Source: an optimization exercise on an open RTL-to-GDS flow (aim: small area, a short achievable clock period and few clock cycles per item). Production flows keep margins and buffers that such runs may drop. At most, simulation tests tie the RTL to the original design; equivalence was not proved. The series may have gaps, and a smaller design here may also do less where the tests do not look. The RTL of runs 2 to 11 was laid out without a check of its function.

**run.sh**
```bash
#!/bin/bash
# synth_recipe.tcl (not shown) runs the flow's synth.tcl, then flattens the netlist and writes it again
# the make line also repeats each setting of config.mk as NAME=value (left out here)
make -C /OpenROAD-flow-scripts/flow DESIGN_CONFIG=/design/flow/config.mk WORK_HOME=/design/flow/orfs CLKGATE_MAP_FILE= SYNTH_SCRIPT=/design/flow/synth_recipe.tcl finish
```
**config.mk**
```make
export PLATFORM = sky130hd
export DESIGN_NAME = gift128
export DESIGN_NICKNAME = gift128
export VERILOG_FILES = /design/flow/design.v
export SDC_FILE = /design/flow/constraint.sdc
export NUM_CORES = 4
export LEC_CHECK = 0
export CAP_MARGIN = 20
export CORE_MARGIN = 2
export CORE_UTILIZATION = 40
export SLEW_MARGIN = 20
```
**design.v**
```verilog
module gift128(input  wire clk,
               input  wire [127:0] P,
               input  wire [127:0] K,
	           input  wire ld, 
               output wire [127:0] C,
               output wire done);
	localparam [0:40*6-1] GIFT_RC = {
     6'h01,6'h03,6'h07,6'h0F,6'h1F,6'h3E,6'h3D,6'h3B,6'h37,6'h2F,
     6'h1E,6'h3C,6'h39,6'h33,6'h27,6'h0E,6'h1D,6'h3A,6'h35,6'h2B,
     6'h16,6'h2C,6'h18,6'h30,6'h21,6'h02,6'h05,6'h0B,6'h17,6'h2E,
     6'h1C,6'h38,6'h31,6'h23,6'h06,6'h0D,6'h1B,6'h36,6'h2D,6'h1A};
	reg  [127:0] state;
	reg  [127:0] roundkey;
    reg  [5:0]   round;
    wire [127:0] round_out;
    wire [127:0] roundkey_out;
    wire  [127:0] next_state;
    wire  [127:0] next_roundkey;
    wire  [5:0]   next_round;
    wire [127:0] sub_1, sub_2, sub_3;
    assign sub_1[(128- 32)-1 -: 32] =  state[(128- 32)-1 -: 32] ^ (state[(128    )-1 -: 32] & state[(128- 64)-1 -: 32]);
    assign sub_1[(128    )-1 -: 32] =  state[(128    )-1 -: 32] ^ (sub_1[(128- 32)-1 -: 32] & state[(128- 96)-1 -: 32]);
    assign sub_1[(128- 64)-1 -: 32] =  state[(128- 64)-1 -: 32] ^ (sub_1[(128    )-1 -: 32] | sub_1[(128- 32)-1 -: 32]);
    assign sub_1[(128- 96)-1 -: 32] =  state[(128- 96)-1 -: 32] ^ sub_1[(128- 64)-1 -: 32];
    assign sub_2[(128- 32)-1 -: 32] =  sub_1[(128- 32)-1 -: 32] ^ sub_1[(128- 96)-1 -: 32];
    assign sub_2[(128- 96)-1 -: 32] = ~sub_1[(128- 96)-1 -: 32];
    assign sub_2[(128- 64)-1 -: 32] =  sub_1[(128- 64)-1 -: 32] ^ (sub_1[(128    )-1 -: 32] & sub_2[(128- 32)-1 -: 32]);
    assign sub_2[(128    )-1 -: 32] =  sub_1[(128    )-1 -: 32];
    assign sub_3[(128    )-1 -: 32] =  sub_2[(128- 96)-1 -: 32];
    assign sub_3[(128- 32)-1 -: 32] =  sub_2[(128- 32)-1 -: 32];
    assign sub_3[(128- 64)-1 -: 32] =  sub_2[(128- 64)-1 -: 32];
    assign sub_3[(128- 96)-1 -: 32] =  sub_2[(128    )-1 -: 32];
    wire [31:0] pq0, pq1, pq2, pq3;
    wire [31:0] pi0, pi1, pi2, pi3;
    assign pi0 = sub_3[(128    )-1 -: 32];
    assign pi1 = sub_3[(128- 32)-1 -: 32];
    assign pi2 = sub_3[(128- 64)-1 -: 32];
    assign pi3 = sub_3[(128- 96)-1 -: 32];
    assign {pq0[15], pq0[23], pq0[31], pq0[ 7], pq0[14], pq0[22], pq0[30], pq0[ 6], 
            pq0[13], pq0[21], pq0[29], pq0[ 5], pq0[12], pq0[20], pq0[28], pq0[ 4], 
            pq0[11], pq0[19], pq0[27], pq0[ 3], pq0[10], pq0[18], pq0[26], pq0[ 2], 
            pq0[ 9], pq0[17], pq0[25], pq0[ 1], pq0[ 8], pq0[16], pq0[24], pq0[ 0]} = pi0;
    assign {pq1[23], pq1[31], pq1[ 7], pq1[15], pq1[22], pq1[30], pq1[ 6], pq1[14], 
            pq1[21], pq1[29], pq1[ 5], pq1[13], pq1[20], pq1[28], pq1[ 4], pq1[12], 
            pq1[19], pq1[27], pq1[ 3], pq1[11], pq1[18], pq1[26], pq1[ 2], pq1[10], 
            pq1[17], pq1[25], pq1[ 1], pq1[ 9], pq1[16], pq1[24], pq1[ 0], pq1[ 8]} = pi1;
    assign {pq2[31], pq2[ 7], pq2[15], pq2[23], pq2[30], pq2[ 6], pq2[14], pq2[22], 
            pq2[29], pq2[ 5], pq2[13], pq2[21], pq2[28], pq2[ 4], pq2[12], pq2[20], 
            pq2[27], pq2[ 3], pq2[11], pq2[19], pq2[26], pq2[ 2], pq2[10], pq2[18], 
            pq2[25], pq2[ 1], pq2[ 9], pq2[17], pq2[24], pq2[ 0], pq2[ 8], pq2[16]} = pi2;
    assign {pq3[ 7], pq3[15], pq3[23], pq3[31], pq3[ 6], pq3[14], pq3[22], pq3[30], 
            pq3[ 5], pq3[13], pq3[21], pq3[29], pq3[ 4], pq3[12], pq3[20], pq3[28], 
            pq3[ 3], pq3[11], pq3[19], pq3[27], pq3[ 2], pq3[10], pq3[18], pq3[26], 
            pq3[ 1], pq3[ 9], pq3[17], pq3[25], pq3[ 0], pq3[ 8], pq3[16], pq3[24]} = pi3;
	wire [31:0] ark0, ark1, ark2, ark3;
	assign ark0 = pq0;
	assign ark1 = {roundkey[(128- 96)-1 -: 16], roundkey[(128-112)-1 -: 16]} ^ pq1;
	assign ark2 = {roundkey[(128- 32)-1 -: 16], roundkey[(128- 48)-1 -: 16]} ^ pq2;
	assign ark3 = ((round < 6'd40) ? GIFT_RC[6*round +: 6] : 6'h00) ^ pq3 ^ 32'h80000000;
    wire [127:0] ark_out;
	assign ark_out = {ark0, ark1, ark2, ark3};
	wire [15:0] rw0, rw1, rw2, rw3, rw4, rw5, rw6, rw7;
	assign {rw0, rw1, rw2, rw3, rw4, rw5, rw6, rw7} = roundkey;
	assign roundkey_out = {{rw6[2-1:0], rw6[15:2]}, {rw7[12-1:0], rw7[15:12]},
							rw0, rw1, rw2, rw3, rw4, rw5};
    assign round_out = ark_out;
    assign next_state = (ld) ? P : round_out;
    assign next_roundkey = (ld)   ? K : roundkey_out;
    assign next_round    = (ld)   ? 4'h0 : 
                           (done) ? 4'h0 : round + 4'h1;
    always @(posedge clk)
    begin
      state    <= next_state;
      roundkey <= next_roundkey; 
      round    <= next_round;
    end
    assign C = ark_out;
    assign done = (round == 6'd39);
endmodule
```
**constraint.sdc**
```tcl
create_clock -name core_clock -period 10.0 [get_ports {clk}]
set_input_delay 2.0000 -clock core_clock [delete_from_list [all_inputs] [get_ports {clk}]]
set_output_delay 2.0000 -clock core_clock [all_outputs]
set_load 0.01 [all_outputs]
```
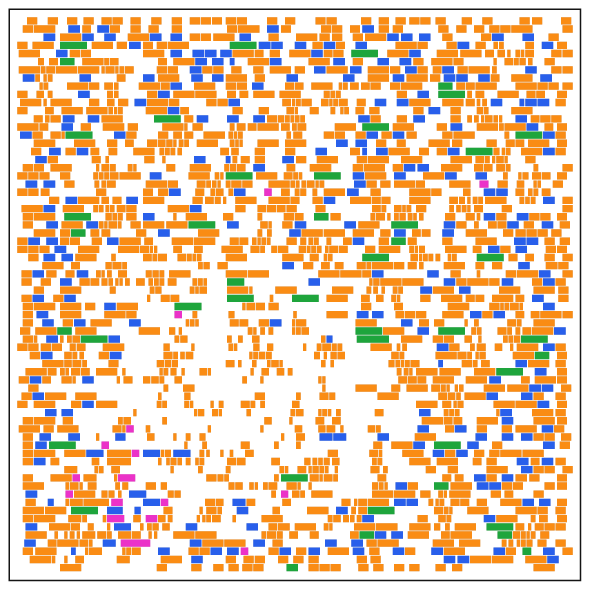
Run 1: cell sizes after repair
Scale: 3 px per micron.
drive 1 or less: marked orange, cells 1,479. drive 3 to 4: marked magenta, cells 16. drive 2: marked blue, cells 275. drive 6 and up: marked green, cells 44.

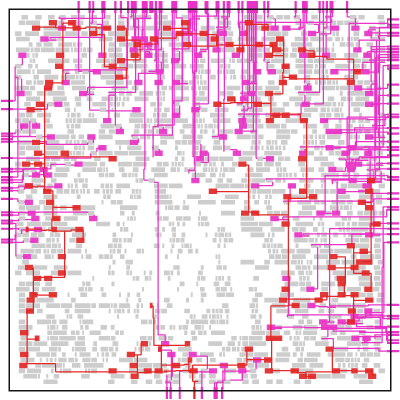
Run 1: I/O nets highlighted
Scale: 2 px per micron.
P: marked magenta, bits 128, direction input, edge 54 top, 45 right, 22 left, 7 bottom, end cells 128, wire 5,420 microns. ld: marked red, bits 1, direction input, edge bottom, end cells 140, wire 1,530 microns.
total of buffers placed on input and output ports: 386
Ports: 387

==> flow_results.xml, run 1 <==
<?xml version="1.0" encoding="UTF-8"?>
<metrics>
  <group name="run_status">
    <metric name="result_of_the_run" unit="">complete, no violations</metric>
  </group>
  <group name="routing">
    <metric name="remaining_drc_errors" unit="">0</metric>
    <metric name="detail_route.vias_per_cell" unit="">5.160</metric>
    <metric name="detail_route.wirelength.met1" unit="mm">21.32</metric>
    <metric name="highest-signal-layer" unit="">met5</metric>
    <metric name="met3RoutedLength" unit="mm">3.729</metric>
    <metric name="firstDrtPassIters" unit="">5</metric>
    <metric name="detail_route.wirelength" unit="mm">50.88</metric>
    <metric name="met2_routed_length" unit="mm">23.80</metric>
    <metric name="drt_iter0_markers" unit="">823</metric>
  </group>
  <group name="setup_path">
    <metric name="r2r-start" unit="">round[1]$_SDFF_PP0_</metric>
    <metric name="worstSetupStartpoint" unit="">round[1]$_SDFF_PP0_</metric>
    <metric name="ff2ff_path_depth" unit="">12</metric>
    <metric name="cp_data_required_time" unit="ns">8.00</metric>
    <metric name="crit_end" unit="">C[5]</metric>
    <metric name="timing.setup.critical_path_class" unit="">flop to output port</metric>
    <metric name="r2r_end" unit="">state[2]$_DFF_P_</metric>
    <metric name="setup.reg_to_reg.worst_slack" unit="ns">5.46</metric>
    <metric name="critPathArrivalTime" unit="ns">5.33</metric>
  </group>
  <group name="sta">
    <metric name="final-setup-viol-count" unit="">0</metric>
    <metric name="final_max_slew_viol_count" unit="">0</metric>
    <metric name="fin_crit_sh" unit="">0.7328</metric>
    <metric name="grt_setup_unrepaired" unit="">false</metric>
    <metric name="worstMarginPinSlew" unit="ns">1.055</metric>
    <metric name="timing.final.hold_violations" unit="">0</metric>
    <metric name="hold_ws" unit="ns">0.4540</metric>
    <metric name="clock.fmax" unit="MHz">136.5</metric>
    <metric name="final_period_minus_worst_setup_slack" unit="ns">7.328</metric>
    <metric name="setup_total_negative_slack" unit="ns">0</metric>
    <metric name="finalWorstSetupSlack" unit="ns">2.672</metric>
  </group>
  <group name="cells_and_area">
    <metric name="total_number_of_nets_in_the_final_design" unit="">2058</metric>
    <metric name="layout-drive-gt1-share" unit="">0.1847</metric>
    <metric name="area_delta_synth_final" unit="%">38.40</metric>
  </group>
  <group name="logic_synthesis">
    <metric name="synth.area.top_cells" unit="">dfxtp_1 38%, mux2_2 21%, xnor2_1 11%</metric>
    <metric name="synthAdderAreaFrac" unit="">0.008685</metric>
    <metric name="synth_largest_area_cell" unit="">dfxtp_1</metric>
    <metric name="synth_fp_nets" unit="">1691</metric>
    <metric name="synth_edf_count" unit="">0</metric>
    <metric name="synth_cells" unit="">1424</metric>
    <metric name="prevailing_post_synth_register_cell" unit="">dfxtp_1</metric>
    <metric name="synth-compound-area-share" unit="">0.1286</metric>
    <metric name="yosysUniqueCellTypes" unit="">75</metric>
    <metric name="syn-cell-area" unit="sq mm">0.01383</metric>
    <metric name="ys_warn_count" unit="">1</metric>
    <metric name="share_of_the_synthesized_netlist_area_taken_by_xor_and_xnor_gates" unit="">0.1415</metric>
    <metric name="yosys.cell_count.top_type" unit="">dfxtp_1</metric>
    <metric name="synth_top_family_by_area" unit="">multiplexers</metric>
    <metric name="synth-seq-area-share" unit="">0.3792</metric>
    <metric name="fraction_of_the_mapped_netlist_area_in_simple_logic_gates" unit="">0.1104</metric>
    <metric name="post_synth_most_frequent_cells" unit="">262 x dfxtp_1, 254 x mux2_2, 172 x xnor2_1</metric>
    <metric name="async_flop_share" unit="">0</metric>
    <metric name="synth_top_area_share" unit="">0.3792</metric>
  </group>
  <group name="floorplan">
    <metric name="fp.dieArea" unit="sq mm">0.03608</metric>
    <metric name="die-height" unit="microns">190.0</metric>
  </group>
  <group name="placed_design">
    <metric name="gp_congestion" unit="">0.9089</metric>
    <metric name="post-place-ws" unit="ns">3.194</metric>
  </group>
  <group name="grt">
    <metric name="grt_busiest_layer" unit="">met2</metric>
    <metric name="grt_start_max_net_pins" unit="">87</metric>
    <metric name="global_route.usage.met1" unit="">0.3328</metric>
    <metric name="gr-usage-met2" unit="">0.4579</metric>
    <metric name="first_pass_grt_wire_length" unit="mm">72.82</metric>
    <metric name="grt_overflow" unit="">0</metric>
  </group>
  <group name="clock_tree">
    <metric name="cts_max_level" unit="">1</metric>
    <metric name="clk_latency" unit="ns">0.57</metric>
    <metric name="holdBufCountCts" unit="">0</metric>
    <metric name="clock_tree_buffer_depth" unit="">3</metric>
  </group>
  <group name="min_path">
    <metric name="count_of_cells_along_the_worst_hold_path" unit="">1</metric>
    <metric name="timing.hold.worst.start" unit="">roundkey[48]$_DFF_P_</metric>
    <metric name="hold_end" unit="">roundkey[16]$_DFF_P_</metric>
    <metric name="worstHoldPathType" unit="">flop to flop</metric>
  </group>
  <group name="job">
    <metric name="max-cap-violations" unit="">0</metric>
  </group>
</metrics>
Testbench counts for the RTL of run 1, summed over its fixed seeds: cycles 15,368, items 384.
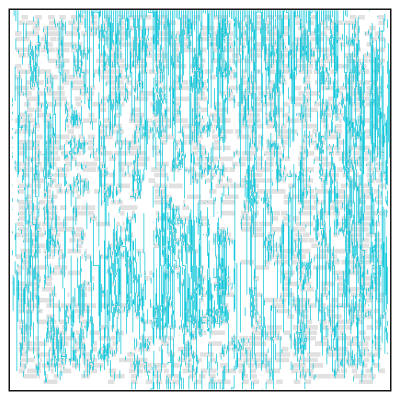
Run 1: the metal 2 layer
Scale: 2 px per micron. Cells faint in the background.
The layer holds 47% of the routed length. The longest straight run is 81.8 microns.

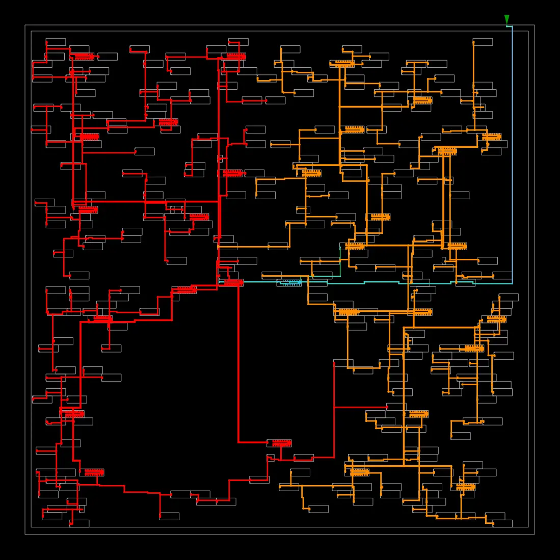
Run 1: CTS result over the die
clk sinks: 262
Num CTS Buffers: 30
root cell of the clock tree: clkbuf_16

==> run 1: area by class of cell <==
class / count / area (sq um)
Fill cell: 3082 / 15150
Multi-Input combinational cell: 1093 / 8337
Sequential cell: 262 / 5245
Timing Repair Buffer: 394 / 3925
Clock buffer: 44 / 903.4
Tap cell: 455 / 569.3
Clock inverter: 11 / 100.1
Inverter: 10 / 42.54
Antenna cell: 8 / 20.02
==> run 1: per-stage QoR <==
step / cell area [sq um] / std cells
floorplan: 13830 / 1424
global placement: 18120 / 2214
detailed placement: 18120 / 2214
CTS: 19120 / 2269
global route: 19140 / 2276
finish: 19140 / 2277
==> run 1: critical path: stages, from the launching register on <==
cell and delay, ns:
dfxtp_1 0.34, ha_1 0.27, fa_1 0.56, ha_1 0.27
xor3_1 0.60, nor2_1 0.49, a21oi_1 0.07, o211ai_1 0.25
o2111ai_1 0.15, a221oi_1 0.29, a211oi_1 0.09, o31ai_1 0.39
xor2_1 0.32, clkdlybuf4s50_1 0.65
==> run 1: flip-flops by register name (all words and copies together) (netlist names) <==
name and flops:
state 128, round 6, roundkey 128
Run 1, gate-type map:
Scale: 2 px per micron.
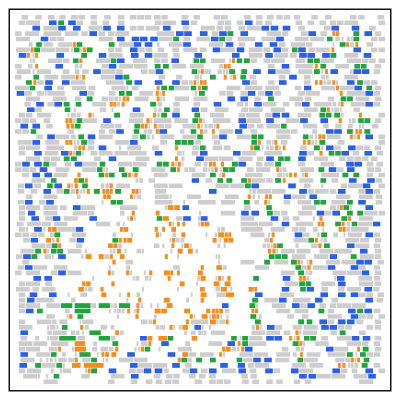

==> run 2: changes to the inputs <==
==> design.v (replaced) <==
module gift128(input  wire clk,
               input  wire [127:0] P,
               input  wire [127:0] K,
               input  wire ld,
               output wire [127:0] C,
               output wire done);
    localparam R = 5;
    reg  [127:0] state;
    reg  [127:0] roundkey;
    reg  [5:0]   rc;       
    function [127:0] gift_round(input [127:0] s, input [127:0] w, input [5:0] c);
        reg [31:0] s0, s1, s2, s3, t, p0, p1, p2, p3;
        integer b;
        begin
            {s0, s1, s2, s3} = s;
            s1 = s1 ^ (s0 & s2);
            s0 = s0 ^ (s1 & s3);
            s2 = s2 ^ (s0 | s1);
            s3 = s3 ^ s2;
            s1 = s1 ^ s3;
            s3 = ~s3;
            s2 = s2 ^ (s0 & s1);
            t = s0; s0 = s3; s3 = t;
            for (b = 0; b < 8; b = b + 1) begin
                p0[b +  0] = s0[4*b+0]; p0[b + 24] = s0[4*b+1]; p0[b + 16] = s0[4*b+2]; p0[b +  8] = s0[4*b+3];
                p1[b +  8] = s1[4*b+0]; p1[b +  0] = s1[4*b+1]; p1[b + 24] = s1[4*b+2]; p1[b + 16] = s1[4*b+3];
                p2[b + 16] = s2[4*b+0]; p2[b +  8] = s2[4*b+1]; p2[b +  0] = s2[4*b+2]; p2[b + 24] = s2[4*b+3];
                p3[b + 24] = s3[4*b+0]; p3[b + 16] = s3[4*b+1]; p3[b +  8] = s3[4*b+2]; p3[b +  0] = s3[4*b+3];
            end
            p2 = p2 ^ w[95:64];
            p1 = p1 ^ w[31:0];
            p3 = p3 ^ {1'b1, 25'h0, c};
            gift_round = {p0, p1, p2, p3};
        end
    endfunction
    function [127:0] key_update(input [127:0] w);
        begin
            key_update = {w[17:16], w[31:18], w[11:0], w[15:12], w[127:32]};
        end
    endfunction
    function [5:0] rc_update(input [5:0] c);
        begin
            rc_update = {c[4:0], ~(c[5] ^ c[4])};
        end
    endfunction
    wire [127:0] st [0:R];
    wire [127:0] kw [0:R];
    wire [5:0]   cw [0:R];
    assign st[0] = state;
    assign kw[0] = roundkey;
    assign cw[0] = rc;
    genvar j;
    generate
        for (j = 0; j < R; j = j + 1) begin : rnd
            assign st[j+1] = gift_round(st[j], kw[j], cw[j]);
            assign kw[j+1] = key_update(kw[j]);
            assign cw[j+1] = rc_update(cw[j]);
        end
    endgenerate
    always @(posedge clk) begin
        state    <= ld ? P : st[R];
        roundkey <= ld ? K : kw[R];
        rc       <= ld ? 6'h01 : cw[R];
    end
    assign C    = state;
    assign done = (rc == 6'h34);    
endmodule
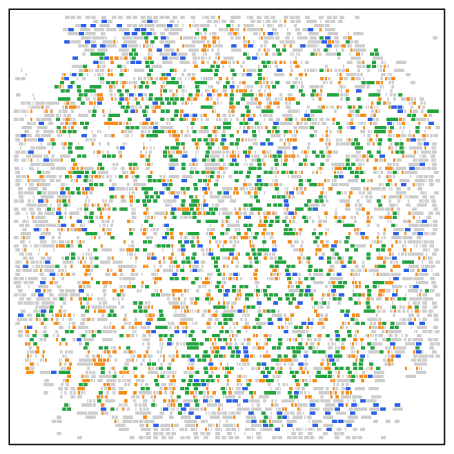
Run 2: gate-type map
Scale: 1.5 px per micron.
multiplexers: marked blue, cells 243, where spread over the die. inverting AOI/OAI gates: marked orange, cells 903, where spread over the die. XOR/XNOR gates: marked green, cells 812, where spread over the die.
multi-input combinational area share: 0.6834
non-filler instance count after layout: 5,548
most common cell after layout, fill and taps aside: xnor2_1

==> flow_results.xml, run 2 <==
<?xml version="1.0" encoding="UTF-8"?>
<metrics>
  <group name="logic_synthesis">
    <metric name="prevailing_post_synth_register_cell" unit="">dfxtp_1</metric>
    <metric name="synth_cells" unit="">4167</metric>
    <metric name="synth-seq-area-share" unit="">0.1612</metric>
    <metric name="ys_warn_count" unit="">1</metric>
    <metric name="synth_fp_nets" unit="">4428</metric>
    <metric name="yosysUniqueCellTypes" unit="">125</metric>
    <metric name="synth_top_area_share" unit="">0.1612</metric>
    <metric name="yosys.cell_count.top_type" unit="">xnor2_1</metric>
    <metric name="post_synth_most_frequent_cells" unit="">547 x xnor2_1, 370 x nand2_1, 296 x nor2_1</metric>
    <metric name="synth_largest_area_cell" unit="">dfxtp_1</metric>
    <metric name="async_flop_share" unit="">0</metric>
    <metric name="synth_edf_count" unit="">0</metric>
    <metric name="synth.area.top_cells" unit="">dfxtp_1 16%, xnor2_1 15%, xor2_1 5.3%</metric>
    <metric name="syn-cell-area" unit="sq mm">0.03253</metric>
  </group>
  <group name="cells_and_area">
    <metric name="clock_buffers" unit="">48</metric>
    <metric name="area_delta_synth_final" unit="%">18.67</metric>
    <metric name="total_number_of_nets_in_the_final_design" unit="">4719</metric>
    <metric name="clock_cell_area_share" unit="">0.03393</metric>
    <metric name="seq_area_frac" unit="">0.1359</metric>
    <metric name="final.signal_buffer_count" unit="">421</metric>
    <metric name="multiInputCombCellCount" unit="">3681</metric>
    <metric name="ant_diodes" unit="">2</metric>
    <metric name="multi_input_comb_area" unit="sq mm">0.02638</metric>
    <metric name="post_route_cell_area" unit="sq mm">0.03860</metric>
    <metric name="n_sequential_cell" unit="">262</metric>
    <metric name="seq_area" unit="sq mm">0.005245</metric>
    <metric name="fillerInstances" unit="">8046</metric>
    <metric name="layout-drive-gt1-share" unit="">0.08984</metric>
    <metric name="largestClassByArea" unit="">multi-input gates</metric>
    <metric name="non_clock_buffer_area_share" unit="">0.1070</metric>
    <metric name="inverters_excl_clock" unit="">54</metric>
  </group>
  <group name="clock_tree">
    <metric name="cts.sinks" unit="">262</metric>
    <metric name="clock_tree_buffer_depth" unit="">3</metric>
    <metric name="clk_pin_slew" unit="ns">0.06</metric>
    <metric name="holdBufCountCts" unit="">0</metric>
    <metric name="numCtsBuffers" unit="">38</metric>
    <metric name="clock_tree.root_cell" unit="">clkbuf_16</metric>
  </group>
  <group name="floorplan">
    <metric name="nWellTaps" unit="">1060</metric>
    <metric name="fp.dieArea" unit="sq mm">0.08362</metric>
    <metric name="die-height" unit="microns">289.2</metric>
    <metric name="pin_count" unit="">387</metric>
  </group>
  <group name="min_path">
    <metric name="worstHoldPathType" unit="">flop to flop</metric>
  </group>
  <group name="placed_design">
    <metric name="numPlacedInstances" unit="">5478</metric>
    <metric name="dpl_cell_area" unit="sq mm">0.03728</metric>
    <metric name="post-place-ws" unit="ns">4.082</metric>
    <metric name="io_buffers" unit="">386</metric>
    <metric name="gp_congestion" unit="">1.046</metric>
  </group>
  <group name="sta">
    <metric name="clock.fmax" unit="MHz">156.8</metric>
    <metric name="setup_total_negative_slack" unit="ns">0</metric>
    <metric name="grt_setup_unrepaired" unit="">false</metric>
    <metric name="fin_crit_sh" unit="">0.6377</metric>
    <metric name="timing.final.hold_violations" unit="">0</metric>
    <metric name="worstMarginPinSlew" unit="ns">1.330</metric>
    <metric name="final-setup-viol-count" unit="">0</metric>
    <metric name="finalWorstSetupSlack" unit="ns">3.623</metric>
    <metric name="final_max_slew_viol_count" unit="">0</metric>
    <metric name="final_period_minus_worst_setup_slack" unit="ns">6.377</metric>
  </group>
  <group name="run_status">
    <metric name="result_of_the_run" unit="">complete, no violations</metric>
  </group>
  <group name="grt">
    <metric name="grt_busiest_layer" unit="">met2</metric>
    <metric name="grt_overflow" unit="">0</metric>
    <metric name="global_route.usage.met1" unit="">0.5023</metric>
    <metric name="gr-usage-met2" unit="">0.5800</metric>
  </group>
  <group name="routing">
    <metric name="detail_route.vias_per_cell" unit="">6.266</metric>
    <metric name="remaining_drc_errors" unit="">0</metric>
    <metric name="drt_iter0_markers" unit="">4032</metric>
    <metric name="detail_route.wirelength.met1" unit="mm">67.37</metric>
    <metric name="firstDrtPassIters" unit="">7</metric>
    <metric name="met2_routed_length" unit="mm">70.28</metric>
    <metric name="highest-signal-layer" unit="">met5</metric>
    <metric name="met3RoutedLength" unit="mm">16.45</metric>
  </group>
  <group name="setup_path">
    <metric name="crit_family" unit="">compound AO/OA/AOI/OAI gates</metric>
    <metric name="timing.setup.critical_path_class" unit="">flop to flop</metric>
    <metric name="critPathArrivalTime" unit="ns">6.74</metric>
    <metric name="cp_slowest_stage_delay" unit="ns">1.00</metric>
    <metric name="cp_data_required_time" unit="ns">10.36</metric>
    <metric name="critical_path.cell_chain" unit="">nand2b_1 &gt; a21oi_1 &gt; o31ai_2 &gt; nand2_1 &gt; or4_1 &gt; o211ai_1 &gt; a32oi_1 &gt; xnor2_1 &gt; mux2_2 &gt; a211oi_2 &gt; xor2_2 &gt; o311ai_0 &gt; o21ai_0</metric>
    <metric name="standard_cell_with_the_maximum_stage_delay_on_the_critical_path" unit="">o21ai_0</metric>
  </group>
  <group name="job">
    <metric name="max-cap-violations" unit="">0</metric>
  </group>
</metrics>
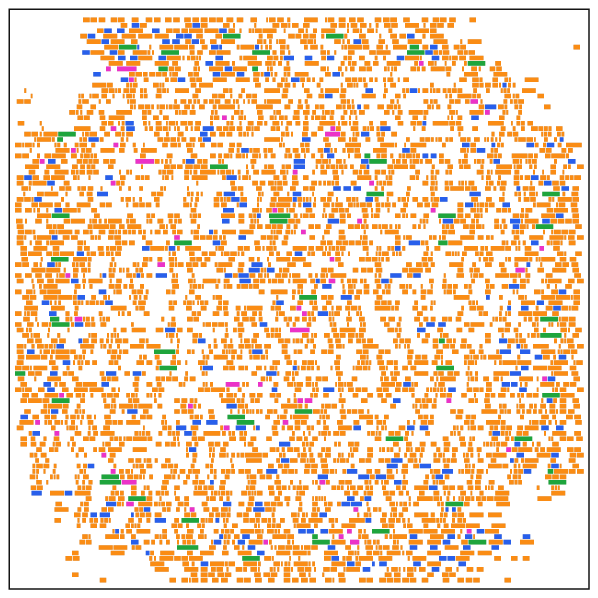
Run 2: cell sizes after repair
Scale: 2 px per micron.
drive 1 or less: marked orange, cells 4,083. drive 3 to 4: marked magenta, cells 57. drive 2: marked blue, cells 291. drive 6 and up: marked green, cells 55.

[run 2: changes by cell type after synthesis, sizes merged, moves of 98 or more]
cell	delta
xor2	+169
xnor2	+389
mux2	-102
and2	+112
nor3	+98
nor2	+221
nand2	+276
o21ai	+186
[run 2: cells by family (layout without fill, tap and decap cells)]
kind of cell             Yosys count  in the layout  synth area share
AND/OR/NAND/NOR                 1497           1497            0.2386
AO/OA/AOI/OAI                   1126           1126            0.2464
XOR/XNOR                         812            812            0.2434
flip-flops                       262            262            0.1612
multiplexers                     243            243           0.08081
buffers and inverters            224            543           0.02846
adder cells (fa/ha/maj)            3              3          0.001154
other                              0              2                 0
[run 2: final timing paths]
check,startpoint,end,slack (ns),depth (start not counted)
worst max-delay path,state[93]$_DFF_P_,state[28]$_DFF_P_,3.62,13
worst min-delay path,roundkey[119]$_DFF_P_,roundkey[85]$_DFF_P_,0.67,1
worst max register to register,state[93]$_DFF_P_,state[28]$_DFF_P_,3.62,13
worst min register to register,roundkey[119]$_DFF_P_,roundkey[85]$_DFF_P_,0.67,1
Run 2, the metal 2 layer:
Scale: 1.5 px per micron. Cells faint in the background.
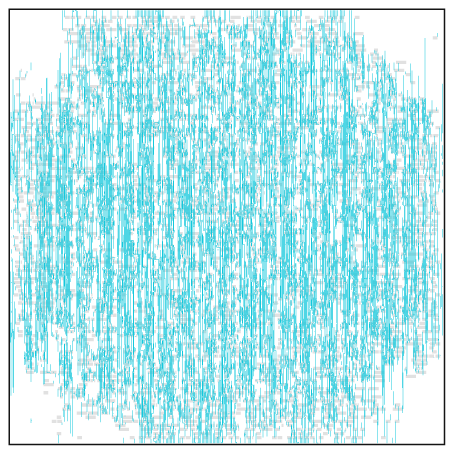

==> run 3: changes to the inputs <==
--- a/design.v
+++ b/design.v
@@ -5,5 +5,5 @@
                output wire [127:0] C,
                output wire done);
-    localparam R = 5;
+    localparam R = 4;
     reg  [127:0] state;
     reg  [127:0] roundkey;
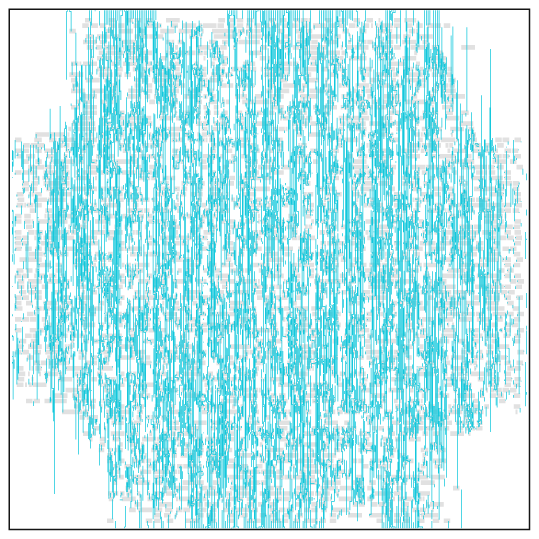
Run 3: the metal 2 layer
Scale: 2 px per micron. Cells faint in the background.
The layer carries 50.9 mm of wire. The layer holds 43% of the routed length.
via total after detailed routing: 26,539
met2 GRT Util: 0.5157
Routed Wire Length: 118.5 mm

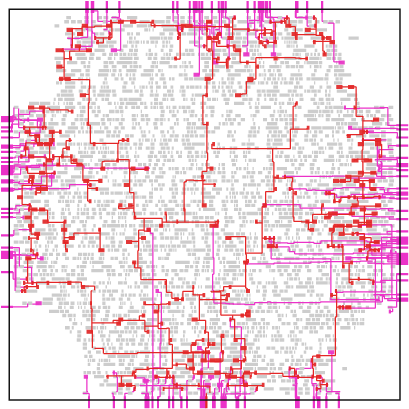
Run 3: I/O nets highlighted
Scale: 1.5 px per micron.
P: marked magenta, bits 128, direction input, edge 33 bottom, 32 right, 32 top, 31 left, end cells 128, wire 4,190 microns. ld: marked red, bits 1, direction input, edge bottom, end cells 373, wire 3,630 microns.

==> flow_results.xml, run 3 <==
<?xml version="1.0" encoding="UTF-8"?>
<metrics>
  <group name="run_status">
    <metric name="result_of_the_run" unit="">complete, no violations</metric>
  </group>
  <group name="sta">
    <metric name="finClkSkew" unit="ns">0.01873</metric>
    <metric name="timing.final.hold_violations" unit="">0</metric>
    <metric name="finalWorstSetupSlack" unit="ns">4.883</metric>
    <metric name="worstMarginPinSlew" unit="ns">1.163</metric>
    <metric name="final_period_minus_worst_setup_slack" unit="ns">5.117</metric>
    <metric name="setup_total_negative_slack" unit="ns">0</metric>
    <metric name="fin_crit_sh" unit="">0.5117</metric>
    <metric name="clock.fmax" unit="MHz">195.4</metric>
    <metric name="grt_setup_unrepaired" unit="">false</metric>
  </group>
  <group name="routing">
    <metric name="highest-signal-layer" unit="">met5</metric>
    <metric name="firstDrtPassIters" unit="">6</metric>
    <metric name="postRouteAntennaNets" unit="">0</metric>
    <metric name="met2_routed_length" unit="mm">50.95</metric>
    <metric name="detail_route.vias_per_cell" unit="">5.976</metric>
    <metric name="met3RoutedLength" unit="mm">10.58</metric>
    <metric name="drt_iter0_markers" unit="">2963</metric>
    <metric name="remaining_drc_errors" unit="">0</metric>
    <metric name="detail_route.wirelength.met1" unit="mm">50.13</metric>
  </group>
  <group name="setup_path">
    <metric name="critPathArrivalTime" unit="ns">5.51</metric>
    <metric name="critical_path.cell_chain" unit="">nand2b_1 &gt; and3_1 &gt; or4_1 &gt; a31o_2 &gt; a211oi_1 &gt; xnor2_1 &gt; mux2_2 &gt; a211oi_1 &gt; xnor2_1 &gt; mux2i_1 &gt; a21boi_0 &gt; o31ai_1</metric>
    <metric name="crit_family" unit="">compound AO/OA/AOI/OAI gates</metric>
    <metric name="r2r-start" unit="">state[62]$_DFF_P_</metric>
    <metric name="worstSetupStartpoint" unit="">state[62]$_DFF_P_</metric>
    <metric name="standard_cell_with_the_maximum_stage_delay_on_the_critical_path" unit="">a211oi_1</metric>
    <metric name="cp_data_required_time" unit="ns">10.40</metric>
    <metric name="cp_slowest_stage_delay" unit="ns">0.76</metric>
  </group>
  <group name="logic_synthesis">
    <metric name="post_synth_most_frequent_cells" unit="">457 x xnor2_1, 294 x nand2_1, 262 x dfxtp_1</metric>
    <metric name="synth_largest_area_cell" unit="">dfxtp_1</metric>
    <metric name="yosysUniqueCellTypes" unit="">111</metric>
    <metric name="ys_warn_count" unit="">1</metric>
    <metric name="synth_fp_nets" unit="">3482</metric>
    <metric name="prevailing_post_synth_register_cell" unit="">dfxtp_1</metric>
    <metric name="synth_edf_count" unit="">0</metric>
    <metric name="yosys.cell_count.top_type" unit="">xnor2_1</metric>
    <metric name="synth_top_area_share" unit="">0.2010</metric>
    <metric name="synth_cells" unit="">3222</metric>
    <metric name="synth.area.top_cells" unit="">dfxtp_1 20%, xnor2_1 15%, mux2_2 7.0%</metric>
    <metric name="async_flop_share" unit="">0</metric>
    <metric name="syn-cell-area" unit="sq mm">0.02610</metric>
    <metric name="synth-seq-area-share" unit="">0.2010</metric>
  </group>
  <group name="floorplan">
    <metric name="die-height" unit="microns">259.4</metric>
    <metric name="fp.dieArea" unit="sq mm">0.06730</metric>
    <metric name="nWellTaps" unit="">855</metric>
    <metric name="core_area" unit="sq mm">0.06446</metric>
    <metric name="pin_count" unit="">387</metric>
  </group>
  <group name="cells_and_area">
    <metric name="multiInputCombCellCount" unit="">2819</metric>
    <metric name="biggestRegsByFlops" unit="">roundkey (128), state (128), rc (6)</metric>
    <metric name="n_sequential_cell" unit="">262</metric>
    <metric name="fillerInstances" unit="">6394</metric>
    <metric name="clock_buffers" unit="">47</metric>
    <metric name="seq_area_frac" unit="">0.1643</metric>
    <metric name="non_clock_buffer_area_share" unit="">0.1252</metric>
    <metric name="seq_area" unit="sq mm">0.005245</metric>
    <metric name="clock_cell_area_share" unit="">0.03599</metric>
    <metric name="multi_input_comb_area" unit="sq mm">0.02030</metric>
    <metric name="final.signal_buffer_count" unit="">403</metric>
    <metric name="layout-drive-gt1-share" unit="">0.09068</metric>
    <metric name="most-common-layout-cells" unit="">457 x xnor2_1, 385 x clkdlybuf4s50_1, 294 x nand2_1</metric>
    <metric name="largestClassByArea" unit="">multi-input gates</metric>
    <metric name="layoutNonFillerInstCount" unit="">4441</metric>
    <metric name="inverters_excl_clock" unit="">41</metric>
    <metric name="area_delta_synth_final" unit="%">22.29</metric>
    <metric name="multi_input_combinational_area_share" unit="">0.6359</metric>
    <metric name="ant_diodes" unit="">2</metric>
    <metric name="post_route_cell_area" unit="sq mm">0.03191</metric>
    <metric name="layout_commonest_cell" unit="">xnor2_1</metric>
    <metric name="total_number_of_nets_in_the_final_design" unit="">3822</metric>
  </group>
  <group name="clock_tree">
    <metric name="numCtsBuffers" unit="">35</metric>
    <metric name="clock_tree.root_cell" unit="">clkbuf_16</metric>
    <metric name="cts.sinks" unit="">262</metric>
    <metric name="holdBufCountCts" unit="">0</metric>
    <metric name="clk_pin_slew" unit="ns">0.06</metric>
    <metric name="clock_tree_buffer_depth" unit="">3</metric>
    <metric name="post-cts-setup-buffers" unit="">0</metric>
  </group>
  <group name="placed_design">
    <metric name="io_buffers" unit="">386</metric>
    <metric name="numPlacedInstances" unit="">4380</metric>
    <metric name="dpl_cell_area" unit="sq mm">0.03076</metric>
    <metric name="gp_congestion" unit="">1.006</metric>
    <metric name="post-place-ws" unit="ns">4.990</metric>
  </group>
  <group name="job">
    <metric name="max-cap-violations" unit="">0</metric>
  </group>
  <group name="grt">
    <metric name="grt_busiest_layer" unit="">met2</metric>
    <metric name="grt_overflow" unit="">0</metric>
    <metric name="global_route.usage.met1" unit="">0.4561</metric>
  </group>
  <group name="min_path">
    <metric name="timing.hold.worst.start" unit="">roundkey[60]$_DFF_P_</metric>
    <metric name="worstHoldPathType" unit="">flop to flop</metric>
  </group>
</metrics>
## run 3: changes by cell type after synthesis, sizes merged, moves of 33 or more
cell,delta
nor3,-61
nand3,-50
nand2,-79
and3,-33
nor2,-70
xnor2,-97
a21oi,-53
buf,-39
o21ai,-66
xor2,-52
## run 3: cells by family after synthesis
family / count (synthesis) / synth area share
buffers and inverters: 141 / 0.02133
adders and majority gates: 2 / 0.0009587
DFF: 262 / 0.2010
AOI/OAI and AO/OA: 854 / 0.2270
and+or+nand+nor: 1076 / 0.2131
muxes: 236 / 0.09843
xor gates and xnor gates: 651 / 0.2383
## run 3: through the flow
| step | utilization |
|---|---|
| final | 0.4951 |
| after global routing | 0.4950 |
| after global placement | 0.4772 |
| after detailed placement | 0.4772 |
| after floorplan | - |
| after CTS | 0.4950 |
## run 3: worst paths after layout
check,to,slack [ns],depth (start not counted)
worst min register to register,roundkey[58]$_DFF_P_,0.51,2
worst min-delay path,roundkey[58]$_DFF_P_,0.51,2
worst max-delay path,state[50]$_DFF_P_,4.88,12
worst max register to register,state[50]$_DFF_P_,4.88,12
Run 3, gate-type map:
Scale: 2 px per micron.
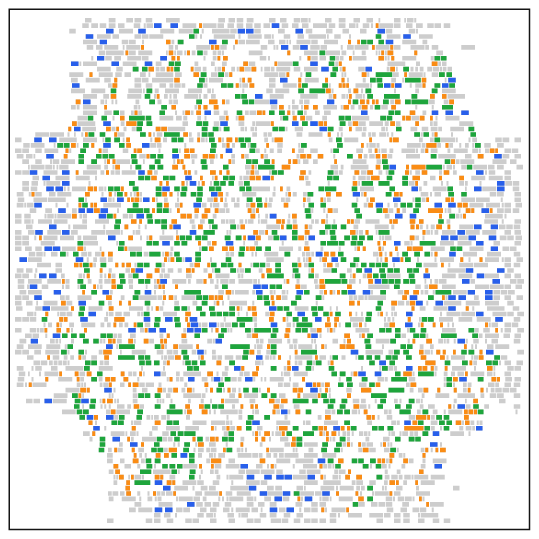

==> run 4: changes to the inputs <==
--- a/design.v
+++ b/design.v
@@ -5,11 +5,11 @@
                output wire [127:0] C,
                output wire done);
-    localparam R = 4;
+    localparam R = 4;     
+    localparam M = 4;     
     reg  [127:0] state;
     reg  [127:0] roundkey;
-    reg  [5:0]   rc;       
-    function [127:0] gift_round(input [127:0] s, input [127:0] w, input [5:0] c);
-        reg [31:0] s0, s1, s2, s3, t, p0, p1, p2, p3;
-        integer b;
+    reg  [5:0]   rc;        
+    function [127:0] sub_cells(input [127:0] s);
+        reg [31:0] s0, s1, s2, s3;
         begin
             {s0, s1, s2, s3} = s;
@@ -21,5 +21,12 @@
             s3 = ~s3;
             s2 = s2 ^ (s0 & s1);
-            t = s0; s0 = s3; s3 = t;
+            sub_cells = {s3, s1, s2, s0};
+        end
+    endfunction
+    function [127:0] perm_ark(input [127:0] s, input [127:0] w, input [5:0] c);
+        reg [31:0] s0, s1, s2, s3, p0, p1, p2, p3;
+        integer b;
+        begin
+            {s0, s1, s2, s3} = s;
             for (b = 0; b < 8; b = b + 1) begin
                 p0[b +  0] = s0[4*b+0]; p0[b + 24] = s0[4*b+1]; p0[b + 16] = s0[4*b+2]; p0[b +  8] = s0[4*b+3];
@@ -31,5 +38,5 @@
             p1 = p1 ^ w[31:0];
             p3 = p3 ^ {1'b1, 25'h0, c};
-            gift_round = {p0, p1, p2, p3};
+            perm_ark = {p0, p1, p2, p3};
         end
     endfunction
@@ -47,4 +54,7 @@
     wire [127:0] kw [0:R];
     wire [5:0]   cw [0:R];
+    wire [127:0] st_in [0:R-1];
+    wire [127:0] kw_in [0:R-1];
+    wire [5:0]   cw_in [0:R-1];
     assign st[0] = state;
     assign kw[0] = roundkey;
@@ -53,7 +63,16 @@
     generate
         for (j = 0; j < R; j = j + 1) begin : rnd
-            assign st[j+1] = gift_round(st[j], kw[j], cw[j]);
-            assign kw[j+1] = key_update(kw[j]);
-            assign cw[j+1] = rc_update(cw[j]);
+            if (j == M) begin : mx
+                assign st_in[j] = ld ? P : st[j];
+                assign kw_in[j] = ld ? K : kw[j];
+                assign cw_in[j] = ld ? 6'h01 : cw[j];
+            end else begin : nomx
+                assign st_in[j] = st[j];
+                assign kw_in[j] = kw[j];
+                assign cw_in[j] = cw[j];
+            end
+            assign st[j+1] = perm_ark(sub_cells(st_in[j]), kw_in[j], cw_in[j]);
+            assign kw[j+1] = key_update(kw_in[j]);
+            assign cw[j+1] = rc_update(cw_in[j]);
         end
     endgenerate
--- a/config.mk
+++ b/config.mk
@@ -9,3 +9,4 @@
 export CORE_MARGIN = 2
 export CORE_UTILIZATION = 40
+export SETUP_SLACK_MARGIN = 5
 export SLEW_MARGIN = 20
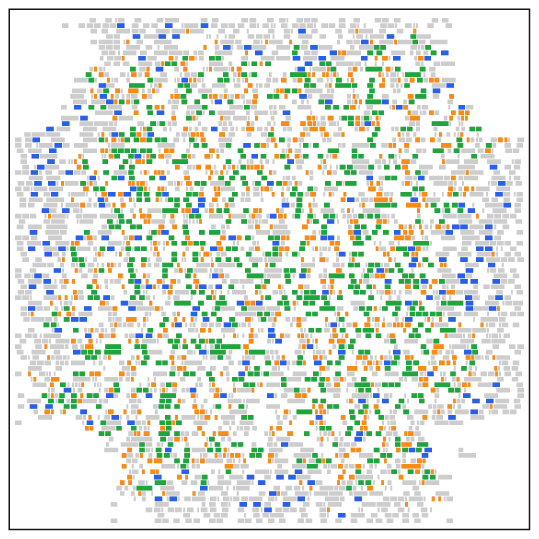
Run 4: gate-type map
Scale: 2 px per micron.
XOR/XNOR gates: marked green, cells 651. multiplexers: marked blue, cells 236, where spread over the die. inverting AOI/OAI gates: marked orange, cells 705, where spread over the die.
non-filler instance count after layout: 4,443
multi-input combinational area share: 0.6357

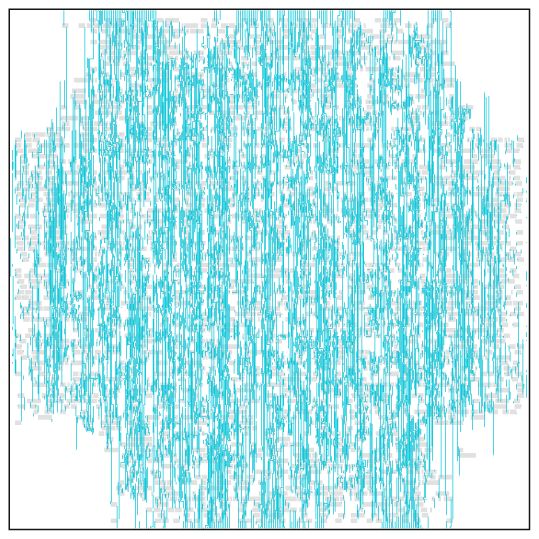
Run 4: the metal 2 layer
Scale: 2 px per micron. Cells faint in the background.
3,232 nets have wire on it. The layer holds 43% of the routed length. The longest straight run is 124 microns.

==> flow_results.xml, run 4 <==
<?xml version="1.0" encoding="UTF-8"?>
<metrics>
  <group name="min_path">
    <metric name="hold_end" unit="">roundkey[62]$_DFF_P_</metric>
    <metric name="timing.hold.worst.start" unit="">roundkey[48]$_DFF_P_</metric>
    <metric name="worstHoldPathType" unit="">flop to flop</metric>
    <metric name="count_of_cells_along_the_worst_hold_path" unit="">2</metric>
  </group>
  <group name="cells_and_area">
    <metric name="final_core_utilization" unit="">0.4961</metric>
    <metric name="layout-drive-gt1-share" unit="">0.09235</metric>
    <metric name="layout_commonest_cell" unit="">xnor2_1</metric>
    <metric name="biggestRegsByFlops" unit="">roundkey (128), state (128), rc (6)</metric>
    <metric name="post_route_cell_area" unit="sq mm">0.03198</metric>
    <metric name="total_number_of_nets_in_the_final_design" unit="">3817</metric>
    <metric name="most-common-layout-cells" unit="">455 x xnor2_1, 385 x clkdlybuf4s50_1, 294 x nand2_1</metric>
    <metric name="area_delta_synth_final" unit="%">22.55</metric>
  </group>
  <group name="job">
    <metric name="max-cap-violations" unit="">0</metric>
  </group>
  <group name="logic_synthesis">
    <metric name="synth.ff_latch_count" unit="">262</metric>
    <metric name="prevailing_post_synth_register_cell" unit="">dfxtp_1</metric>
    <metric name="synth.area.top_cells" unit="">dfxtp_1 20%, xnor2_1 15%, mux2_2 7.0%</metric>
    <metric name="synth_largest_area_cell" unit="">dfxtp_1</metric>
    <metric name="synth_top_area_share" unit="">0.2010</metric>
    <metric name="synth-seq-area-share" unit="">0.2010</metric>
    <metric name="ys_warn_count" unit="">1</metric>
    <metric name="async_flop_share" unit="">0</metric>
    <metric name="synth_fp_nets" unit="">3482</metric>
    <metric name="post_synth_most_frequent_cells" unit="">457 x xnor2_1, 294 x nand2_1, 262 x dfxtp_1</metric>
    <metric name="synth_edf_count" unit="">0</metric>
    <metric name="syn-cell-area" unit="sq mm">0.02610</metric>
    <metric name="yosysUniqueCellTypes" unit="">111</metric>
    <metric name="synth_cells" unit="">3222</metric>
  </group>
  <group name="setup_path">
    <metric name="standard_cell_with_the_maximum_stage_delay_on_the_critical_path" unit="">o31ai_1</metric>
    <metric name="crit_end" unit="">state[13]$_DFF_P_</metric>
    <metric name="crit_path_max_fanout" unit="">10</metric>
    <metric name="r2r-start" unit="">state[79]$_DFF_P_</metric>
    <metric name="cp_data_required_time" unit="ns">10.37</metric>
    <metric name="r2r_end" unit="">state[13]$_DFF_P_</metric>
    <metric name="ff2ff_path_depth" unit="">12</metric>
    <metric name="critical_path.cell_chain" unit="">and3b_1 &gt; or4_1 &gt; a21o_1 &gt; and4_1 &gt; o31ai_1 &gt; and2_4 &gt; o211ai_2 &gt; xor2_1 &gt; and3_1 &gt; o21bai_1 &gt; xnor2_1 &gt; o21ai_0</metric>
    <metric name="worstSetupStartpoint" unit="">state[79]$_DFF_P_</metric>
    <metric name="critPathArrivalTime" unit="ns">5.37</metric>
    <metric name="setup.reg_to_reg.worst_slack" unit="ns">5.01</metric>
    <metric name="crit_family" unit="">compound AO/OA/AOI/OAI gates</metric>
    <metric name="cp_slowest_stage_delay" unit="ns">0.79</metric>
  </group>
  <group name="grt">
    <metric name="first_pass_grt_wire_length" unit="mm">164.6</metric>
    <metric name="grt_overflow" unit="">0</metric>
  </group>
  <group name="floorplan">
    <metric name="core_area" unit="sq mm">0.06446</metric>
    <metric name="die-height" unit="microns">259.4</metric>
    <metric name="fp.dieArea" unit="sq mm">0.06730</metric>
    <metric name="starting_density_of_the_core" unit="">0.4048</metric>
    <metric name="pin_count" unit="">387</metric>
  </group>
  <group name="run_status">
    <metric name="result_of_the_run" unit="">complete, no violations</metric>
  </group>
  <group name="routing">
    <metric name="detail_route.wirelength" unit="mm">119.0</metric>
    <metric name="detail_route.vias_per_cell" unit="">6.010</metric>
    <metric name="remaining_drc_errors" unit="">0</metric>
    <metric name="vias" unit="">26703</metric>
    <metric name="postRouteAntennaNets" unit="">0</metric>
    <metric name="drt_iter0_markers" unit="">2967</metric>
  </group>
  <group name="sta">
    <metric name="finClkSkew" unit="ns">0.02441</metric>
    <metric name="grt_setup_unrepaired" unit="">true</metric>
    <metric name="worstMarginPinSlew" unit="ns">1.120</metric>
    <metric name="final_period_minus_worst_setup_slack" unit="ns">4.993</metric>
    <metric name="setup_total_negative_slack" unit="ns">0</metric>
    <metric name="fin_crit_sh" unit="">0.4993</metric>
    <metric name="timing.final.hold_violations" unit="">0</metric>
    <metric name="finalWorstSetupSlack" unit="ns">5.007</metric>
    <metric name="clock.fmax" unit="MHz">200.3</metric>
  </group>
  <group name="placed_design">
    <metric name="gp_congestion" unit="">1.023</metric>
    <metric name="io_buffers" unit="">386</metric>
    <metric name="numPlacedInstances" unit="">4374</metric>
    <metric name="post-place-ws" unit="ns">4.651</metric>
    <metric name="dpl_cell_area" unit="sq mm">0.03073</metric>
  </group>
  <group name="clock_tree">
    <metric name="numCtsBuffers" unit="">36</metric>
    <metric name="cts.sinks" unit="">262</metric>
    <metric name="post-cts-setup-buffers" unit="">0</metric>
    <metric name="holdBufCountCts" unit="">0</metric>
    <metric name="tritoncts" unit="">yes</metric>
    <metric name="clock_tree.root_cell" unit="">clkbuf_16</metric>
    <metric name="clk_pin_slew" unit="ns">0.06</metric>
  </group>
</metrics>
[run 4: cell counts after synthesis]
Identical to the previous run, type by type.
[run 4: area by class of cell]
cell class	count	area, sq um
clock inverter	19	210.2
inverter	41	153.9
fill	6293	32480
clock buffer	46	999.7
sequential	262	5245
multi-input combinational	2819	20330
antenna	4	10.01
timing repair buffer	397	3964
tap	855	1070
[run 4: cell families after synthesis]
group | synth area share
buffers and inverters | 0.02133
flip-flops | 0.2010
adder cells (fa/ha/maj) | 0.0009587
AO/OA/AOI/OAI | 0.2270
multiplexers | 0.09843
AND/OR/NAND/NOR | 0.2131
XOR/XNOR | 0.2383
[run 4: metal layers]
| metal | wire length (microns) | global-route usage | vias to the layer above | part of all wire |
|---|---|---|---|---|
| li1 | - | - | 12473 | - |
| met1 | 49300 | 0.4633 | 12661 | 0.41 |
| met2 | 50760 | 0.5130 | 1339 | 0.43 |
| met3 | 12430 | 0.06630 | 228 | 0.10 |
| met4 | 6468 | 0.1561 | 2 | 0.054 |
| met5 | 13 | 0 | - | 0.00011 |
[run 4: timing repair]
item | 4_1_cts | 5_1_grt
endpoints found under the hold margin | 0 | 0
gates resized for setup | 2 | 3
setup endpoints to repair | 1 | 3
pin swaps | 0 | 0
Run 4, CTS result over the die:
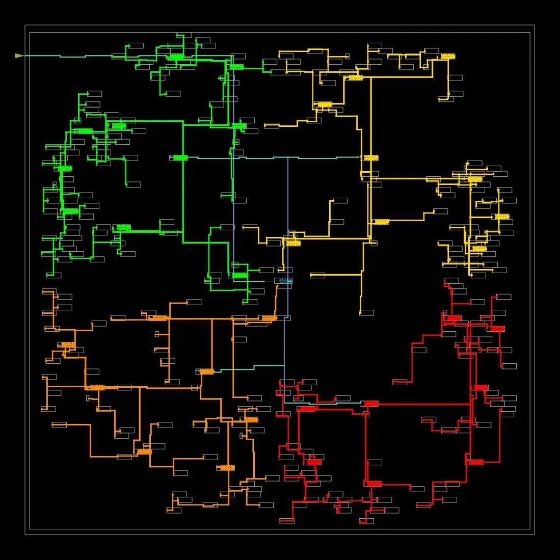

==> run 5: changes to the inputs <==
--- a/design.v
+++ b/design.v
@@ -5,6 +5,6 @@
                output wire [127:0] C,
                output wire done);
-    localparam R = 4;     
-    localparam M = 4;     
+    localparam R = 3;     
+    localparam M = 2;     
     reg  [127:0] state;
     reg  [127:0] roundkey;
@@ -78,7 +78,7 @@
     endgenerate
     always @(posedge clk) begin
-        state    <= ld ? P : st[R];
-        roundkey <= ld ? K : kw[R];
-        rc       <= ld ? 6'h01 : cw[R];
+        state    <= st[R];
+        roundkey <= kw[R];
+        rc       <= cw[R];
     end
     assign C    = state;
==> flow/run.sh (new file) <==
#!/bin/bash
# Standard ORFS layout, with timing repair aimed at a tighter period than the
# constraint (setup margin) and small port buffers. Logs: flow_std.log here,
# ORFS's own per-step logs under orfs/logs.
set -euo pipefail
MARGIN=$(cat flow/margin.txt 2>/dev/null || echo 7)
bash standard.sh SETUP_SLACK_MARGIN=$MARGIN "BUFFER_PORTS_ARGS=-buffer_cell sky130_fd_sc_hd__buf_1" finish > flow_std.log 2>&1
==> flow/margin.txt (new file) <==
7
==> standard.sh (new file) <==
#!/bin/bash
# synth_recipe.tcl (not shown) runs the flow's synth.tcl, then flattens the netlist and writes it again
# the make line also repeats each setting of config.mk as NAME=value (left out here)
make -C /OpenROAD-flow-scripts/flow DESIGN_CONFIG=/design/flow/config.mk WORK_HOME=/design/flow/orfs CLKGATE_MAP_FILE= SYNTH_SCRIPT=/design/flow/synth_recipe.tcl "${@:-finish}"
--- a/config.mk
+++ b/config.mk
@@ -9,4 +9,3 @@
 export CORE_MARGIN = 2
 export CORE_UTILIZATION = 40
-export SETUP_SLACK_MARGIN = 5
 export SLEW_MARGIN = 20
removed: run.sh
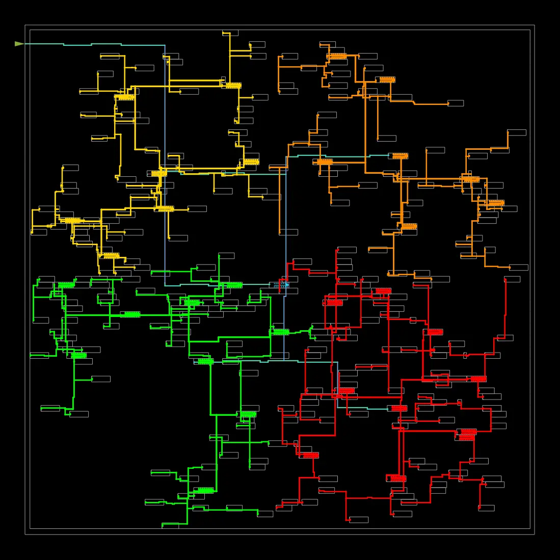
Run 5: CTS result over the die
Num CTS Buffers: 34
CTS H-tree lvls: 2
sequential cell count of the final layout: 262

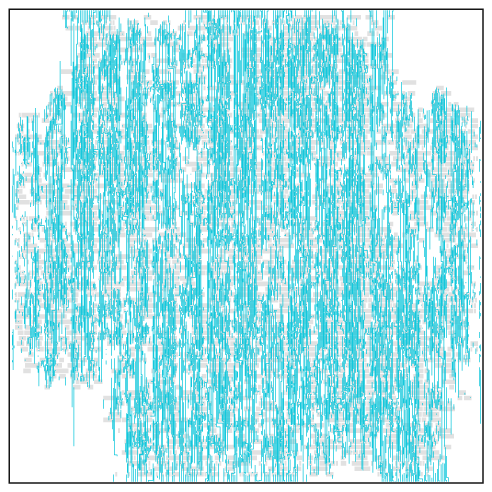
Run 5: the metal 2 layer
Scale: 2 px per micron. Cells faint in the background.
The wires run mostly vertical. The longest straight run is 78.2 microns. The layer carries 49.8 mm of wire.

==> flow_results.xml, run 5 <==
<?xml version="1.0" encoding="UTF-8"?>
<metrics>
  <group name="cells_and_area">
    <metric name="most-common-layout-cells" unit="">276 x buf_4, 261 x xnor2_1, 256 x buf_1</metric>
    <metric name="layoutNonFillerInstCount" unit="">3994</metric>
    <metric name="total_number_of_nets_in_the_final_design" unit="">3534</metric>
    <metric name="area_delta_synth_final" unit="%">57.17</metric>
    <metric name="post_route_cell_area" unit="sq mm">0.03389</metric>
    <metric name="fillerInstances" unit="">4252</metric>
    <metric name="layout-drive-gt1-share" unit="">0.4225</metric>
    <metric name="final_core_utilization" unit="">0.6323</metric>
    <metric name="layout_commonest_cell" unit="">buf_4</metric>
    <metric name="biggestRegsByFlops" unit="">roundkey (128), state (128), rc (6)</metric>
  </group>
  <group name="sta">
    <metric name="timing.final.hold_violations" unit="">0</metric>
    <metric name="final_period_minus_worst_setup_slack" unit="ns">3.487</metric>
    <metric name="final_max_slew_viol_count" unit="">0</metric>
    <metric name="clock.fmax" unit="MHz">286.8</metric>
    <metric name="grt_setup_unrepaired" unit="">true</metric>
    <metric name="finClkSkew" unit="ns">0.02956</metric>
    <metric name="fin_crit_sh" unit="">0.3487</metric>
    <metric name="setup_total_negative_slack" unit="ns">0</metric>
    <metric name="worstMarginPinSlew" unit="ns">1.014</metric>
  </group>
  <group name="logic_synthesis">
    <metric name="synth_edf_count" unit="">0</metric>
    <metric name="share_of_the_synthesized_netlist_area_taken_by_xor_and_xnor_gates" unit="">0.2173</metric>
    <metric name="fraction_of_the_mapped_netlist_area_in_simple_logic_gates" unit="">0.1928</metric>
    <metric name="synth-compound-area-share" unit="">0.2104</metric>
    <metric name="post_synth_most_frequent_cells" unit="">325 x xnor2_1, 262 x dfxtp_1, 214 x nand2_1</metric>
    <metric name="synth_largest_area_cell" unit="">dfxtp_1</metric>
    <metric name="synthAdderAreaFrac" unit="">0.0005802</metric>
    <metric name="synth_cells" unit="">2512</metric>
    <metric name="synth_top_family_by_area" unit="">XOR/XNOR gates</metric>
    <metric name="syn-cell-area" unit="sq mm">0.02156</metric>
    <metric name="ys_warn_count" unit="">1</metric>
    <metric name="synth.area.top_cells" unit="">dfxtp_1 24%, xnor2_1 13%, mux2_2 8.3%</metric>
    <metric name="synth-seq-area-share" unit="">0.2432</metric>
    <metric name="synth_top_area_share" unit="">0.2432</metric>
    <metric name="prevailing_post_synth_register_cell" unit="">dfxtp_1</metric>
    <metric name="yosysUniqueCellTypes" unit="">119</metric>
    <metric name="synth.area.mux_share" unit="">0.1149</metric>
    <metric name="synth_area_per_cell" unit="sq um">8.585</metric>
    <metric name="synth_fp_nets" unit="">2771</metric>
    <metric name="async_flop_share" unit="">0</metric>
    <metric name="synth.ff_latch_count" unit="">262</metric>
  </group>
  <group name="placed_design">
    <metric name="dpl_cell_area" unit="sq mm">0.02436</metric>
    <metric name="post-place-ws" unit="ns">4.661</metric>
    <metric name="numPlacedInstances" unit="">3519</metric>
    <metric name="io_buffers" unit="">386</metric>
    <metric name="gp_congestion" unit="">0.9401</metric>
  </group>
  <group name="setup_path">
    <metric name="critical_path.cell_chain" unit="">clkbuf_16 &gt; buf_16 &gt; buf_12 &gt; buf_16 &gt; o41ai_4 &gt; inv_1 &gt; o31ai_1 &gt; xor2_1</metric>
    <metric name="crit_path_max_fanout" unit="">17</metric>
    <metric name="critPathArrivalTime" unit="ns">3.95</metric>
    <metric name="setup.reg_to_reg.worst_slack" unit="ns">6.63</metric>
    <metric name="cp_slowest_stage_delay" unit="ns">0.60</metric>
    <metric name="ff2ff_path_depth" unit="">11</metric>
    <metric name="worstSetupStartpoint" unit="">ld</metric>
    <metric name="worst_setup_path_end_kind" unit="">flop</metric>
    <metric name="standard_cell_with_the_maximum_stage_delay_on_the_critical_path" unit="">o41ai_4</metric>
    <metric name="r2r_end" unit="">state[38]$_DFF_P_</metric>
    <metric name="crit_family" unit="">compound AO/OA/AOI/OAI gates</metric>
    <metric name="cp_data_required_time" unit="ns">10.47</metric>
    <metric name="r2r-start" unit="">state[65]$_DFF_P_</metric>
    <metric name="crit_end" unit="">state[38]$_DFF_P_</metric>
  </group>
  <group name="grt">
    <metric name="grt_start_max_net_pins" unit="">38</metric>
    <metric name="first_pass_grt_wire_length" unit="mm">157.1</metric>
    <metric name="antenna_found_initial" unit="">4</metric>
    <metric name="grt_overflow" unit="">0</metric>
  </group>
  <group name="min_path">
    <metric name="hold_end" unit="">roundkey[2]$_DFF_P_</metric>
    <metric name="timing.hold.worst.start" unit="">roundkey[98]$_DFF_P_</metric>
    <metric name="count_of_cells_along_the_worst_hold_path" unit="">1</metric>
  </group>
  <group name="floorplan">
    <metric name="fp.dieArea" unit="sq mm">0.05578</metric>
    <metric name="pin_count" unit="">387</metric>
    <metric name="starting_density_of_the_core" unit="">0.4023</metric>
    <metric name="core_area" unit="sq mm">0.05360</metric>
    <metric name="die-height" unit="microns">236.2</metric>
  </group>
  <group name="routing">
    <metric name="drt_iter0_markers" unit="">2684</metric>
    <metric name="detail_route.wirelength" unit="mm">116.9</metric>
    <metric name="postRouteAntennaNets" unit="">0</metric>
    <metric name="remaining_drc_errors" unit="">0</metric>
    <metric name="detail_route.vias_per_cell" unit="">6.188</metric>
    <metric name="vias" unit="">24715</metric>
  </group>
  <group name="clock_tree">
    <metric name="post-cts-setup-buffers" unit="">293</metric>
    <metric name="post_cts_resized" unit="">884</metric>
    <metric name="clk_pin_slew" unit="ns">0.06</metric>
    <metric name="cts.sinks" unit="">262</metric>
    <metric name="holdBufCountCts" unit="">0</metric>
    <metric name="clock_tree.root_cell" unit="">clkbuf_16</metric>
    <metric name="tritoncts" unit="">yes</metric>
  </group>
  <group name="job">
    <metric name="max-cap-violations" unit="">0</metric>
  </group>
  <group name="run_status">
    <metric name="result_of_the_run" unit="">complete, no violations</metric>
  </group>
</metrics>
run 5: changes by cell type in the layout (fill, tap and decap cells not counted), moves of 120 or more:
cell,previous run,this run
xnor2_1,455,261
buf_6,0,192
nand2_1,294,174
dfxtp_4,0,132
clkdlybuf4s50_1,385,0
dfxtp_1,262,128
buf_4,10,276
buf_1,0,256
run 5: cell type report:
cell class              count  area [sq um]  area share
inverters                  30         141.4    0.004171
multi-input cells        2139         18940      0.5588
repair buffers            800          6892      0.2033
clock buffers              43         945.9     0.02791
diodes                      1         2.502  0.00007383
flip-flops and latches    262          5743      0.1694
clock inverters            15         152.6    0.004504
well taps                 696         870.8     0.02569
repair inverters            8         207.7    0.006128
run 5: worst register-to-register path: cells and delay by family (launching register included):
family                    cells  cell delay, ns
AOI/OAI and AO/OA             2            1.01
muxes                         1            0.18
xor gates and xnor gates      1            0.22
DFF                           1            0.32
and+or+nand+nor               4            1.15
buffers and inverters         3            0.37
run 5: routing by layer:
metal / part of all wire / global-route usage
met5: 0.00010 / 0
met4: 0.086 / 0.2741
met3: 0.10 / 0.08754
met2: 0.43 / 0.5854
met1: 0.38 / 0.4957
Run 5, gate-type map:
Scale: 2 px per micron.
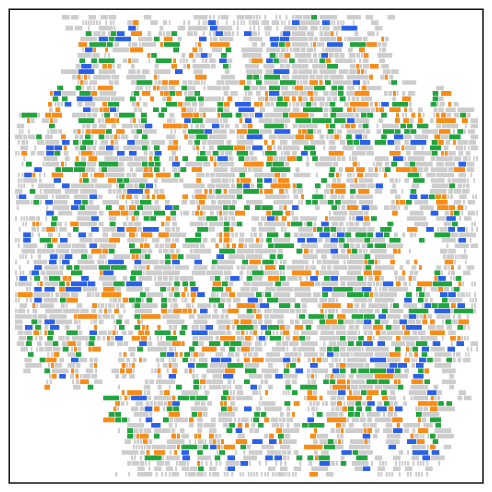

==> run 6: changes to the inputs <==
--- a/design.v
+++ b/design.v
@@ -10,4 +10,5 @@
     reg  [127:0] roundkey;
     reg  [5:0]   rc;        
+    reg          done_r;    
     function [127:0] sub_cells(input [127:0] s);
         reg [31:0] s0, s1, s2, s3;
@@ -77,10 +78,12 @@
         end
     endgenerate
+    wire [5:0] rc_next = cw[R];
     always @(posedge clk) begin
+        done_r <= (rc_next == 6'h34);    
         state    <= st[R];
         roundkey <= kw[R];
-        rc       <= cw[R];
+        rc       <= rc_next;
     end
     assign C    = state;
-    assign done = (rc == 6'h34);    
+    assign done = done_r;
 endmodule
==> flow/run.sh (replaced) <==
#!/bin/bash
# The standard ORFS layout, with 1x port buffers instead of the default
# (clkdlybuf4s50_1) and, if flow/margin.txt exists, timing repair aimed that
# many ns below the clock period (setup margin). The make output goes to
# flow_std.log here; ORFS's per-step logs are under orfs/logs.
set -euo pipefail
ARGS=("BUFFER_PORTS_ARGS=-buffer_cell sky130_fd_sc_hd__buf_1")
if [[ -f flow/margin.txt ]]; then ARGS+=("SETUP_SLACK_MARGIN=$(cat flow/margin.txt)"); fi
bash standard.sh "${ARGS[@]}" finish > flow_std.log 2>&1
removed: flow/margin.txt
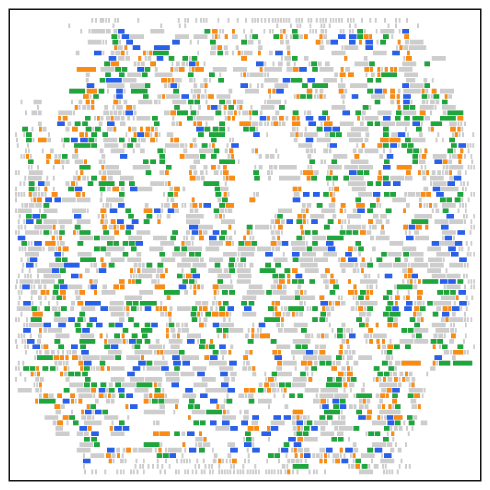
Run 6: gate-type map
Scale: 2 px per micron.
XOR/XNOR gates: marked green, cells 478, where spread over the die. inverting AOI/OAI gates: marked orange, cells 491, where spread over the die. multiplexers: marked blue, cells 238, where spread over the die.

==> flow_results.xml, run 6 <==
<?xml version="1.0" encoding="UTF-8"?>
<metrics>
  <group name="run_status">
    <metric name="result_of_the_run" unit="">complete, no violations</metric>
  </group>
  <group name="setup_path">
    <metric name="crit_path_max_fanout" unit="">165</metric>
    <metric name="crit_family" unit="">buffers and inverters</metric>
    <metric name="critical_path.cell_chain" unit="">clkbuf_4 &gt; buf_4 &gt; buf_12 &gt; nor2_1 &gt; nand2_1 &gt; mux2i_1 &gt; a311o_1 &gt; or3_1 &gt; and3_1 &gt; xnor2_1</metric>
    <metric name="critPathArrivalTime" unit="ns">5.23</metric>
    <metric name="cp_slowest_stage_delay" unit="ns">0.69</metric>
    <metric name="worst_setup_path_end_kind" unit="">flop</metric>
    <metric name="standard_cell_with_the_maximum_stage_delay_on_the_critical_path" unit="">buf_4</metric>
  </group>
  <group name="cells_and_area">
    <metric name="layout-drive-gt1-share" unit="">0.1050</metric>
    <metric name="final.signal_buffer_count" unit="">393</metric>
    <metric name="inverters_excl_clock" unit="">36</metric>
    <metric name="multi_input_comb_area" unit="sq mm">0.01564</metric>
    <metric name="multiInputCombCellCount" unit="">2121</metric>
    <metric name="fillerInstances" unit="">5196</metric>
    <metric name="n_sequential_cell" unit="">263</metric>
    <metric name="area_delta_synth_final" unit="%">15.26</metric>
    <metric name="most-common-layout-cells" unit="">385 x buf_1, 324 x xnor2_1, 263 x dfxtp_1</metric>
    <metric name="clock_buffers" unit="">47</metric>
    <metric name="ant_diodes" unit="">2</metric>
    <metric name="layoutNonFillerInstCount" unit="">3565</metric>
    <metric name="clock_cell_area_share" unit="">0.04806</metric>
    <metric name="post_route_cell_area" unit="sq mm">0.02460</metric>
    <metric name="layout_commonest_cell" unit="">buf_1</metric>
    <metric name="non_clock_buffer_area_share" unit="">0.06168</metric>
    <metric name="total_number_of_nets_in_the_final_design" unit="">3108</metric>
    <metric name="biggestRegsByFlops" unit="">roundkey (128), state (128), rc (6)</metric>
    <metric name="multi_input_combinational_area_share" unit="">0.6355</metric>
  </group>
  <group name="logic_synthesis">
    <metric name="prevailing_post_synth_register_cell" unit="">dfxtp_1</metric>
    <metric name="async_flop_share" unit="">0</metric>
    <metric name="yosysUniqueCellTypes" unit="">115</metric>
    <metric name="synth.area.top_cells" unit="">dfxtp_1 25%, xnor2_1 13%, mux2_2 8.2%</metric>
    <metric name="synth.area.mux_share" unit="">0.1236</metric>
    <metric name="synth_top_family_by_area" unit="">XOR/XNOR gates</metric>
    <metric name="syn-cell-area" unit="sq mm">0.02135</metric>
    <metric name="synth_area_per_cell" unit="sq um">8.577</metric>
    <metric name="synth.ff_latch_count" unit="">263</metric>
    <metric name="ys_warn_count" unit="">1</metric>
    <metric name="synth_fp_nets" unit="">2747</metric>
    <metric name="fraction_of_the_mapped_netlist_area_in_simple_logic_gates" unit="">0.1965</metric>
    <metric name="post_synth_most_frequent_cells" unit="">324 x xnor2_1, 263 x dfxtp_1, 219 x nand2_1</metric>
    <metric name="synth-compound-area-share" unit="">0.1908</metric>
    <metric name="synth_edf_count" unit="">0</metric>
    <metric name="synth_top_area_share" unit="">0.2466</metric>
    <metric name="synth-seq-area-share" unit="">0.2466</metric>
    <metric name="synthAdderAreaFrac" unit="">0</metric>
    <metric name="synth_largest_area_cell" unit="">dfxtp_1</metric>
    <metric name="synth_cells" unit="">2489</metric>
  </group>
  <group name="floorplan">
    <metric name="pin_count" unit="">387</metric>
    <metric name="fp.dieArea" unit="sq mm">0.05523</metric>
    <metric name="starting_density_of_the_core" unit="">0.4054</metric>
    <metric name="nWellTaps" unit="">688</metric>
    <metric name="die-height" unit="microns">235.0</metric>
  </group>
  <group name="routing">
    <metric name="detail_route.vias_per_cell" unit="">5.797</metric>
    <metric name="vias" unit="">20666</metric>
    <metric name="detail_route.wirelength" unit="mm">90.97</metric>
    <metric name="drt_iter0_markers" unit="">1861</metric>
    <metric name="wire_per_inst" unit="microns">25.52</metric>
    <metric name="remaining_drc_errors" unit="">0</metric>
  </group>
  <group name="sta">
    <metric name="clock.fmax" unit="MHz">208.9</metric>
    <metric name="final_period_minus_worst_setup_slack" unit="ns">4.786</metric>
    <metric name="setup_total_negative_slack" unit="ns">0</metric>
    <metric name="fin_crit_sh" unit="">0.4786</metric>
    <metric name="finClkSkew" unit="ns">0.01732</metric>
    <metric name="final_max_slew_viol_count" unit="">0</metric>
    <metric name="timing.final.hold_violations" unit="">0</metric>
  </group>
  <group name="placed_design">
    <metric name="dpl_cell_area" unit="sq mm">0.02342</metric>
    <metric name="numPlacedInstances" unit="">3501</metric>
    <metric name="io_buffers" unit="">386</metric>
    <metric name="gp_congestion" unit="">0.9370</metric>
    <metric name="post-place-ws" unit="ns">4.723</metric>
  </group>
  <group name="clock_tree">
    <metric name="cts_max_level" unit="">2</metric>
    <metric name="clock_tree.root_cell" unit="">clkbuf_16</metric>
    <metric name="cts.sinks" unit="">263</metric>
    <metric name="numCtsBuffers" unit="">35</metric>
    <metric name="post-cts-setup-buffers" unit="">0</metric>
    <metric name="post_cts_resized" unit="">0</metric>
    <metric name="holdBufCountCts" unit="">0</metric>
    <metric name="tritoncts" unit="">yes</metric>
    <metric name="clk_pin_slew" unit="ns">0.06</metric>
  </group>
  <group name="grt">
    <metric name="first_pass_grt_wire_length" unit="mm">127.7</metric>
    <metric name="antenna_found_initial" unit="">0</metric>
    <metric name="grt_start_max_net_pins" unit="">166</metric>
  </group>
  <group name="job">
    <metric name="max-cap-violations" unit="">0</metric>
  </group>
</metrics>
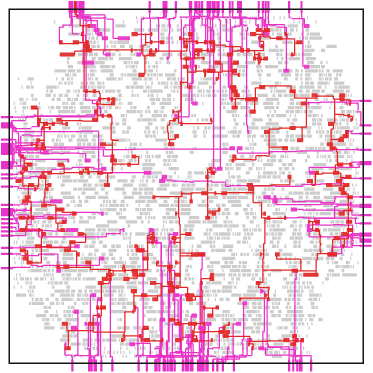
Run 6: I/O nets highlighted
Scale: 1.5 px per micron.
ld: marked red, bits 1, direction input, edge top, end cells 318, wire 2,930 microns. P: marked magenta, bits 128, direction input, edge 42 bottom, 38 top, 31 left, 17 right, end cells 142, wire 6,000 microns.

==> run 6: cell count changes after synthesis, sizes merged, moves of 10 or more <==
cell    change
and2       +11
nor3       -17
a211oi     -10
nand2b     +10
mux2i      +16
clkbuf     -18
==> run 6: kinds of logic (layout without fill, tap and decap cells) <==
logic type | after synthesis | in the layout
and+or+nand+nor | 819 | 819
buffers and inverters | 105 | 491
other | 0 | 2
muxes | 238 | 238
DFF | 263 | 263
xor gates and xnor gates | 478 | 478
AOI/OAI and AO/OA | 586 | 586
==> run 6: worst paths after layout <==
kind / endpoint / cells past startpoint / slack [ns] / from
setup / recovery: state[50]$_DFF_P_ / 10 / 5.21 / ld
hold / removal: roundkey[10]$_DFF_P_ / 1 / 0.51 / roundkey[106]$_DFF_P_
hold reg to reg: roundkey[10]$_DFF_P_ / 1 / 0.51 / roundkey[106]$_DFF_P_
setup reg to reg: state[35]$_DFF_P_ / 10 / 6.16 / state[7]$_DFF_P_
==> run 6: metal layers <==
metal	up-vias	routed length [microns]	GRT usage
met1	10000	41440	0.4422
li1	9673	-	-
met2	863	39930	0.4903
met4	0	3308	0.1110
met5	-	0	0
met3	130	6289	0.04265
Run 6, the metal 2 layer:
Scale: 2 px per micron. Cells faint in the background.
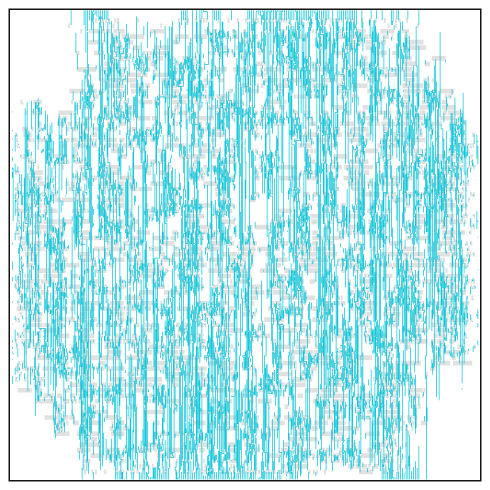

==> run 7: changes to the inputs <==
==> flow/margin.txt (new file) <==
6.4
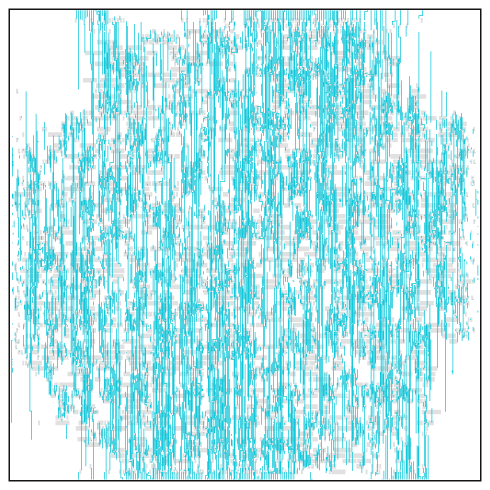
Run 7: the metal 2 layer
Scale: 2 px per micron. Cells faint in the background.
The wires run mostly vertical. The layer carries 41.3 mm of wire. The layer holds 44% of the routed length.
via total after detailed routing: 20,859
Routed Wire Length: 93.65 mm

==> flow_results.xml, run 7 <==
<?xml version="1.0" encoding="UTF-8"?>
<metrics>
  <group name="cells_and_area">
    <metric name="area_delta_synth_final" unit="%">18.03</metric>
    <metric name="total_number_of_nets_in_the_final_design" unit="">3115</metric>
    <metric name="layout_commonest_cell" unit="">buf_1</metric>
    <metric name="most-common-layout-cells" unit="">385 x buf_1, 321 x xnor2_1, 262 x dfxtp_1</metric>
    <metric name="multi_input_comb_area" unit="sq mm">0.01592</metric>
    <metric name="biggestRegsByFlops" unit="">roundkey (128), state (128), rc (6)</metric>
    <metric name="post_route_cell_area" unit="sq mm">0.02520</metric>
    <metric name="fillerInstances" unit="">5132</metric>
    <metric name="layout-drive-gt1-share" unit="">0.1204</metric>
    <metric name="layoutNonFillerInstCount" unit="">3572</metric>
  </group>
  <group name="sta">
    <metric name="final-setup-viol-count" unit="">0</metric>
    <metric name="fin_crit_sh" unit="">0.3566</metric>
    <metric name="final_max_slew_viol_count" unit="">0</metric>
    <metric name="clock.fmax" unit="MHz">280.4</metric>
    <metric name="setup_total_negative_slack" unit="ns">0</metric>
    <metric name="finalWorstSetupSlack" unit="ns">6.434</metric>
    <metric name="finClkSkew" unit="ns">0.02245</metric>
    <metric name="final_period_minus_worst_setup_slack" unit="ns">3.566</metric>
    <metric name="timing.final.hold_violations" unit="">0</metric>
  </group>
  <group name="placed_design">
    <metric name="gp_congestion" unit="">0.9422</metric>
    <metric name="numPlacedInstances" unit="">3498</metric>
    <metric name="io_buffers" unit="">386</metric>
    <metric name="post-place-ws" unit="ns">4.705</metric>
    <metric name="dpl_cell_area" unit="sq mm">0.02349</metric>
  </group>
  <group name="setup_path">
    <metric name="crit_family" unit="">buffers and inverters</metric>
    <metric name="critPathArrivalTime" unit="ns">4.05</metric>
    <metric name="standard_cell_with_the_maximum_stage_delay_on_the_critical_path" unit="">a221o_2</metric>
    <metric name="worst_setup_path_end_kind" unit="">flop</metric>
    <metric name="critical_path.cell_chain" unit="">clkbuf_16 &gt; buf_12 &gt; buf_16 &gt; nor3_1 &gt; a221o_2 &gt; xnor2_1 &gt; a211oi_1 &gt; xnor2_1</metric>
    <metric name="crit_path_max_fanout" unit="">56</metric>
    <metric name="cp_slowest_stage_delay" unit="ns">0.51</metric>
    <metric name="critPathMostFrequentCell" unit="">xnor2_1</metric>
  </group>
  <group name="grt">
    <metric name="global_route.usage.met1" unit="">0.4313</metric>
    <metric name="grt_overflow" unit="">0</metric>
    <metric name="globalRouteMet3Util" unit="">0.05733</metric>
    <metric name="grt_pass1_vias" unit="">19351</metric>
    <metric name="antenna_found_initial" unit="">5</metric>
    <metric name="grt_start_max_net_pins" unit="">72</metric>
    <metric name="grt_busiest_layer" unit="">met2</metric>
    <metric name="first_pass_grt_wire_length" unit="mm">130.7</metric>
    <metric name="gr-usage-met2" unit="">0.5020</metric>
  </group>
  <group name="logic_synthesis">
    <metric name="yosys.cell_count.top_type" unit="">xnor2_1</metric>
    <metric name="synth_fp_nets" unit="">2747</metric>
    <metric name="synth.area.top_cells" unit="">dfxtp_1 25%, xnor2_1 13%, mux2_2 8.2%</metric>
    <metric name="yosysUniqueCellTypes" unit="">115</metric>
    <metric name="syn-cell-area" unit="sq mm">0.02135</metric>
    <metric name="ys_warn_count" unit="">1</metric>
    <metric name="post_synth_most_frequent_cells" unit="">324 x xnor2_1, 263 x dfxtp_1, 219 x nand2_1</metric>
    <metric name="synth_cells" unit="">2489</metric>
    <metric name="synth_top_family_by_area" unit="">XOR/XNOR gates</metric>
    <metric name="synth_edf_count" unit="">0</metric>
    <metric name="fraction_of_the_mapped_netlist_area_in_simple_logic_gates" unit="">0.1965</metric>
    <metric name="synth-seq-area-share" unit="">0.2466</metric>
    <metric name="synth_area_per_cell" unit="sq um">8.577</metric>
    <metric name="prevailing_post_synth_register_cell" unit="">dfxtp_1</metric>
    <metric name="share_of_the_synthesized_netlist_area_taken_by_xor_and_xnor_gates" unit="">0.2215</metric>
    <metric name="synth_top_area_share" unit="">0.2466</metric>
    <metric name="async_flop_share" unit="">0</metric>
    <metric name="synth-compound-area-share" unit="">0.1908</metric>
    <metric name="synth_largest_area_cell" unit="">dfxtp_1</metric>
    <metric name="synthAdderAreaFrac" unit="">0</metric>
    <metric name="synth.area.mux_share" unit="">0.1236</metric>
    <metric name="synth.ff_latch_count" unit="">263</metric>
  </group>
  <group name="run_status">
    <metric name="result_of_the_run" unit="">complete, no violations</metric>
  </group>
  <group name="routing">
    <metric name="met3RoutedLength" unit="mm">7.575</metric>
    <metric name="met2_routed_length" unit="mm">41.34</metric>
    <metric name="remaining_drc_errors" unit="">0</metric>
    <metric name="drt_iter0_markers" unit="">2152</metric>
    <metric name="wire_per_inst" unit="microns">26.22</metric>
    <metric name="detail_route.wirelength.met1" unit="mm">40.18</metric>
    <metric name="detail_route.vias_per_cell" unit="">5.840</metric>
    <metric name="firstDrtPassIters" unit="">6</metric>
    <metric name="highest-signal-layer" unit="">met5</metric>
  </group>
  <group name="clock_tree">
    <metric name="clk_latency" unit="ns">0.57</metric>
    <metric name="holdBufCountCts" unit="">0</metric>
    <metric name="clk_pin_slew" unit="ns">0.06</metric>
    <metric name="cts.sinks" unit="">263</metric>
    <metric name="numCtsBuffers" unit="">35</metric>
    <metric name="clock_tree.root_cell" unit="">clkbuf_16</metric>
    <metric name="clock_tree_buffer_depth" unit="">3</metric>
    <metric name="tritoncts" unit="">yes</metric>
    <metric name="cts_max_level" unit="">2</metric>
  </group>
  <group name="floorplan">
    <metric name="core_area" unit="sq mm">0.05266</metric>
    <metric name="die_x" unit="microns">235.0</metric>
    <metric name="fp.dieArea" unit="sq mm">0.05523</metric>
    <metric name="die-height" unit="microns">235.0</metric>
    <metric name="starting_density_of_the_core" unit="">0.4054</metric>
    <metric name="pin_count" unit="">387</metric>
  </group>
  <group name="job">
    <metric name="max-cap-violations" unit="">0</metric>
  </group>
</metrics>
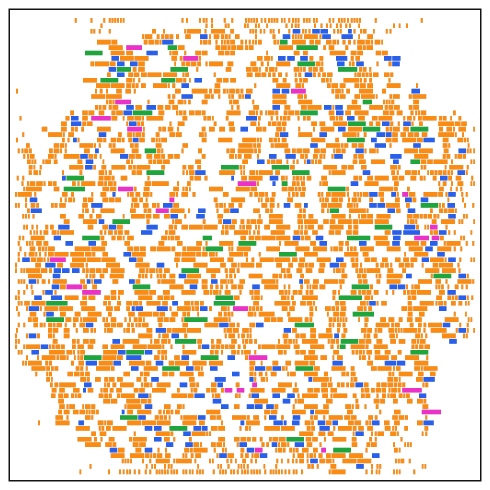
Run 7: cell sizes after repair
Scale: 2 px per micron.
drive 3 to 4: marked magenta, cells 26. drive 1 or less: marked orange, cells 2,536. drive 6 and up: marked green, cells 62. drive 2: marked blue, cells 259.

==> run 7: final cells by class <==
type | instances | area share
antenna | 1 | 0.00009931
clock buffer | 48 | 0.03953
clock inverter | 15 | 0.009534
inverter | 36 | 0.006009
multi-input combinational | 2121 | 0.6317
sequential | 263 | 0.2090
tap | 688 | 0.03416
timing repair buffer | 399 | 0.06962
timing repair inverter | 1 | 0.0003476
==> run 7: worst paths after layout <==
path,startpoint,slack [ns],depth (start not counted),to
max,ld,6.43,8,state[37]$_DFF_P_
max reg2reg,state[120]$_DFF_P_,6.46,8,state[7]$_DFF_P_
min reg2reg,roundkey[103]$_DFF_P_,0.51,1,roundkey[7]$_DFF_P_
min,roundkey[103]$_DFF_P_,0.51,1,roundkey[7]$_DFF_P_
==> run 7: cells by family (layout without fill, tap and decap cells) <==
group                     after synthesis  after routing
and+or+nand+nor                       819            819
AOI/OAI and AO/OA                     586            586
xor gates and xnor gates              478            478
DFF                                   263            263
muxes                                 238            238
buffers and inverters                 105            499
other                                   0              1
==> run 7: timing repair <==
action | 4_1_cts | 5_1_grt
cloned | 4 | 3
endpoints found under the setup margin | 156 | 34
buffers inserted | 0 | 3
gates resized for setup | 35 | 14
pin swaps | 1 | 2
Run 7, I/O nets highlighted:
Scale: 1.5 px per micron.
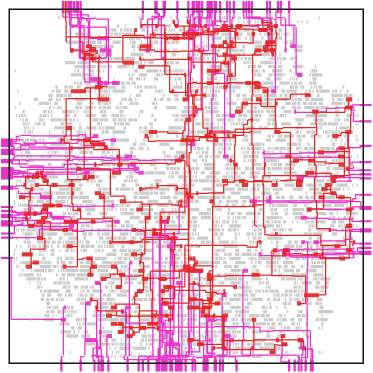

==> run 8: changes to the inputs <==
==> flow/margin.txt (replaced) <==
6.7
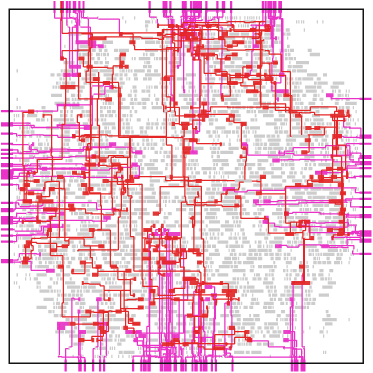
Run 8: I/O nets highlighted
Scale: 1.5 px per micron.
P: marked magenta, bits 128, direction input, edge 42 bottom, 37 top, 28 left, 21 right, end cells 142, wire 5,880 microns. ld: marked red, bits 1, direction input, edge top, end cells 321, wire 6,240 microns.

==> flow_results.xml, run 8 <==
<?xml version="1.0" encoding="UTF-8"?>
<metrics>
  <group name="clock_tree">
    <metric name="numCtsBuffers" unit="">35</metric>
    <metric name="clock_tree_buffer_depth" unit="">3</metric>
    <metric name="holdBufCountCts" unit="">0</metric>
  </group>
  <group name="routing">
    <metric name="wire_per_inst" unit="microns">26.47</metric>
    <metric name="met2_routed_length" unit="mm">42.18</metric>
    <metric name="highest-signal-layer" unit="">met5</metric>
    <metric name="remaining_drc_errors" unit="">0</metric>
  </group>
  <group name="cells_and_area">
    <metric name="biggestRegsByFlops" unit="">roundkey (128), state (128), rc (6)</metric>
    <metric name="seq_area_frac" unit="">0.2037</metric>
    <metric name="final.signal_buffer_count" unit="">426</metric>
    <metric name="largestClassByArea" unit="">multi-input gates</metric>
    <metric name="non_clock_buffer_area_share" unit="">0.07946</metric>
    <metric name="clock_buffers" unit="">47</metric>
    <metric name="total_number_of_nets_in_the_final_design" unit="">3144</metric>
    <metric name="multiInputCombCellCount" unit="">2121</metric>
    <metric name="ant_diodes" unit="">4</metric>
    <metric name="area_delta_synth_final" unit="%">23.69</metric>
    <metric name="multi_input_combinational_area_share" unit="">0.6278</metric>
  </group>
  <group name="logic_synthesis">
    <metric name="prevailing_post_synth_register_cell" unit="">dfxtp_1</metric>
    <metric name="synth.area.top_cells" unit="">dfxtp_1 25%, xnor2_1 13%, mux2_2 8.2%</metric>
    <metric name="synth_top_area_share" unit="">0.2466</metric>
    <metric name="async_flop_share" unit="">0</metric>
    <metric name="synth-seq-area-share" unit="">0.2466</metric>
    <metric name="post_synth_most_frequent_cells" unit="">324 x xnor2_1, 263 x dfxtp_1, 219 x nand2_1</metric>
    <metric name="synthAdderAreaFrac" unit="">0</metric>
    <metric name="yosys.cell_count.top_type" unit="">xnor2_1</metric>
    <metric name="synth.area.mux_share" unit="">0.1236</metric>
    <metric name="synth_area_per_cell" unit="sq um">8.577</metric>
    <metric name="synth_cells" unit="">2489</metric>
    <metric name="fraction_of_the_mapped_netlist_area_in_simple_logic_gates" unit="">0.1965</metric>
    <metric name="synth_top_family_by_area" unit="">XOR/XNOR gates</metric>
  </group>
  <group name="setup_path">
    <metric name="crit_end" unit="">state[62]$_DFF_P_</metric>
    <metric name="ff2ff_path_depth" unit="">10</metric>
    <metric name="crit_family" unit="">buffers and inverters</metric>
    <metric name="r2r_end" unit="">state[42]$_DFF_P_</metric>
    <metric name="standard_cell_with_the_maximum_stage_delay_on_the_critical_path" unit="">inv_8</metric>
  </group>
  <group name="floorplan">
    <metric name="nWellTaps" unit="">688</metric>
    <metric name="fp.dieArea" unit="sq mm">0.05523</metric>
    <metric name="pin_count" unit="">387</metric>
    <metric name="die_x" unit="microns">235.0</metric>
  </group>
  <group name="grt">
    <metric name="globalRouteMet3Util" unit="">0.06156</metric>
    <metric name="grt_start_max_net_pins" unit="">55</metric>
    <metric name="grt_busiest_layer" unit="">met2</metric>
    <metric name="grt_overflow" unit="">0</metric>
    <metric name="global_route.usage.met1" unit="">0.4293</metric>
  </group>
  <group name="min_path">
    <metric name="hold_end" unit="">roundkey[2]$_DFF_P_</metric>
    <metric name="timing.hold.worst.start" unit="">roundkey[98]$_DFF_P_</metric>
  </group>
  <group name="sta">
    <metric name="final-setup-viol-count" unit="">0</metric>
    <metric name="clock.fmax" unit="MHz">290.3</metric>
    <metric name="fin_crit_sh" unit="">0.3445</metric>
    <metric name="finClkSkew" unit="ns">0.01973</metric>
    <metric name="final_period_minus_worst_setup_slack" unit="ns">3.445</metric>
  </group>
  <group name="placed_design">
    <metric name="io_buffers" unit="">386</metric>
    <metric name="gp_congestion" unit="">0.9494</metric>
  </group>
  <group name="run_status">
    <metric name="result_of_the_run" unit="">complete, no violations</metric>
  </group>
</metrics>
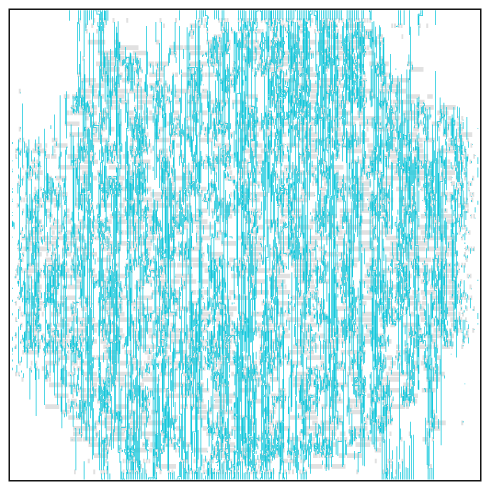
Run 8: the metal 2 layer
Scale: 2 px per micron. Cells faint in the background.
The layer holds 44% of the routed length. 2,780 nets have wire on it. The longest straight run is 97.9 microns. The wires run mostly vertical.
Routed Wire Length: 95.40 mm
via total after detailed routing: 21,315

-- run 8: cell counts after synthesis --
Identical to the previous run, type by type.
-- run 8: timing repair --
item / 4_1_cts / 5_1_grt
gates resized for setup: 138 / 83
buffers inserted: 5 / 20
pin swaps: 6 / 9
gates cloned: 8 / 5
endpoints found under the setup margin: 210 / 85
-- run 8: stage by stage --
stage | instances | setup slack (ns) | instance area [sq um] | hold WS [ns]
detailed placement | 3499 | 4.824 | 23780 | 0.4915
CTS | 3575 | 6.570 | 25770 | 0.5048
global route | 3600 | 6.535 | 26400 | 0.5346
floorplan | 2489 | 6.338 | 22130 | 0.4488
finish | 3604 | 6.555 | 26410 | 0.5065
global placement | 3499 | 4.858 | 23780 | 0.4888
Run 8, CTS result over the die:
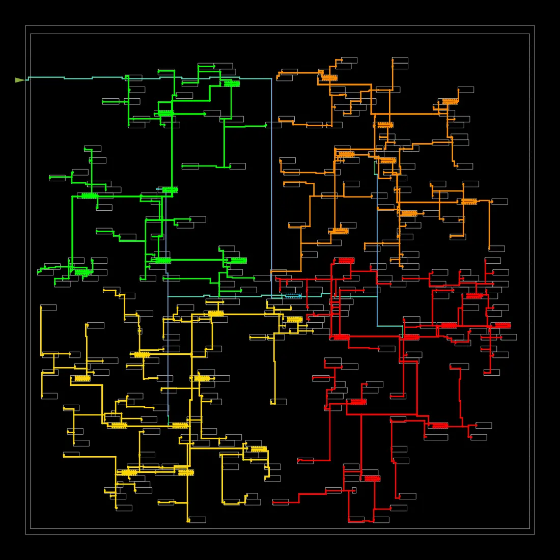

==> run 9: changes to the inputs <==
==> flow/margin.txt (replaced) <==
6.4
--- a/config.mk
+++ b/config.mk
@@ -9,3 +9,5 @@
 export CORE_MARGIN = 2
 export CORE_UTILIZATION = 40
+export CTS_CLUSTER_DIAMETER = 120
+export CTS_CLUSTER_SIZE = 24
 export SLEW_MARGIN = 20
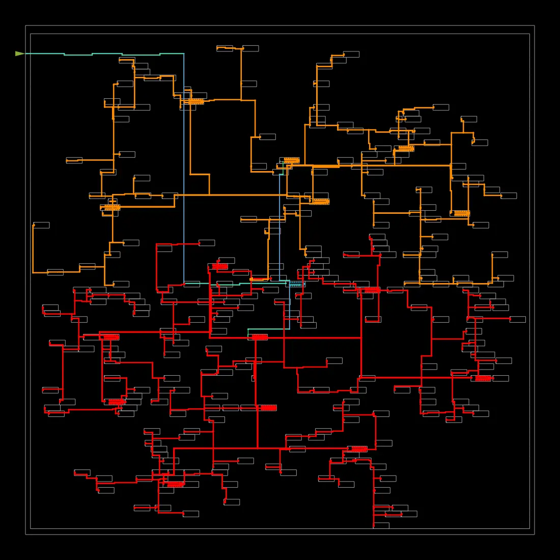
Run 9: CTS result over the die
Num CTS Buffers: 16
CTS H-tree lvls: 1
sequential cell count of the final layout: 263
clk sinks: 263

==> flow_results.xml, run 9 <==
<?xml version="1.0" encoding="UTF-8"?>
<metrics>
  <group name="clock_tree">
    <metric name="holdBufCountCts" unit="">0</metric>
    <metric name="clock_tree_buffer_depth" unit="">3</metric>
  </group>
  <group name="run_status">
    <metric name="result_of_the_run" unit="">complete, no violations</metric>
  </group>
  <group name="logic_synthesis">
    <metric name="async_flop_share" unit="">0</metric>
    <metric name="prevailing_post_synth_register_cell" unit="">dfxtp_1</metric>
    <metric name="synth_top_area_share" unit="">0.2466</metric>
    <metric name="synth.area.mux_share" unit="">0.1236</metric>
    <metric name="yosys.cell_count.top_type" unit="">xnor2_1</metric>
    <metric name="fraction_of_the_mapped_netlist_area_in_simple_logic_gates" unit="">0.1965</metric>
    <metric name="post_synth_most_frequent_cells" unit="">324 x xnor2_1, 263 x dfxtp_1, 219 x nand2_1</metric>
    <metric name="synth_area_per_cell" unit="sq um">8.577</metric>
    <metric name="synth.area.top_cells" unit="">dfxtp_1 25%, xnor2_1 13%, mux2_2 8.2%</metric>
  </group>
  <group name="cells_and_area">
    <metric name="final.signal_buffer_count" unit="">396</metric>
    <metric name="multi_input_combinational_area_share" unit="">0.6495</metric>
    <metric name="post_route_cell_area" unit="sq mm">0.02440</metric>
    <metric name="area_delta_synth_final" unit="%">14.32</metric>
    <metric name="clock_buffers" unit="">17</metric>
    <metric name="total_number_of_nets_in_the_final_design" unit="">3093</metric>
    <metric name="ant_diodes" unit="">3</metric>
  </group>
  <group name="min_path">
    <metric name="hold_end" unit="">roundkey[8]$_DFF_P_</metric>
  </group>
  <group name="grt">
    <metric name="grt_overflow" unit="">0</metric>
    <metric name="grt_start_max_net_pins" unit="">72</metric>
    <metric name="grt_busiest_layer" unit="">met2</metric>
    <metric name="global_route.usage.met1" unit="">0.4361</metric>
  </group>
  <group name="floorplan">
    <metric name="nWellTaps" unit="">688</metric>
    <metric name="die_x" unit="microns">235.0</metric>
  </group>
  <group name="routing">
    <metric name="met2_routed_length" unit="mm">41.12</metric>
    <metric name="highest-signal-layer" unit="">met4</metric>
    <metric name="vias" unit="">20806</metric>
  </group>
  <group name="sta">
    <metric name="finalWorstSetupSlack" unit="ns">6.367</metric>
    <metric name="hold_ws" unit="ns">0.5125</metric>
    <metric name="clock.fmax" unit="MHz">275.3</metric>
  </group>
  <group name="placed_design">
    <metric name="dpl_cell_area" unit="sq mm">0.02349</metric>
  </group>
  <group name="setup_path">
    <metric name="ff2ff_path_depth" unit="">8</metric>
  </group>
</metrics>
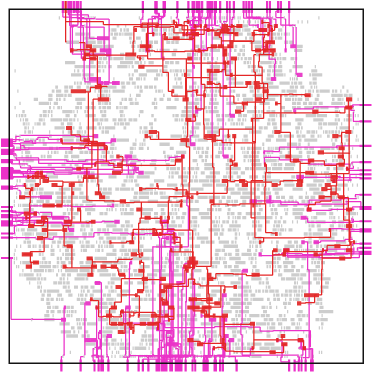
Run 9: I/O nets highlighted
Scale: 1.5 px per micron.
P: marked magenta, bits 128, direction input, edge 44 bottom, 40 top, 27 left, 17 right, end cells 142, wire 6,220 microns. ld: marked red, bits 1, direction input, edge top, end cells 319, wire 4,770 microns.

run 9: cell counts after synthesis:
Identical to the previous run, type by type.
run 9: what timing repair did:
action	in CTS	in global routing
setup endpoints to repair	156	29
gates resized for setup	30	12
cloned	5	1
setup buffers	0	1
run 9: how the worst max path moves through the flow:
stage / start / to / slack, ns / cells after the start
final: state[120]$_DFF_P_ / state[7]$_DFF_P_ / 6.37 / 8
after global routing: state[55]$_DFF_P_ / state[105]$_DFF_P_ / 6.33 / 10
after CTS: ld / state[46]$_DFF_P_ / 6.40 / 7
after detailed placement: ld / state[53]$_DFF_P_ / 4.71 / 8
after global placement: ld / state[37]$_DFF_P_ / 4.77 / 8
after floorplan: ld / state[54]$_DFF_P_ / 6.34 / 10
run 9: critical path, cell delays in order, from the launching register on:
cell     delay (ns)
dfxtp_1        0.62
mux2_2         0.39
a22oi_1        0.48
xor2_1         0.15
xnor2_1        0.69
o21ai_0        0.33
nand2_1        0.16
o21ai_0        0.08
a21oi_1        0.55
Run 9, the metal 2 layer:
Scale: 2 px per micron. Cells faint in the background.
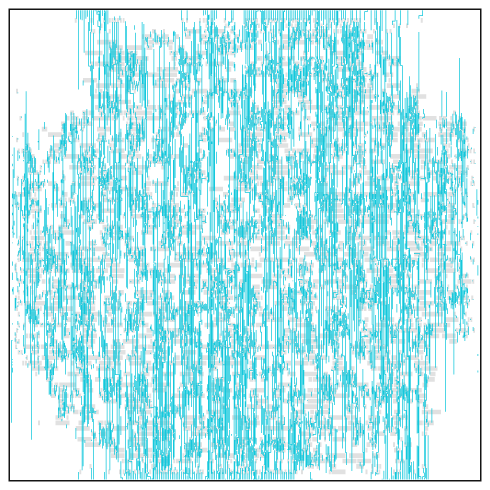

==> run 10: changes to the inputs <==
--- a/design.v
+++ b/design.v
@@ -5,5 +5,5 @@
                output wire [127:0] C,
                output wire done);
-    localparam R = 3;     
+    localparam R = 2;     
     localparam M = 2;     
     reg  [127:0] state;
@@ -78,9 +78,9 @@
         end
     endgenerate
-    wire [5:0] rc_next = cw[R];
+    wire [5:0] rc_next = ld ? 6'h01 : cw[R];
     always @(posedge clk) begin
         done_r <= (rc_next == 6'h34);    
-        state    <= st[R];
-        roundkey <= kw[R];
+        state    <= ld ? P : st[R];
+        roundkey <= ld ? K : kw[R];
         rc       <= rc_next;
     end
--- a/config.mk
+++ b/config.mk
@@ -9,5 +9,3 @@
 export CORE_MARGIN = 2
 export CORE_UTILIZATION = 40
-export CTS_CLUSTER_DIAMETER = 120
-export CTS_CLUSTER_SIZE = 24
 export SLEW_MARGIN = 20
removed: flow/margin.txt
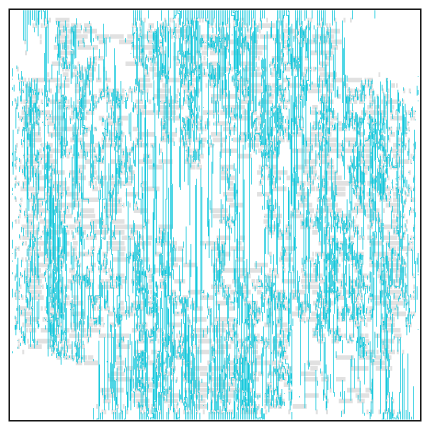
Run 10: the metal 2 layer
Scale: 2 px per micron. Cells faint in the background.
The layer holds 47% of the routed length. 2,108 nets have wire on it. The longest straight run is 113 microns. The layer carries 27.5 mm of wire.

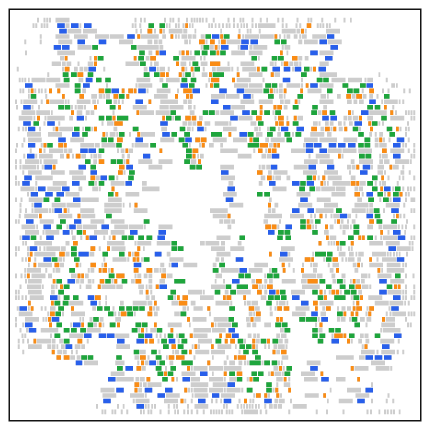
Run 10: gate-type map
Scale: 2 px per micron.
multiplexers: marked blue, cells 201, where spread over the die. inverting AOI/OAI gates: marked orange, cells 342, where spread over the die. XOR/XNOR gates: marked green, cells 322, where spread over the die.
most common cell after layout, fill and taps aside: buf_1
multi-input combinational area share: 0.5551

==> flow_results.xml, run 10 <==
<?xml version="1.0" encoding="UTF-8"?>
<metrics>
  <group name="sta">
    <metric name="timing.final.hold_violations" unit="">0</metric>
    <metric name="final_max_slew_viol_count" unit="">0</metric>
    <metric name="fin_crit_sh" unit="">0.3795</metric>
    <metric name="final-setup-viol-count" unit="">0</metric>
    <metric name="finClkSkew" unit="ns">0.01171</metric>
    <metric name="finalWorstSetupSlack" unit="ns">6.205</metric>
    <metric name="clock.fmax" unit="MHz">263.5</metric>
    <metric name="final_period_minus_worst_setup_slack" unit="ns">3.795</metric>
    <metric name="worstMarginPinSlew" unit="ns">1.061</metric>
    <metric name="grt_setup_unrepaired" unit="">false</metric>
  </group>
  <group name="min_path">
    <metric name="timing.hold.worst.start" unit="">roundkey[80]$_DFF_P_</metric>
    <metric name="hold_end" unit="">roundkey[16]$_DFF_P_</metric>
    <metric name="worstHoldPathType" unit="">flop to flop</metric>
    <metric name="count_of_cells_along_the_worst_hold_path" unit="">1</metric>
  </group>
  <group name="logic_synthesis">
    <metric name="syn-cell-area" unit="sq mm">0.01616</metric>
    <metric name="synth_largest_area_cell" unit="">dfxtp_1</metric>
    <metric name="yosysUniqueCellTypes" unit="">71</metric>
    <metric name="ys_warn_count" unit="">1</metric>
    <metric name="synth_area_per_cell" unit="sq um">8.900</metric>
    <metric name="async_flop_share" unit="">0</metric>
    <metric name="post_synth_most_frequent_cells" unit="">263 x dfxtp_1, 259 x xnor2_1, 179 x nand2_1</metric>
    <metric name="synth_cells" unit="">1816</metric>
    <metric name="synth_edf_count" unit="">0</metric>
    <metric name="yosys.cell_count.top_type" unit="">dfxtp_1</metric>
    <metric name="synth.area.top_cells" unit="">dfxtp_1 33%, xnor2_1 14%, mux2_2 11%</metric>
    <metric name="synth_fp_nets" unit="">2074</metric>
    <metric name="prevailing_post_synth_register_cell" unit="">dfxtp_1</metric>
    <metric name="synth-seq-area-share" unit="">0.3258</metric>
    <metric name="synth_top_area_share" unit="">0.3258</metric>
    <metric name="synth.ff_latch_count" unit="">263</metric>
  </group>
  <group name="clock_tree">
    <metric name="clk_latency" unit="ns">0.57</metric>
    <metric name="cts.sinks" unit="">263</metric>
    <metric name="post_cts_resized" unit="">0</metric>
    <metric name="clock_tree.root_cell" unit="">clkbuf_16</metric>
    <metric name="holdBufCountCts" unit="">0</metric>
    <metric name="cts_max_level" unit="">1</metric>
    <metric name="numCtsBuffers" unit="">30</metric>
    <metric name="post-cts-setup-buffers" unit="">0</metric>
    <metric name="clock_tree_buffer_depth" unit="">3</metric>
  </group>
  <group name="floorplan">
    <metric name="core_area" unit="sq mm">0.03982</metric>
    <metric name="fp-row-count" unit="">73</metric>
    <metric name="starting_density_of_the_core" unit="">0.4058</metric>
    <metric name="die_x" unit="microns">205.0</metric>
    <metric name="die-height" unit="microns">205.0</metric>
    <metric name="fp.dieArea" unit="sq mm">0.04203</metric>
    <metric name="pin_count" unit="">387</metric>
  </group>
  <group name="grt">
    <metric name="grt_use_total" unit="">0.2737</metric>
    <metric name="grt_pass1_vias" unit="">13620</metric>
    <metric name="grt_start_max_net_pins" unit="">97</metric>
    <metric name="global_route.usage.met1" unit="">0.3778</metric>
    <metric name="globalRouteMet3Util" unit="">0.03882</metric>
    <metric name="antenna_found_initial" unit="">3</metric>
    <metric name="first_pass_grt_wire_length" unit="mm">85.22</metric>
    <metric name="grt_busiest_layer" unit="">met2</metric>
    <metric name="grt_overflow" unit="">0</metric>
    <metric name="gr-usage-met2" unit="">0.4598</metric>
  </group>
  <group name="setup_path">
    <metric name="standard_cell_with_the_maximum_stage_delay_on_the_critical_path" unit="">buf_4</metric>
    <metric name="critical_path.cell_chain" unit="">clkbuf_4 &gt; buf_4 &gt; mux2_2</metric>
    <metric name="crit_end" unit="">roundkey[91]$_DFF_P_</metric>
    <metric name="cp_slowest_stage_delay" unit="ns">0.87</metric>
    <metric name="timing.setup.critical_path_class" unit="">input pin to flop</metric>
    <metric name="worstSetupStartpoint" unit="">ld</metric>
    <metric name="ff2ff_path_depth" unit="">7</metric>
    <metric name="r2r_end" unit="">state[32]$_DFF_P_</metric>
    <metric name="crit_path_max_fanout" unit="">96</metric>
    <metric name="cp_data_required_time" unit="ns">10.46</metric>
    <metric name="setup.reg_to_reg.worst_slack" unit="ns">7.11</metric>
    <metric name="worst_setup_path_end_kind" unit="">flop</metric>
    <metric name="critPathArrivalTime" unit="ns">4.25</metric>
  </group>
  <group name="placed_design">
    <metric name="gp_congestion" unit="">0.8830</metric>
    <metric name="io_buffers" unit="">386</metric>
    <metric name="detailedPlacementHpwl" unit="mm">48.06</metric>
  </group>
  <group name="routing">
    <metric name="postRouteAntennaNets" unit="">0</metric>
    <metric name="met3RoutedLength" unit="mm">4.142</metric>
    <metric name="vias" unit="">14678</metric>
    <metric name="highest-signal-layer" unit="">met5</metric>
    <metric name="remaining_drc_errors" unit="">0</metric>
    <metric name="detail_route.wirelength" unit="mm">59.03</metric>
    <metric name="firstDrtPassIters" unit="">5</metric>
    <metric name="drt_iter0_markers" unit="">944</metric>
    <metric name="met2_routed_length" unit="mm">27.47</metric>
    <metric name="detail_route.wirelength.met1" unit="mm">26.50</metric>
    <metric name="detail_route.vias_per_cell" unit="">5.375</metric>
  </group>
  <group name="cells_and_area">
    <metric name="most-common-layout-cells" unit="">385 x buf_1, 263 x dfxtp_1, 259 x xnor2_1</metric>
    <metric name="layout-drive-gt1-share" unit="">0.1075</metric>
    <metric name="total_number_of_nets_in_the_final_design" unit="">2441</metric>
    <metric name="fillerInstances" unit="">3942</metric>
    <metric name="area_delta_synth_final" unit="%">18.09</metric>
    <metric name="biggestRegsByFlops" unit="">roundkey (128), state (128), rc (6)</metric>
  </group>
  <group name="run_status">
    <metric name="result_of_the_run" unit="">complete, no violations</metric>
  </group>
</metrics>
run 10: logic make-up (layout without fill, tap and decap cells):
family,Yosys count,in the layout,synth area share
and+or+nand+nor,546,546,0.1710
AOI/OAI and AO/OA,413,413,0.1677
xor gates and xnor gates,322,322,0.1796
DFF,263,263,0.3258
muxes,201,201,0.1373
buffers and inverters,71,460,0.01866
other,0,1,0
run 10: layout make-up:
cell class	instances	area (sq um)	share of cell area
flip-flops and latches	263	5265	0.2759
clock buffers	44	914.6	0.04792
well taps	525	656.9	0.03442
clock inverters	10	108.9	0.005703
repair buffers	390	1483	0.07768
inverters	16	60.06	0.003147
multi-input cells	1482	10600	0.5551
diodes	1	2.502	0.0001311
run 10: through the flow:
step,utilization,cells,cell area [sq um],hold WS [ns]
floorplan,-,1816,16160,0.4726
global placement,0.4535,2676,18060,0.4851
detailed placement,0.4535,2676,18060,0.4943
CTS,0.4792,2730,19080,0.5074
global route,0.4792,2730,19080,0.5261
finish,0.4793,2731,19090,0.5025
run 10: worst max-delay path, delay by kind of cell:
kind                   cells  cell delay, ns
muxes                      1            0.42
buffers and inverters      2            1.66
Run 10, cell sizes after repair:
Scale: 3 px per micron.
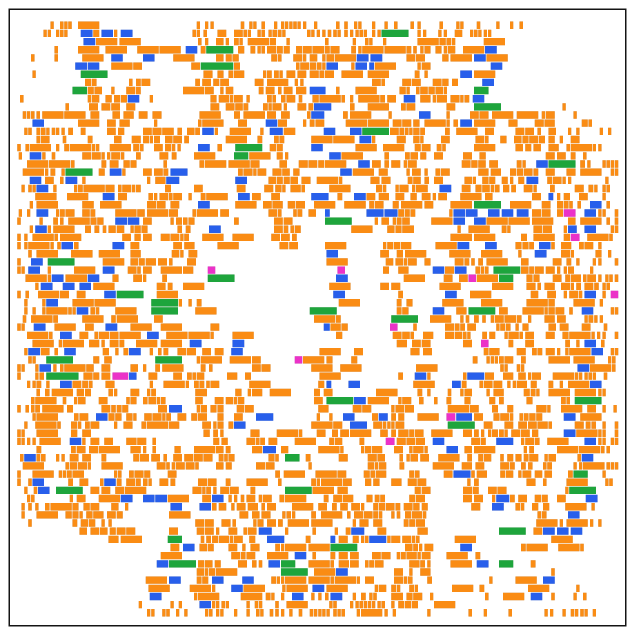

==> run 11: changes to the inputs <==
==> flow/margin.txt (new file) <==
6.5
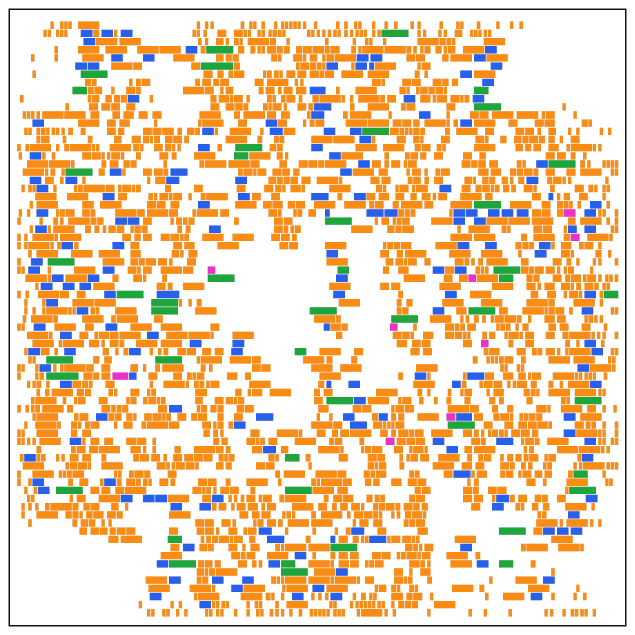
Run 11: cell sizes after repair
Scale: 3 px per micron.
drive 1 or less: marked orange, cells 1,967. drive 3 to 4: marked magenta, cells 9. drive 6 and up: marked green, cells 45. drive 2: marked blue, cells 184.
area delta synth->final: 18.19%
worst-case setup margin in the final layout: 6.531 ns
Buffers, non-clock: 390
post-route cell area: 0.01910 sq mm

==> flow_results.xml, run 11 <==
<?xml version="1.0" encoding="UTF-8"?>
<metrics>
  <group name="placed_design">
    <metric name="gp_congestion" unit="">0.8830</metric>
    <metric name="numPlacedInstances" unit="">2676</metric>
    <metric name="io_buffers" unit="">386</metric>
    <metric name="detailedPlacementHpwl" unit="mm">48.06</metric>
  </group>
  <group name="routing">
    <metric name="remaining_drc_errors" unit="">0</metric>
    <metric name="detail_route.wirelength.met1" unit="mm">26.88</metric>
    <metric name="highest-signal-layer" unit="">met5</metric>
    <metric name="vias" unit="">14752</metric>
    <metric name="detail_route.vias_per_cell" unit="">5.402</metric>
    <metric name="met3RoutedLength" unit="mm">3.733</metric>
    <metric name="firstDrtPassIters" unit="">5</metric>
    <metric name="met2_routed_length" unit="mm">27.59</metric>
    <metric name="drt_iter0_markers" unit="">932</metric>
  </group>
  <group name="floorplan">
    <metric name="fp.dieArea" unit="sq mm">0.04203</metric>
    <metric name="starting_density_of_the_core" unit="">0.4058</metric>
    <metric name="fp-row-count" unit="">73</metric>
    <metric name="core_area" unit="sq mm">0.03982</metric>
    <metric name="pin_count" unit="">387</metric>
    <metric name="die-height" unit="microns">205.0</metric>
    <metric name="die_x" unit="microns">205.0</metric>
  </group>
  <group name="clock_tree">
    <metric name="clock_tree_buffer_depth" unit="">3</metric>
    <metric name="cts.sinks" unit="">263</metric>
    <metric name="numCtsBuffers" unit="">30</metric>
    <metric name="clk_latency" unit="ns">0.58</metric>
    <metric name="cts_max_level" unit="">1</metric>
    <metric name="post_cts_resized" unit="">4</metric>
    <metric name="clock_tree.root_cell" unit="">clkbuf_16</metric>
  </group>
  <group name="sta">
    <metric name="final-setup-viol-count" unit="">0</metric>
    <metric name="clock.fmax" unit="MHz">288.3</metric>
    <metric name="setup_total_negative_slack" unit="ns">0</metric>
    <metric name="finClkSkew" unit="ns">0.01390</metric>
    <metric name="final_period_minus_worst_setup_slack" unit="ns">3.469</metric>
    <metric name="fin_crit_sh" unit="">0.3469</metric>
    <metric name="worstMarginPinSlew" unit="ns">0.8985</metric>
    <metric name="hold_ws" unit="ns">0.5009</metric>
  </group>
  <group name="logic_synthesis">
    <metric name="syn-cell-area" unit="sq mm">0.01616</metric>
    <metric name="yosys.cell_count.top_type" unit="">dfxtp_1</metric>
    <metric name="synth_top_area_share" unit="">0.3258</metric>
    <metric name="synth_largest_area_cell" unit="">dfxtp_1</metric>
    <metric name="synth.ff_latch_count" unit="">263</metric>
    <metric name="prevailing_post_synth_register_cell" unit="">dfxtp_1</metric>
    <metric name="synth.area.top_cells" unit="">dfxtp_1 33%, xnor2_1 14%, mux2_2 11%</metric>
    <metric name="synth_area_per_cell" unit="sq um">8.900</metric>
    <metric name="synth-seq-area-share" unit="">0.3258</metric>
    <metric name="synth_edf_count" unit="">0</metric>
    <metric name="post_synth_most_frequent_cells" unit="">263 x dfxtp_1, 259 x xnor2_1, 179 x nand2_1</metric>
    <metric name="synth_cells" unit="">1816</metric>
    <metric name="ys_warn_count" unit="">1</metric>
    <metric name="yosysUniqueCellTypes" unit="">71</metric>
  </group>
  <group name="grt">
    <metric name="grt_busiest_layer" unit="">met2</metric>
    <metric name="first_pass_grt_wire_length" unit="mm">85.30</metric>
    <metric name="gr-usage-met2" unit="">0.4596</metric>
    <metric name="grt_start_max_net_pins" unit="">97</metric>
    <metric name="grt_pass1_vias" unit="">13610</metric>
    <metric name="global_route.usage.met1" unit="">0.3784</metric>
    <metric name="globalRouteMet3Util" unit="">0.03898</metric>
    <metric name="antenna_found_initial" unit="">3</metric>
    <metric name="grt_use_total" unit="">0.2738</metric>
    <metric name="grt_overflow" unit="">0</metric>
  </group>
  <group name="setup_path">
    <metric name="timing.setup.critical_path_class" unit="">flop to output port</metric>
    <metric name="crit_family" unit="">flip-flops</metric>
    <metric name="cp_slowest_stage_delay" unit="ns">0.65</metric>
    <metric name="critPathArrivalTime" unit="ns">1.47</metric>
    <metric name="critical_path_buf_inv_count" unit="">1</metric>
    <metric name="crit_path_max_fanout" unit="">9</metric>
    <metric name="worst_setup_path_end_kind" unit="">output port</metric>
    <metric name="standard_cell_with_the_maximum_stage_delay_on_the_critical_path" unit="">dfxtp_1</metric>
  </group>
  <group name="cells_and_area">
    <metric name="layoutNonFillerInstCount" unit="">2731</metric>
    <metric name="multi_input_comb_area" unit="sq mm">0.01060</metric>
    <metric name="most-common-layout-cells" unit="">385 x buf_1, 262 x dfxtp_1, 259 x xnor2_1</metric>
    <metric name="fillerInstances" unit="">3936</metric>
    <metric name="layout_commonest_cell" unit="">buf_1</metric>
    <metric name="layout-drive-gt1-share" unit="">0.1079</metric>
    <metric name="seq_area" unit="sq mm">0.005266</metric>
    <metric name="biggestRegsByFlops" unit="">roundkey (128), state (128), rc (6)</metric>
  </group>
  <group name="run_status">
    <metric name="result_of_the_run" unit="">complete, no violations</metric>
  </group>
  <group name="min_path">
    <metric name="worstHoldPathType" unit="">flop to flop</metric>
  </group>
</metrics>
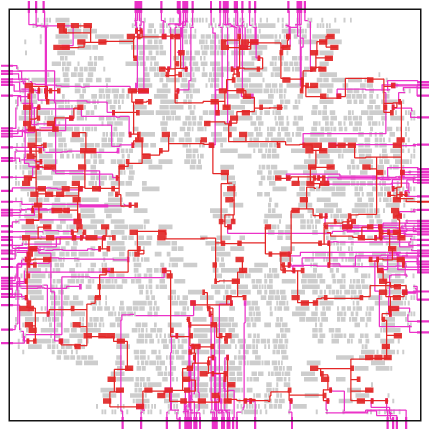
Run 11: I/O nets highlighted
Scale: 2 px per micron.
P: marked magenta, bits 128, direction input, edge 39 left, 34 right, 29 top, 26 bottom, end cells 128, wire 4,920 microns. ld: marked red, bits 1, direction input, edge right, end cells 385, wire 2,990 microns.

-- run 11: logic make-up (layout without fill, tap and decap cells) --
kind of cell              after synthesis  count (layout)  synth area share
other                                   0               1                 0
buffers and inverters                  71             460           0.01866
xor gates and xnor gates              322             322            0.1796
muxes                                 201             201            0.1373
AOI/OAI and AO/OA                     413             413            0.1677
DFF                                   263             263            0.3258
and+or+nand+nor                       546             546            0.1710
-- run 11: path summary, 6_finish.rpt --
kind / slack (ns) / cells past startpoint / from / end
hold reg to reg: 0.50 / 1 / roundkey[80]$_DFF_P_ / roundkey[16]$_DFF_P_
hold / removal: 0.50 / 1 / roundkey[80]$_DFF_P_ / roundkey[16]$_DFF_P_
setup / recovery: 6.53 / 1 / state[30]$_DFF_P_ / C[30]
setup reg to reg: 7.09 / 7 / state[43]$_DFF_P_ / state[32]$_DFF_P_
-- run 11: layout make-up --
class	count	area share
inverters	16	0.003144
repair buffers	390	0.07834
multi-input cells	1482	0.5547
well taps	525	0.03439
diodes	1	0.0001310
clock inverters	10	0.005699
flip-flops and latches	263	0.2757
clock buffers	44	0.04788

==> screenshots <==
CTS result over the die.
shot_01.png
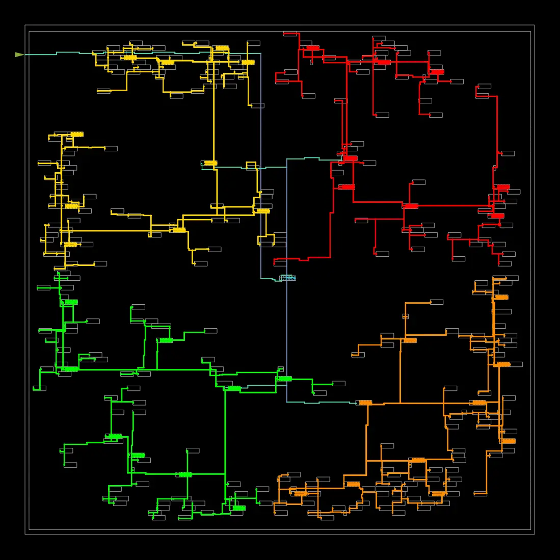
shot_02.png
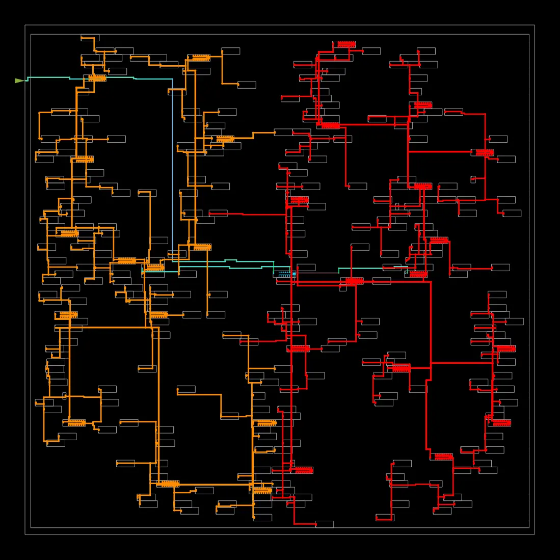
shot_03.png
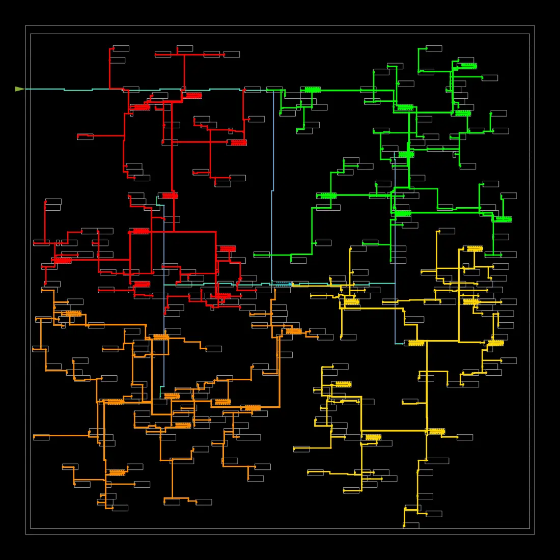
shot_04.png
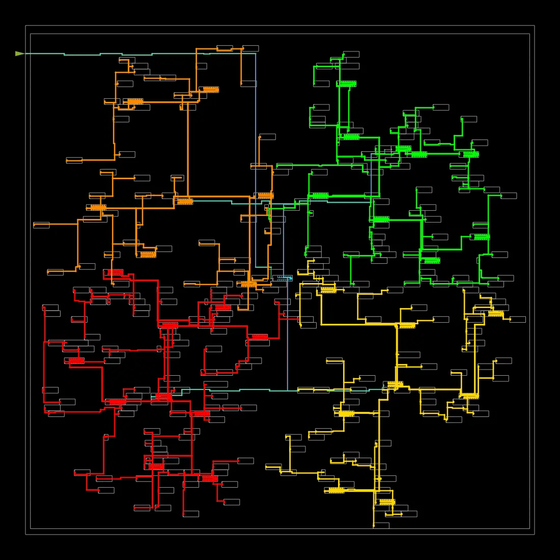
shot_05.png
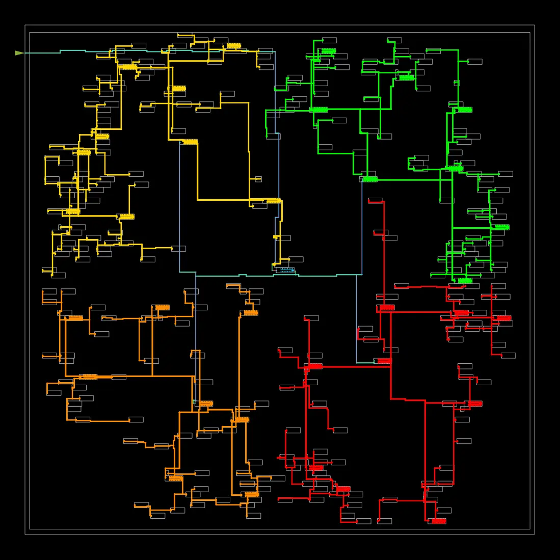
For run 7, see shot_04.png.
For run 3, see shot_05.png.
For run 6, see shot_03.png.
For run 2, see shot_01.png.
For run 10, see shot_02.png.


## Gallery

Gate-type map.
Scale: 2 px per micron.
panel A
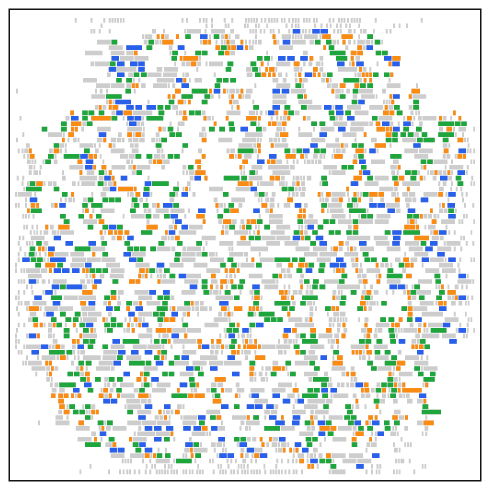
panel B
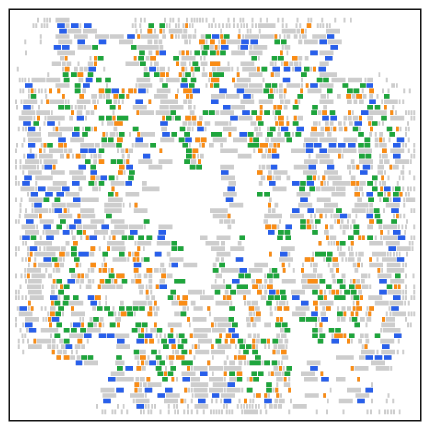
For run 11, see panel B.
For run 9, see panel A.

## static timing again, ports no longer ideal
How much do the figures lean on ideal ports? The routed layouts below were timed once more, with nothing changed but the port constraints. Step 1 (the two cells are an assumption about what drives the block):
set clk [get_ports {clk}]
set_driving_cell -lib_cell sky130_fd_sc_hd__clkbuf_16 $clk
set_driving_cell -lib_cell sky130_fd_sc_hd__buf_2 [delete_from_list [all_inputs] $clk]
Step 2 times the ports against the registers' clock, not the clock port: input delays grow and output delays shrink by t, the midpoint of the rising clock arrivals with the driver on. Three values: no drivers, after step 1, after step 2; two values: the first two.
run	shift t [ns]	slack for setup (ns)	hold slack, ns
run 1	0.618	2.672 / 2.614 / 3.232	0.454 / 0.454 / 0.454
run 2	0.640	3.623 / 3.623 / 3.623	0.665 / 0.665 / 0.665
run 3	0.629	4.883 / 4.883 / 4.883	0.514 / 0.514 / 0.514
run 4	0.631	5.007 / 5.007 / 5.007	0.542 / 0.542 / 0.542
run 5	0.629	6.513 / 6.444 / 5.816	0.508 / 0.508 / 0.508
run 6	0.597	5.214 / 5.247 / 4.650	0.506 / 0.506 / 0.506
run 7	0.621	6.434 / 6.326 / 5.705	0.511 / 0.511 / 0.511
run 8	0.616	6.555 / 6.423 / 5.807	0.507 / 0.507 / 0.507
run 9	0.614	6.367 / 6.289 / 5.675	0.512 / 0.512 / 0.512
run 10	0.619	6.205 / 6.234 / 5.615	0.503 / 0.503 / 0.503
run 11	0.620	6.531 / 6.479 / 6.150	0.501 / 0.501 / 0.501
After both steps every run listed still meets setup and hold. For run 8, which loses most, drivers alone change the setup slack by -0.132 ns; drivers and shift together by -0.748 ns.
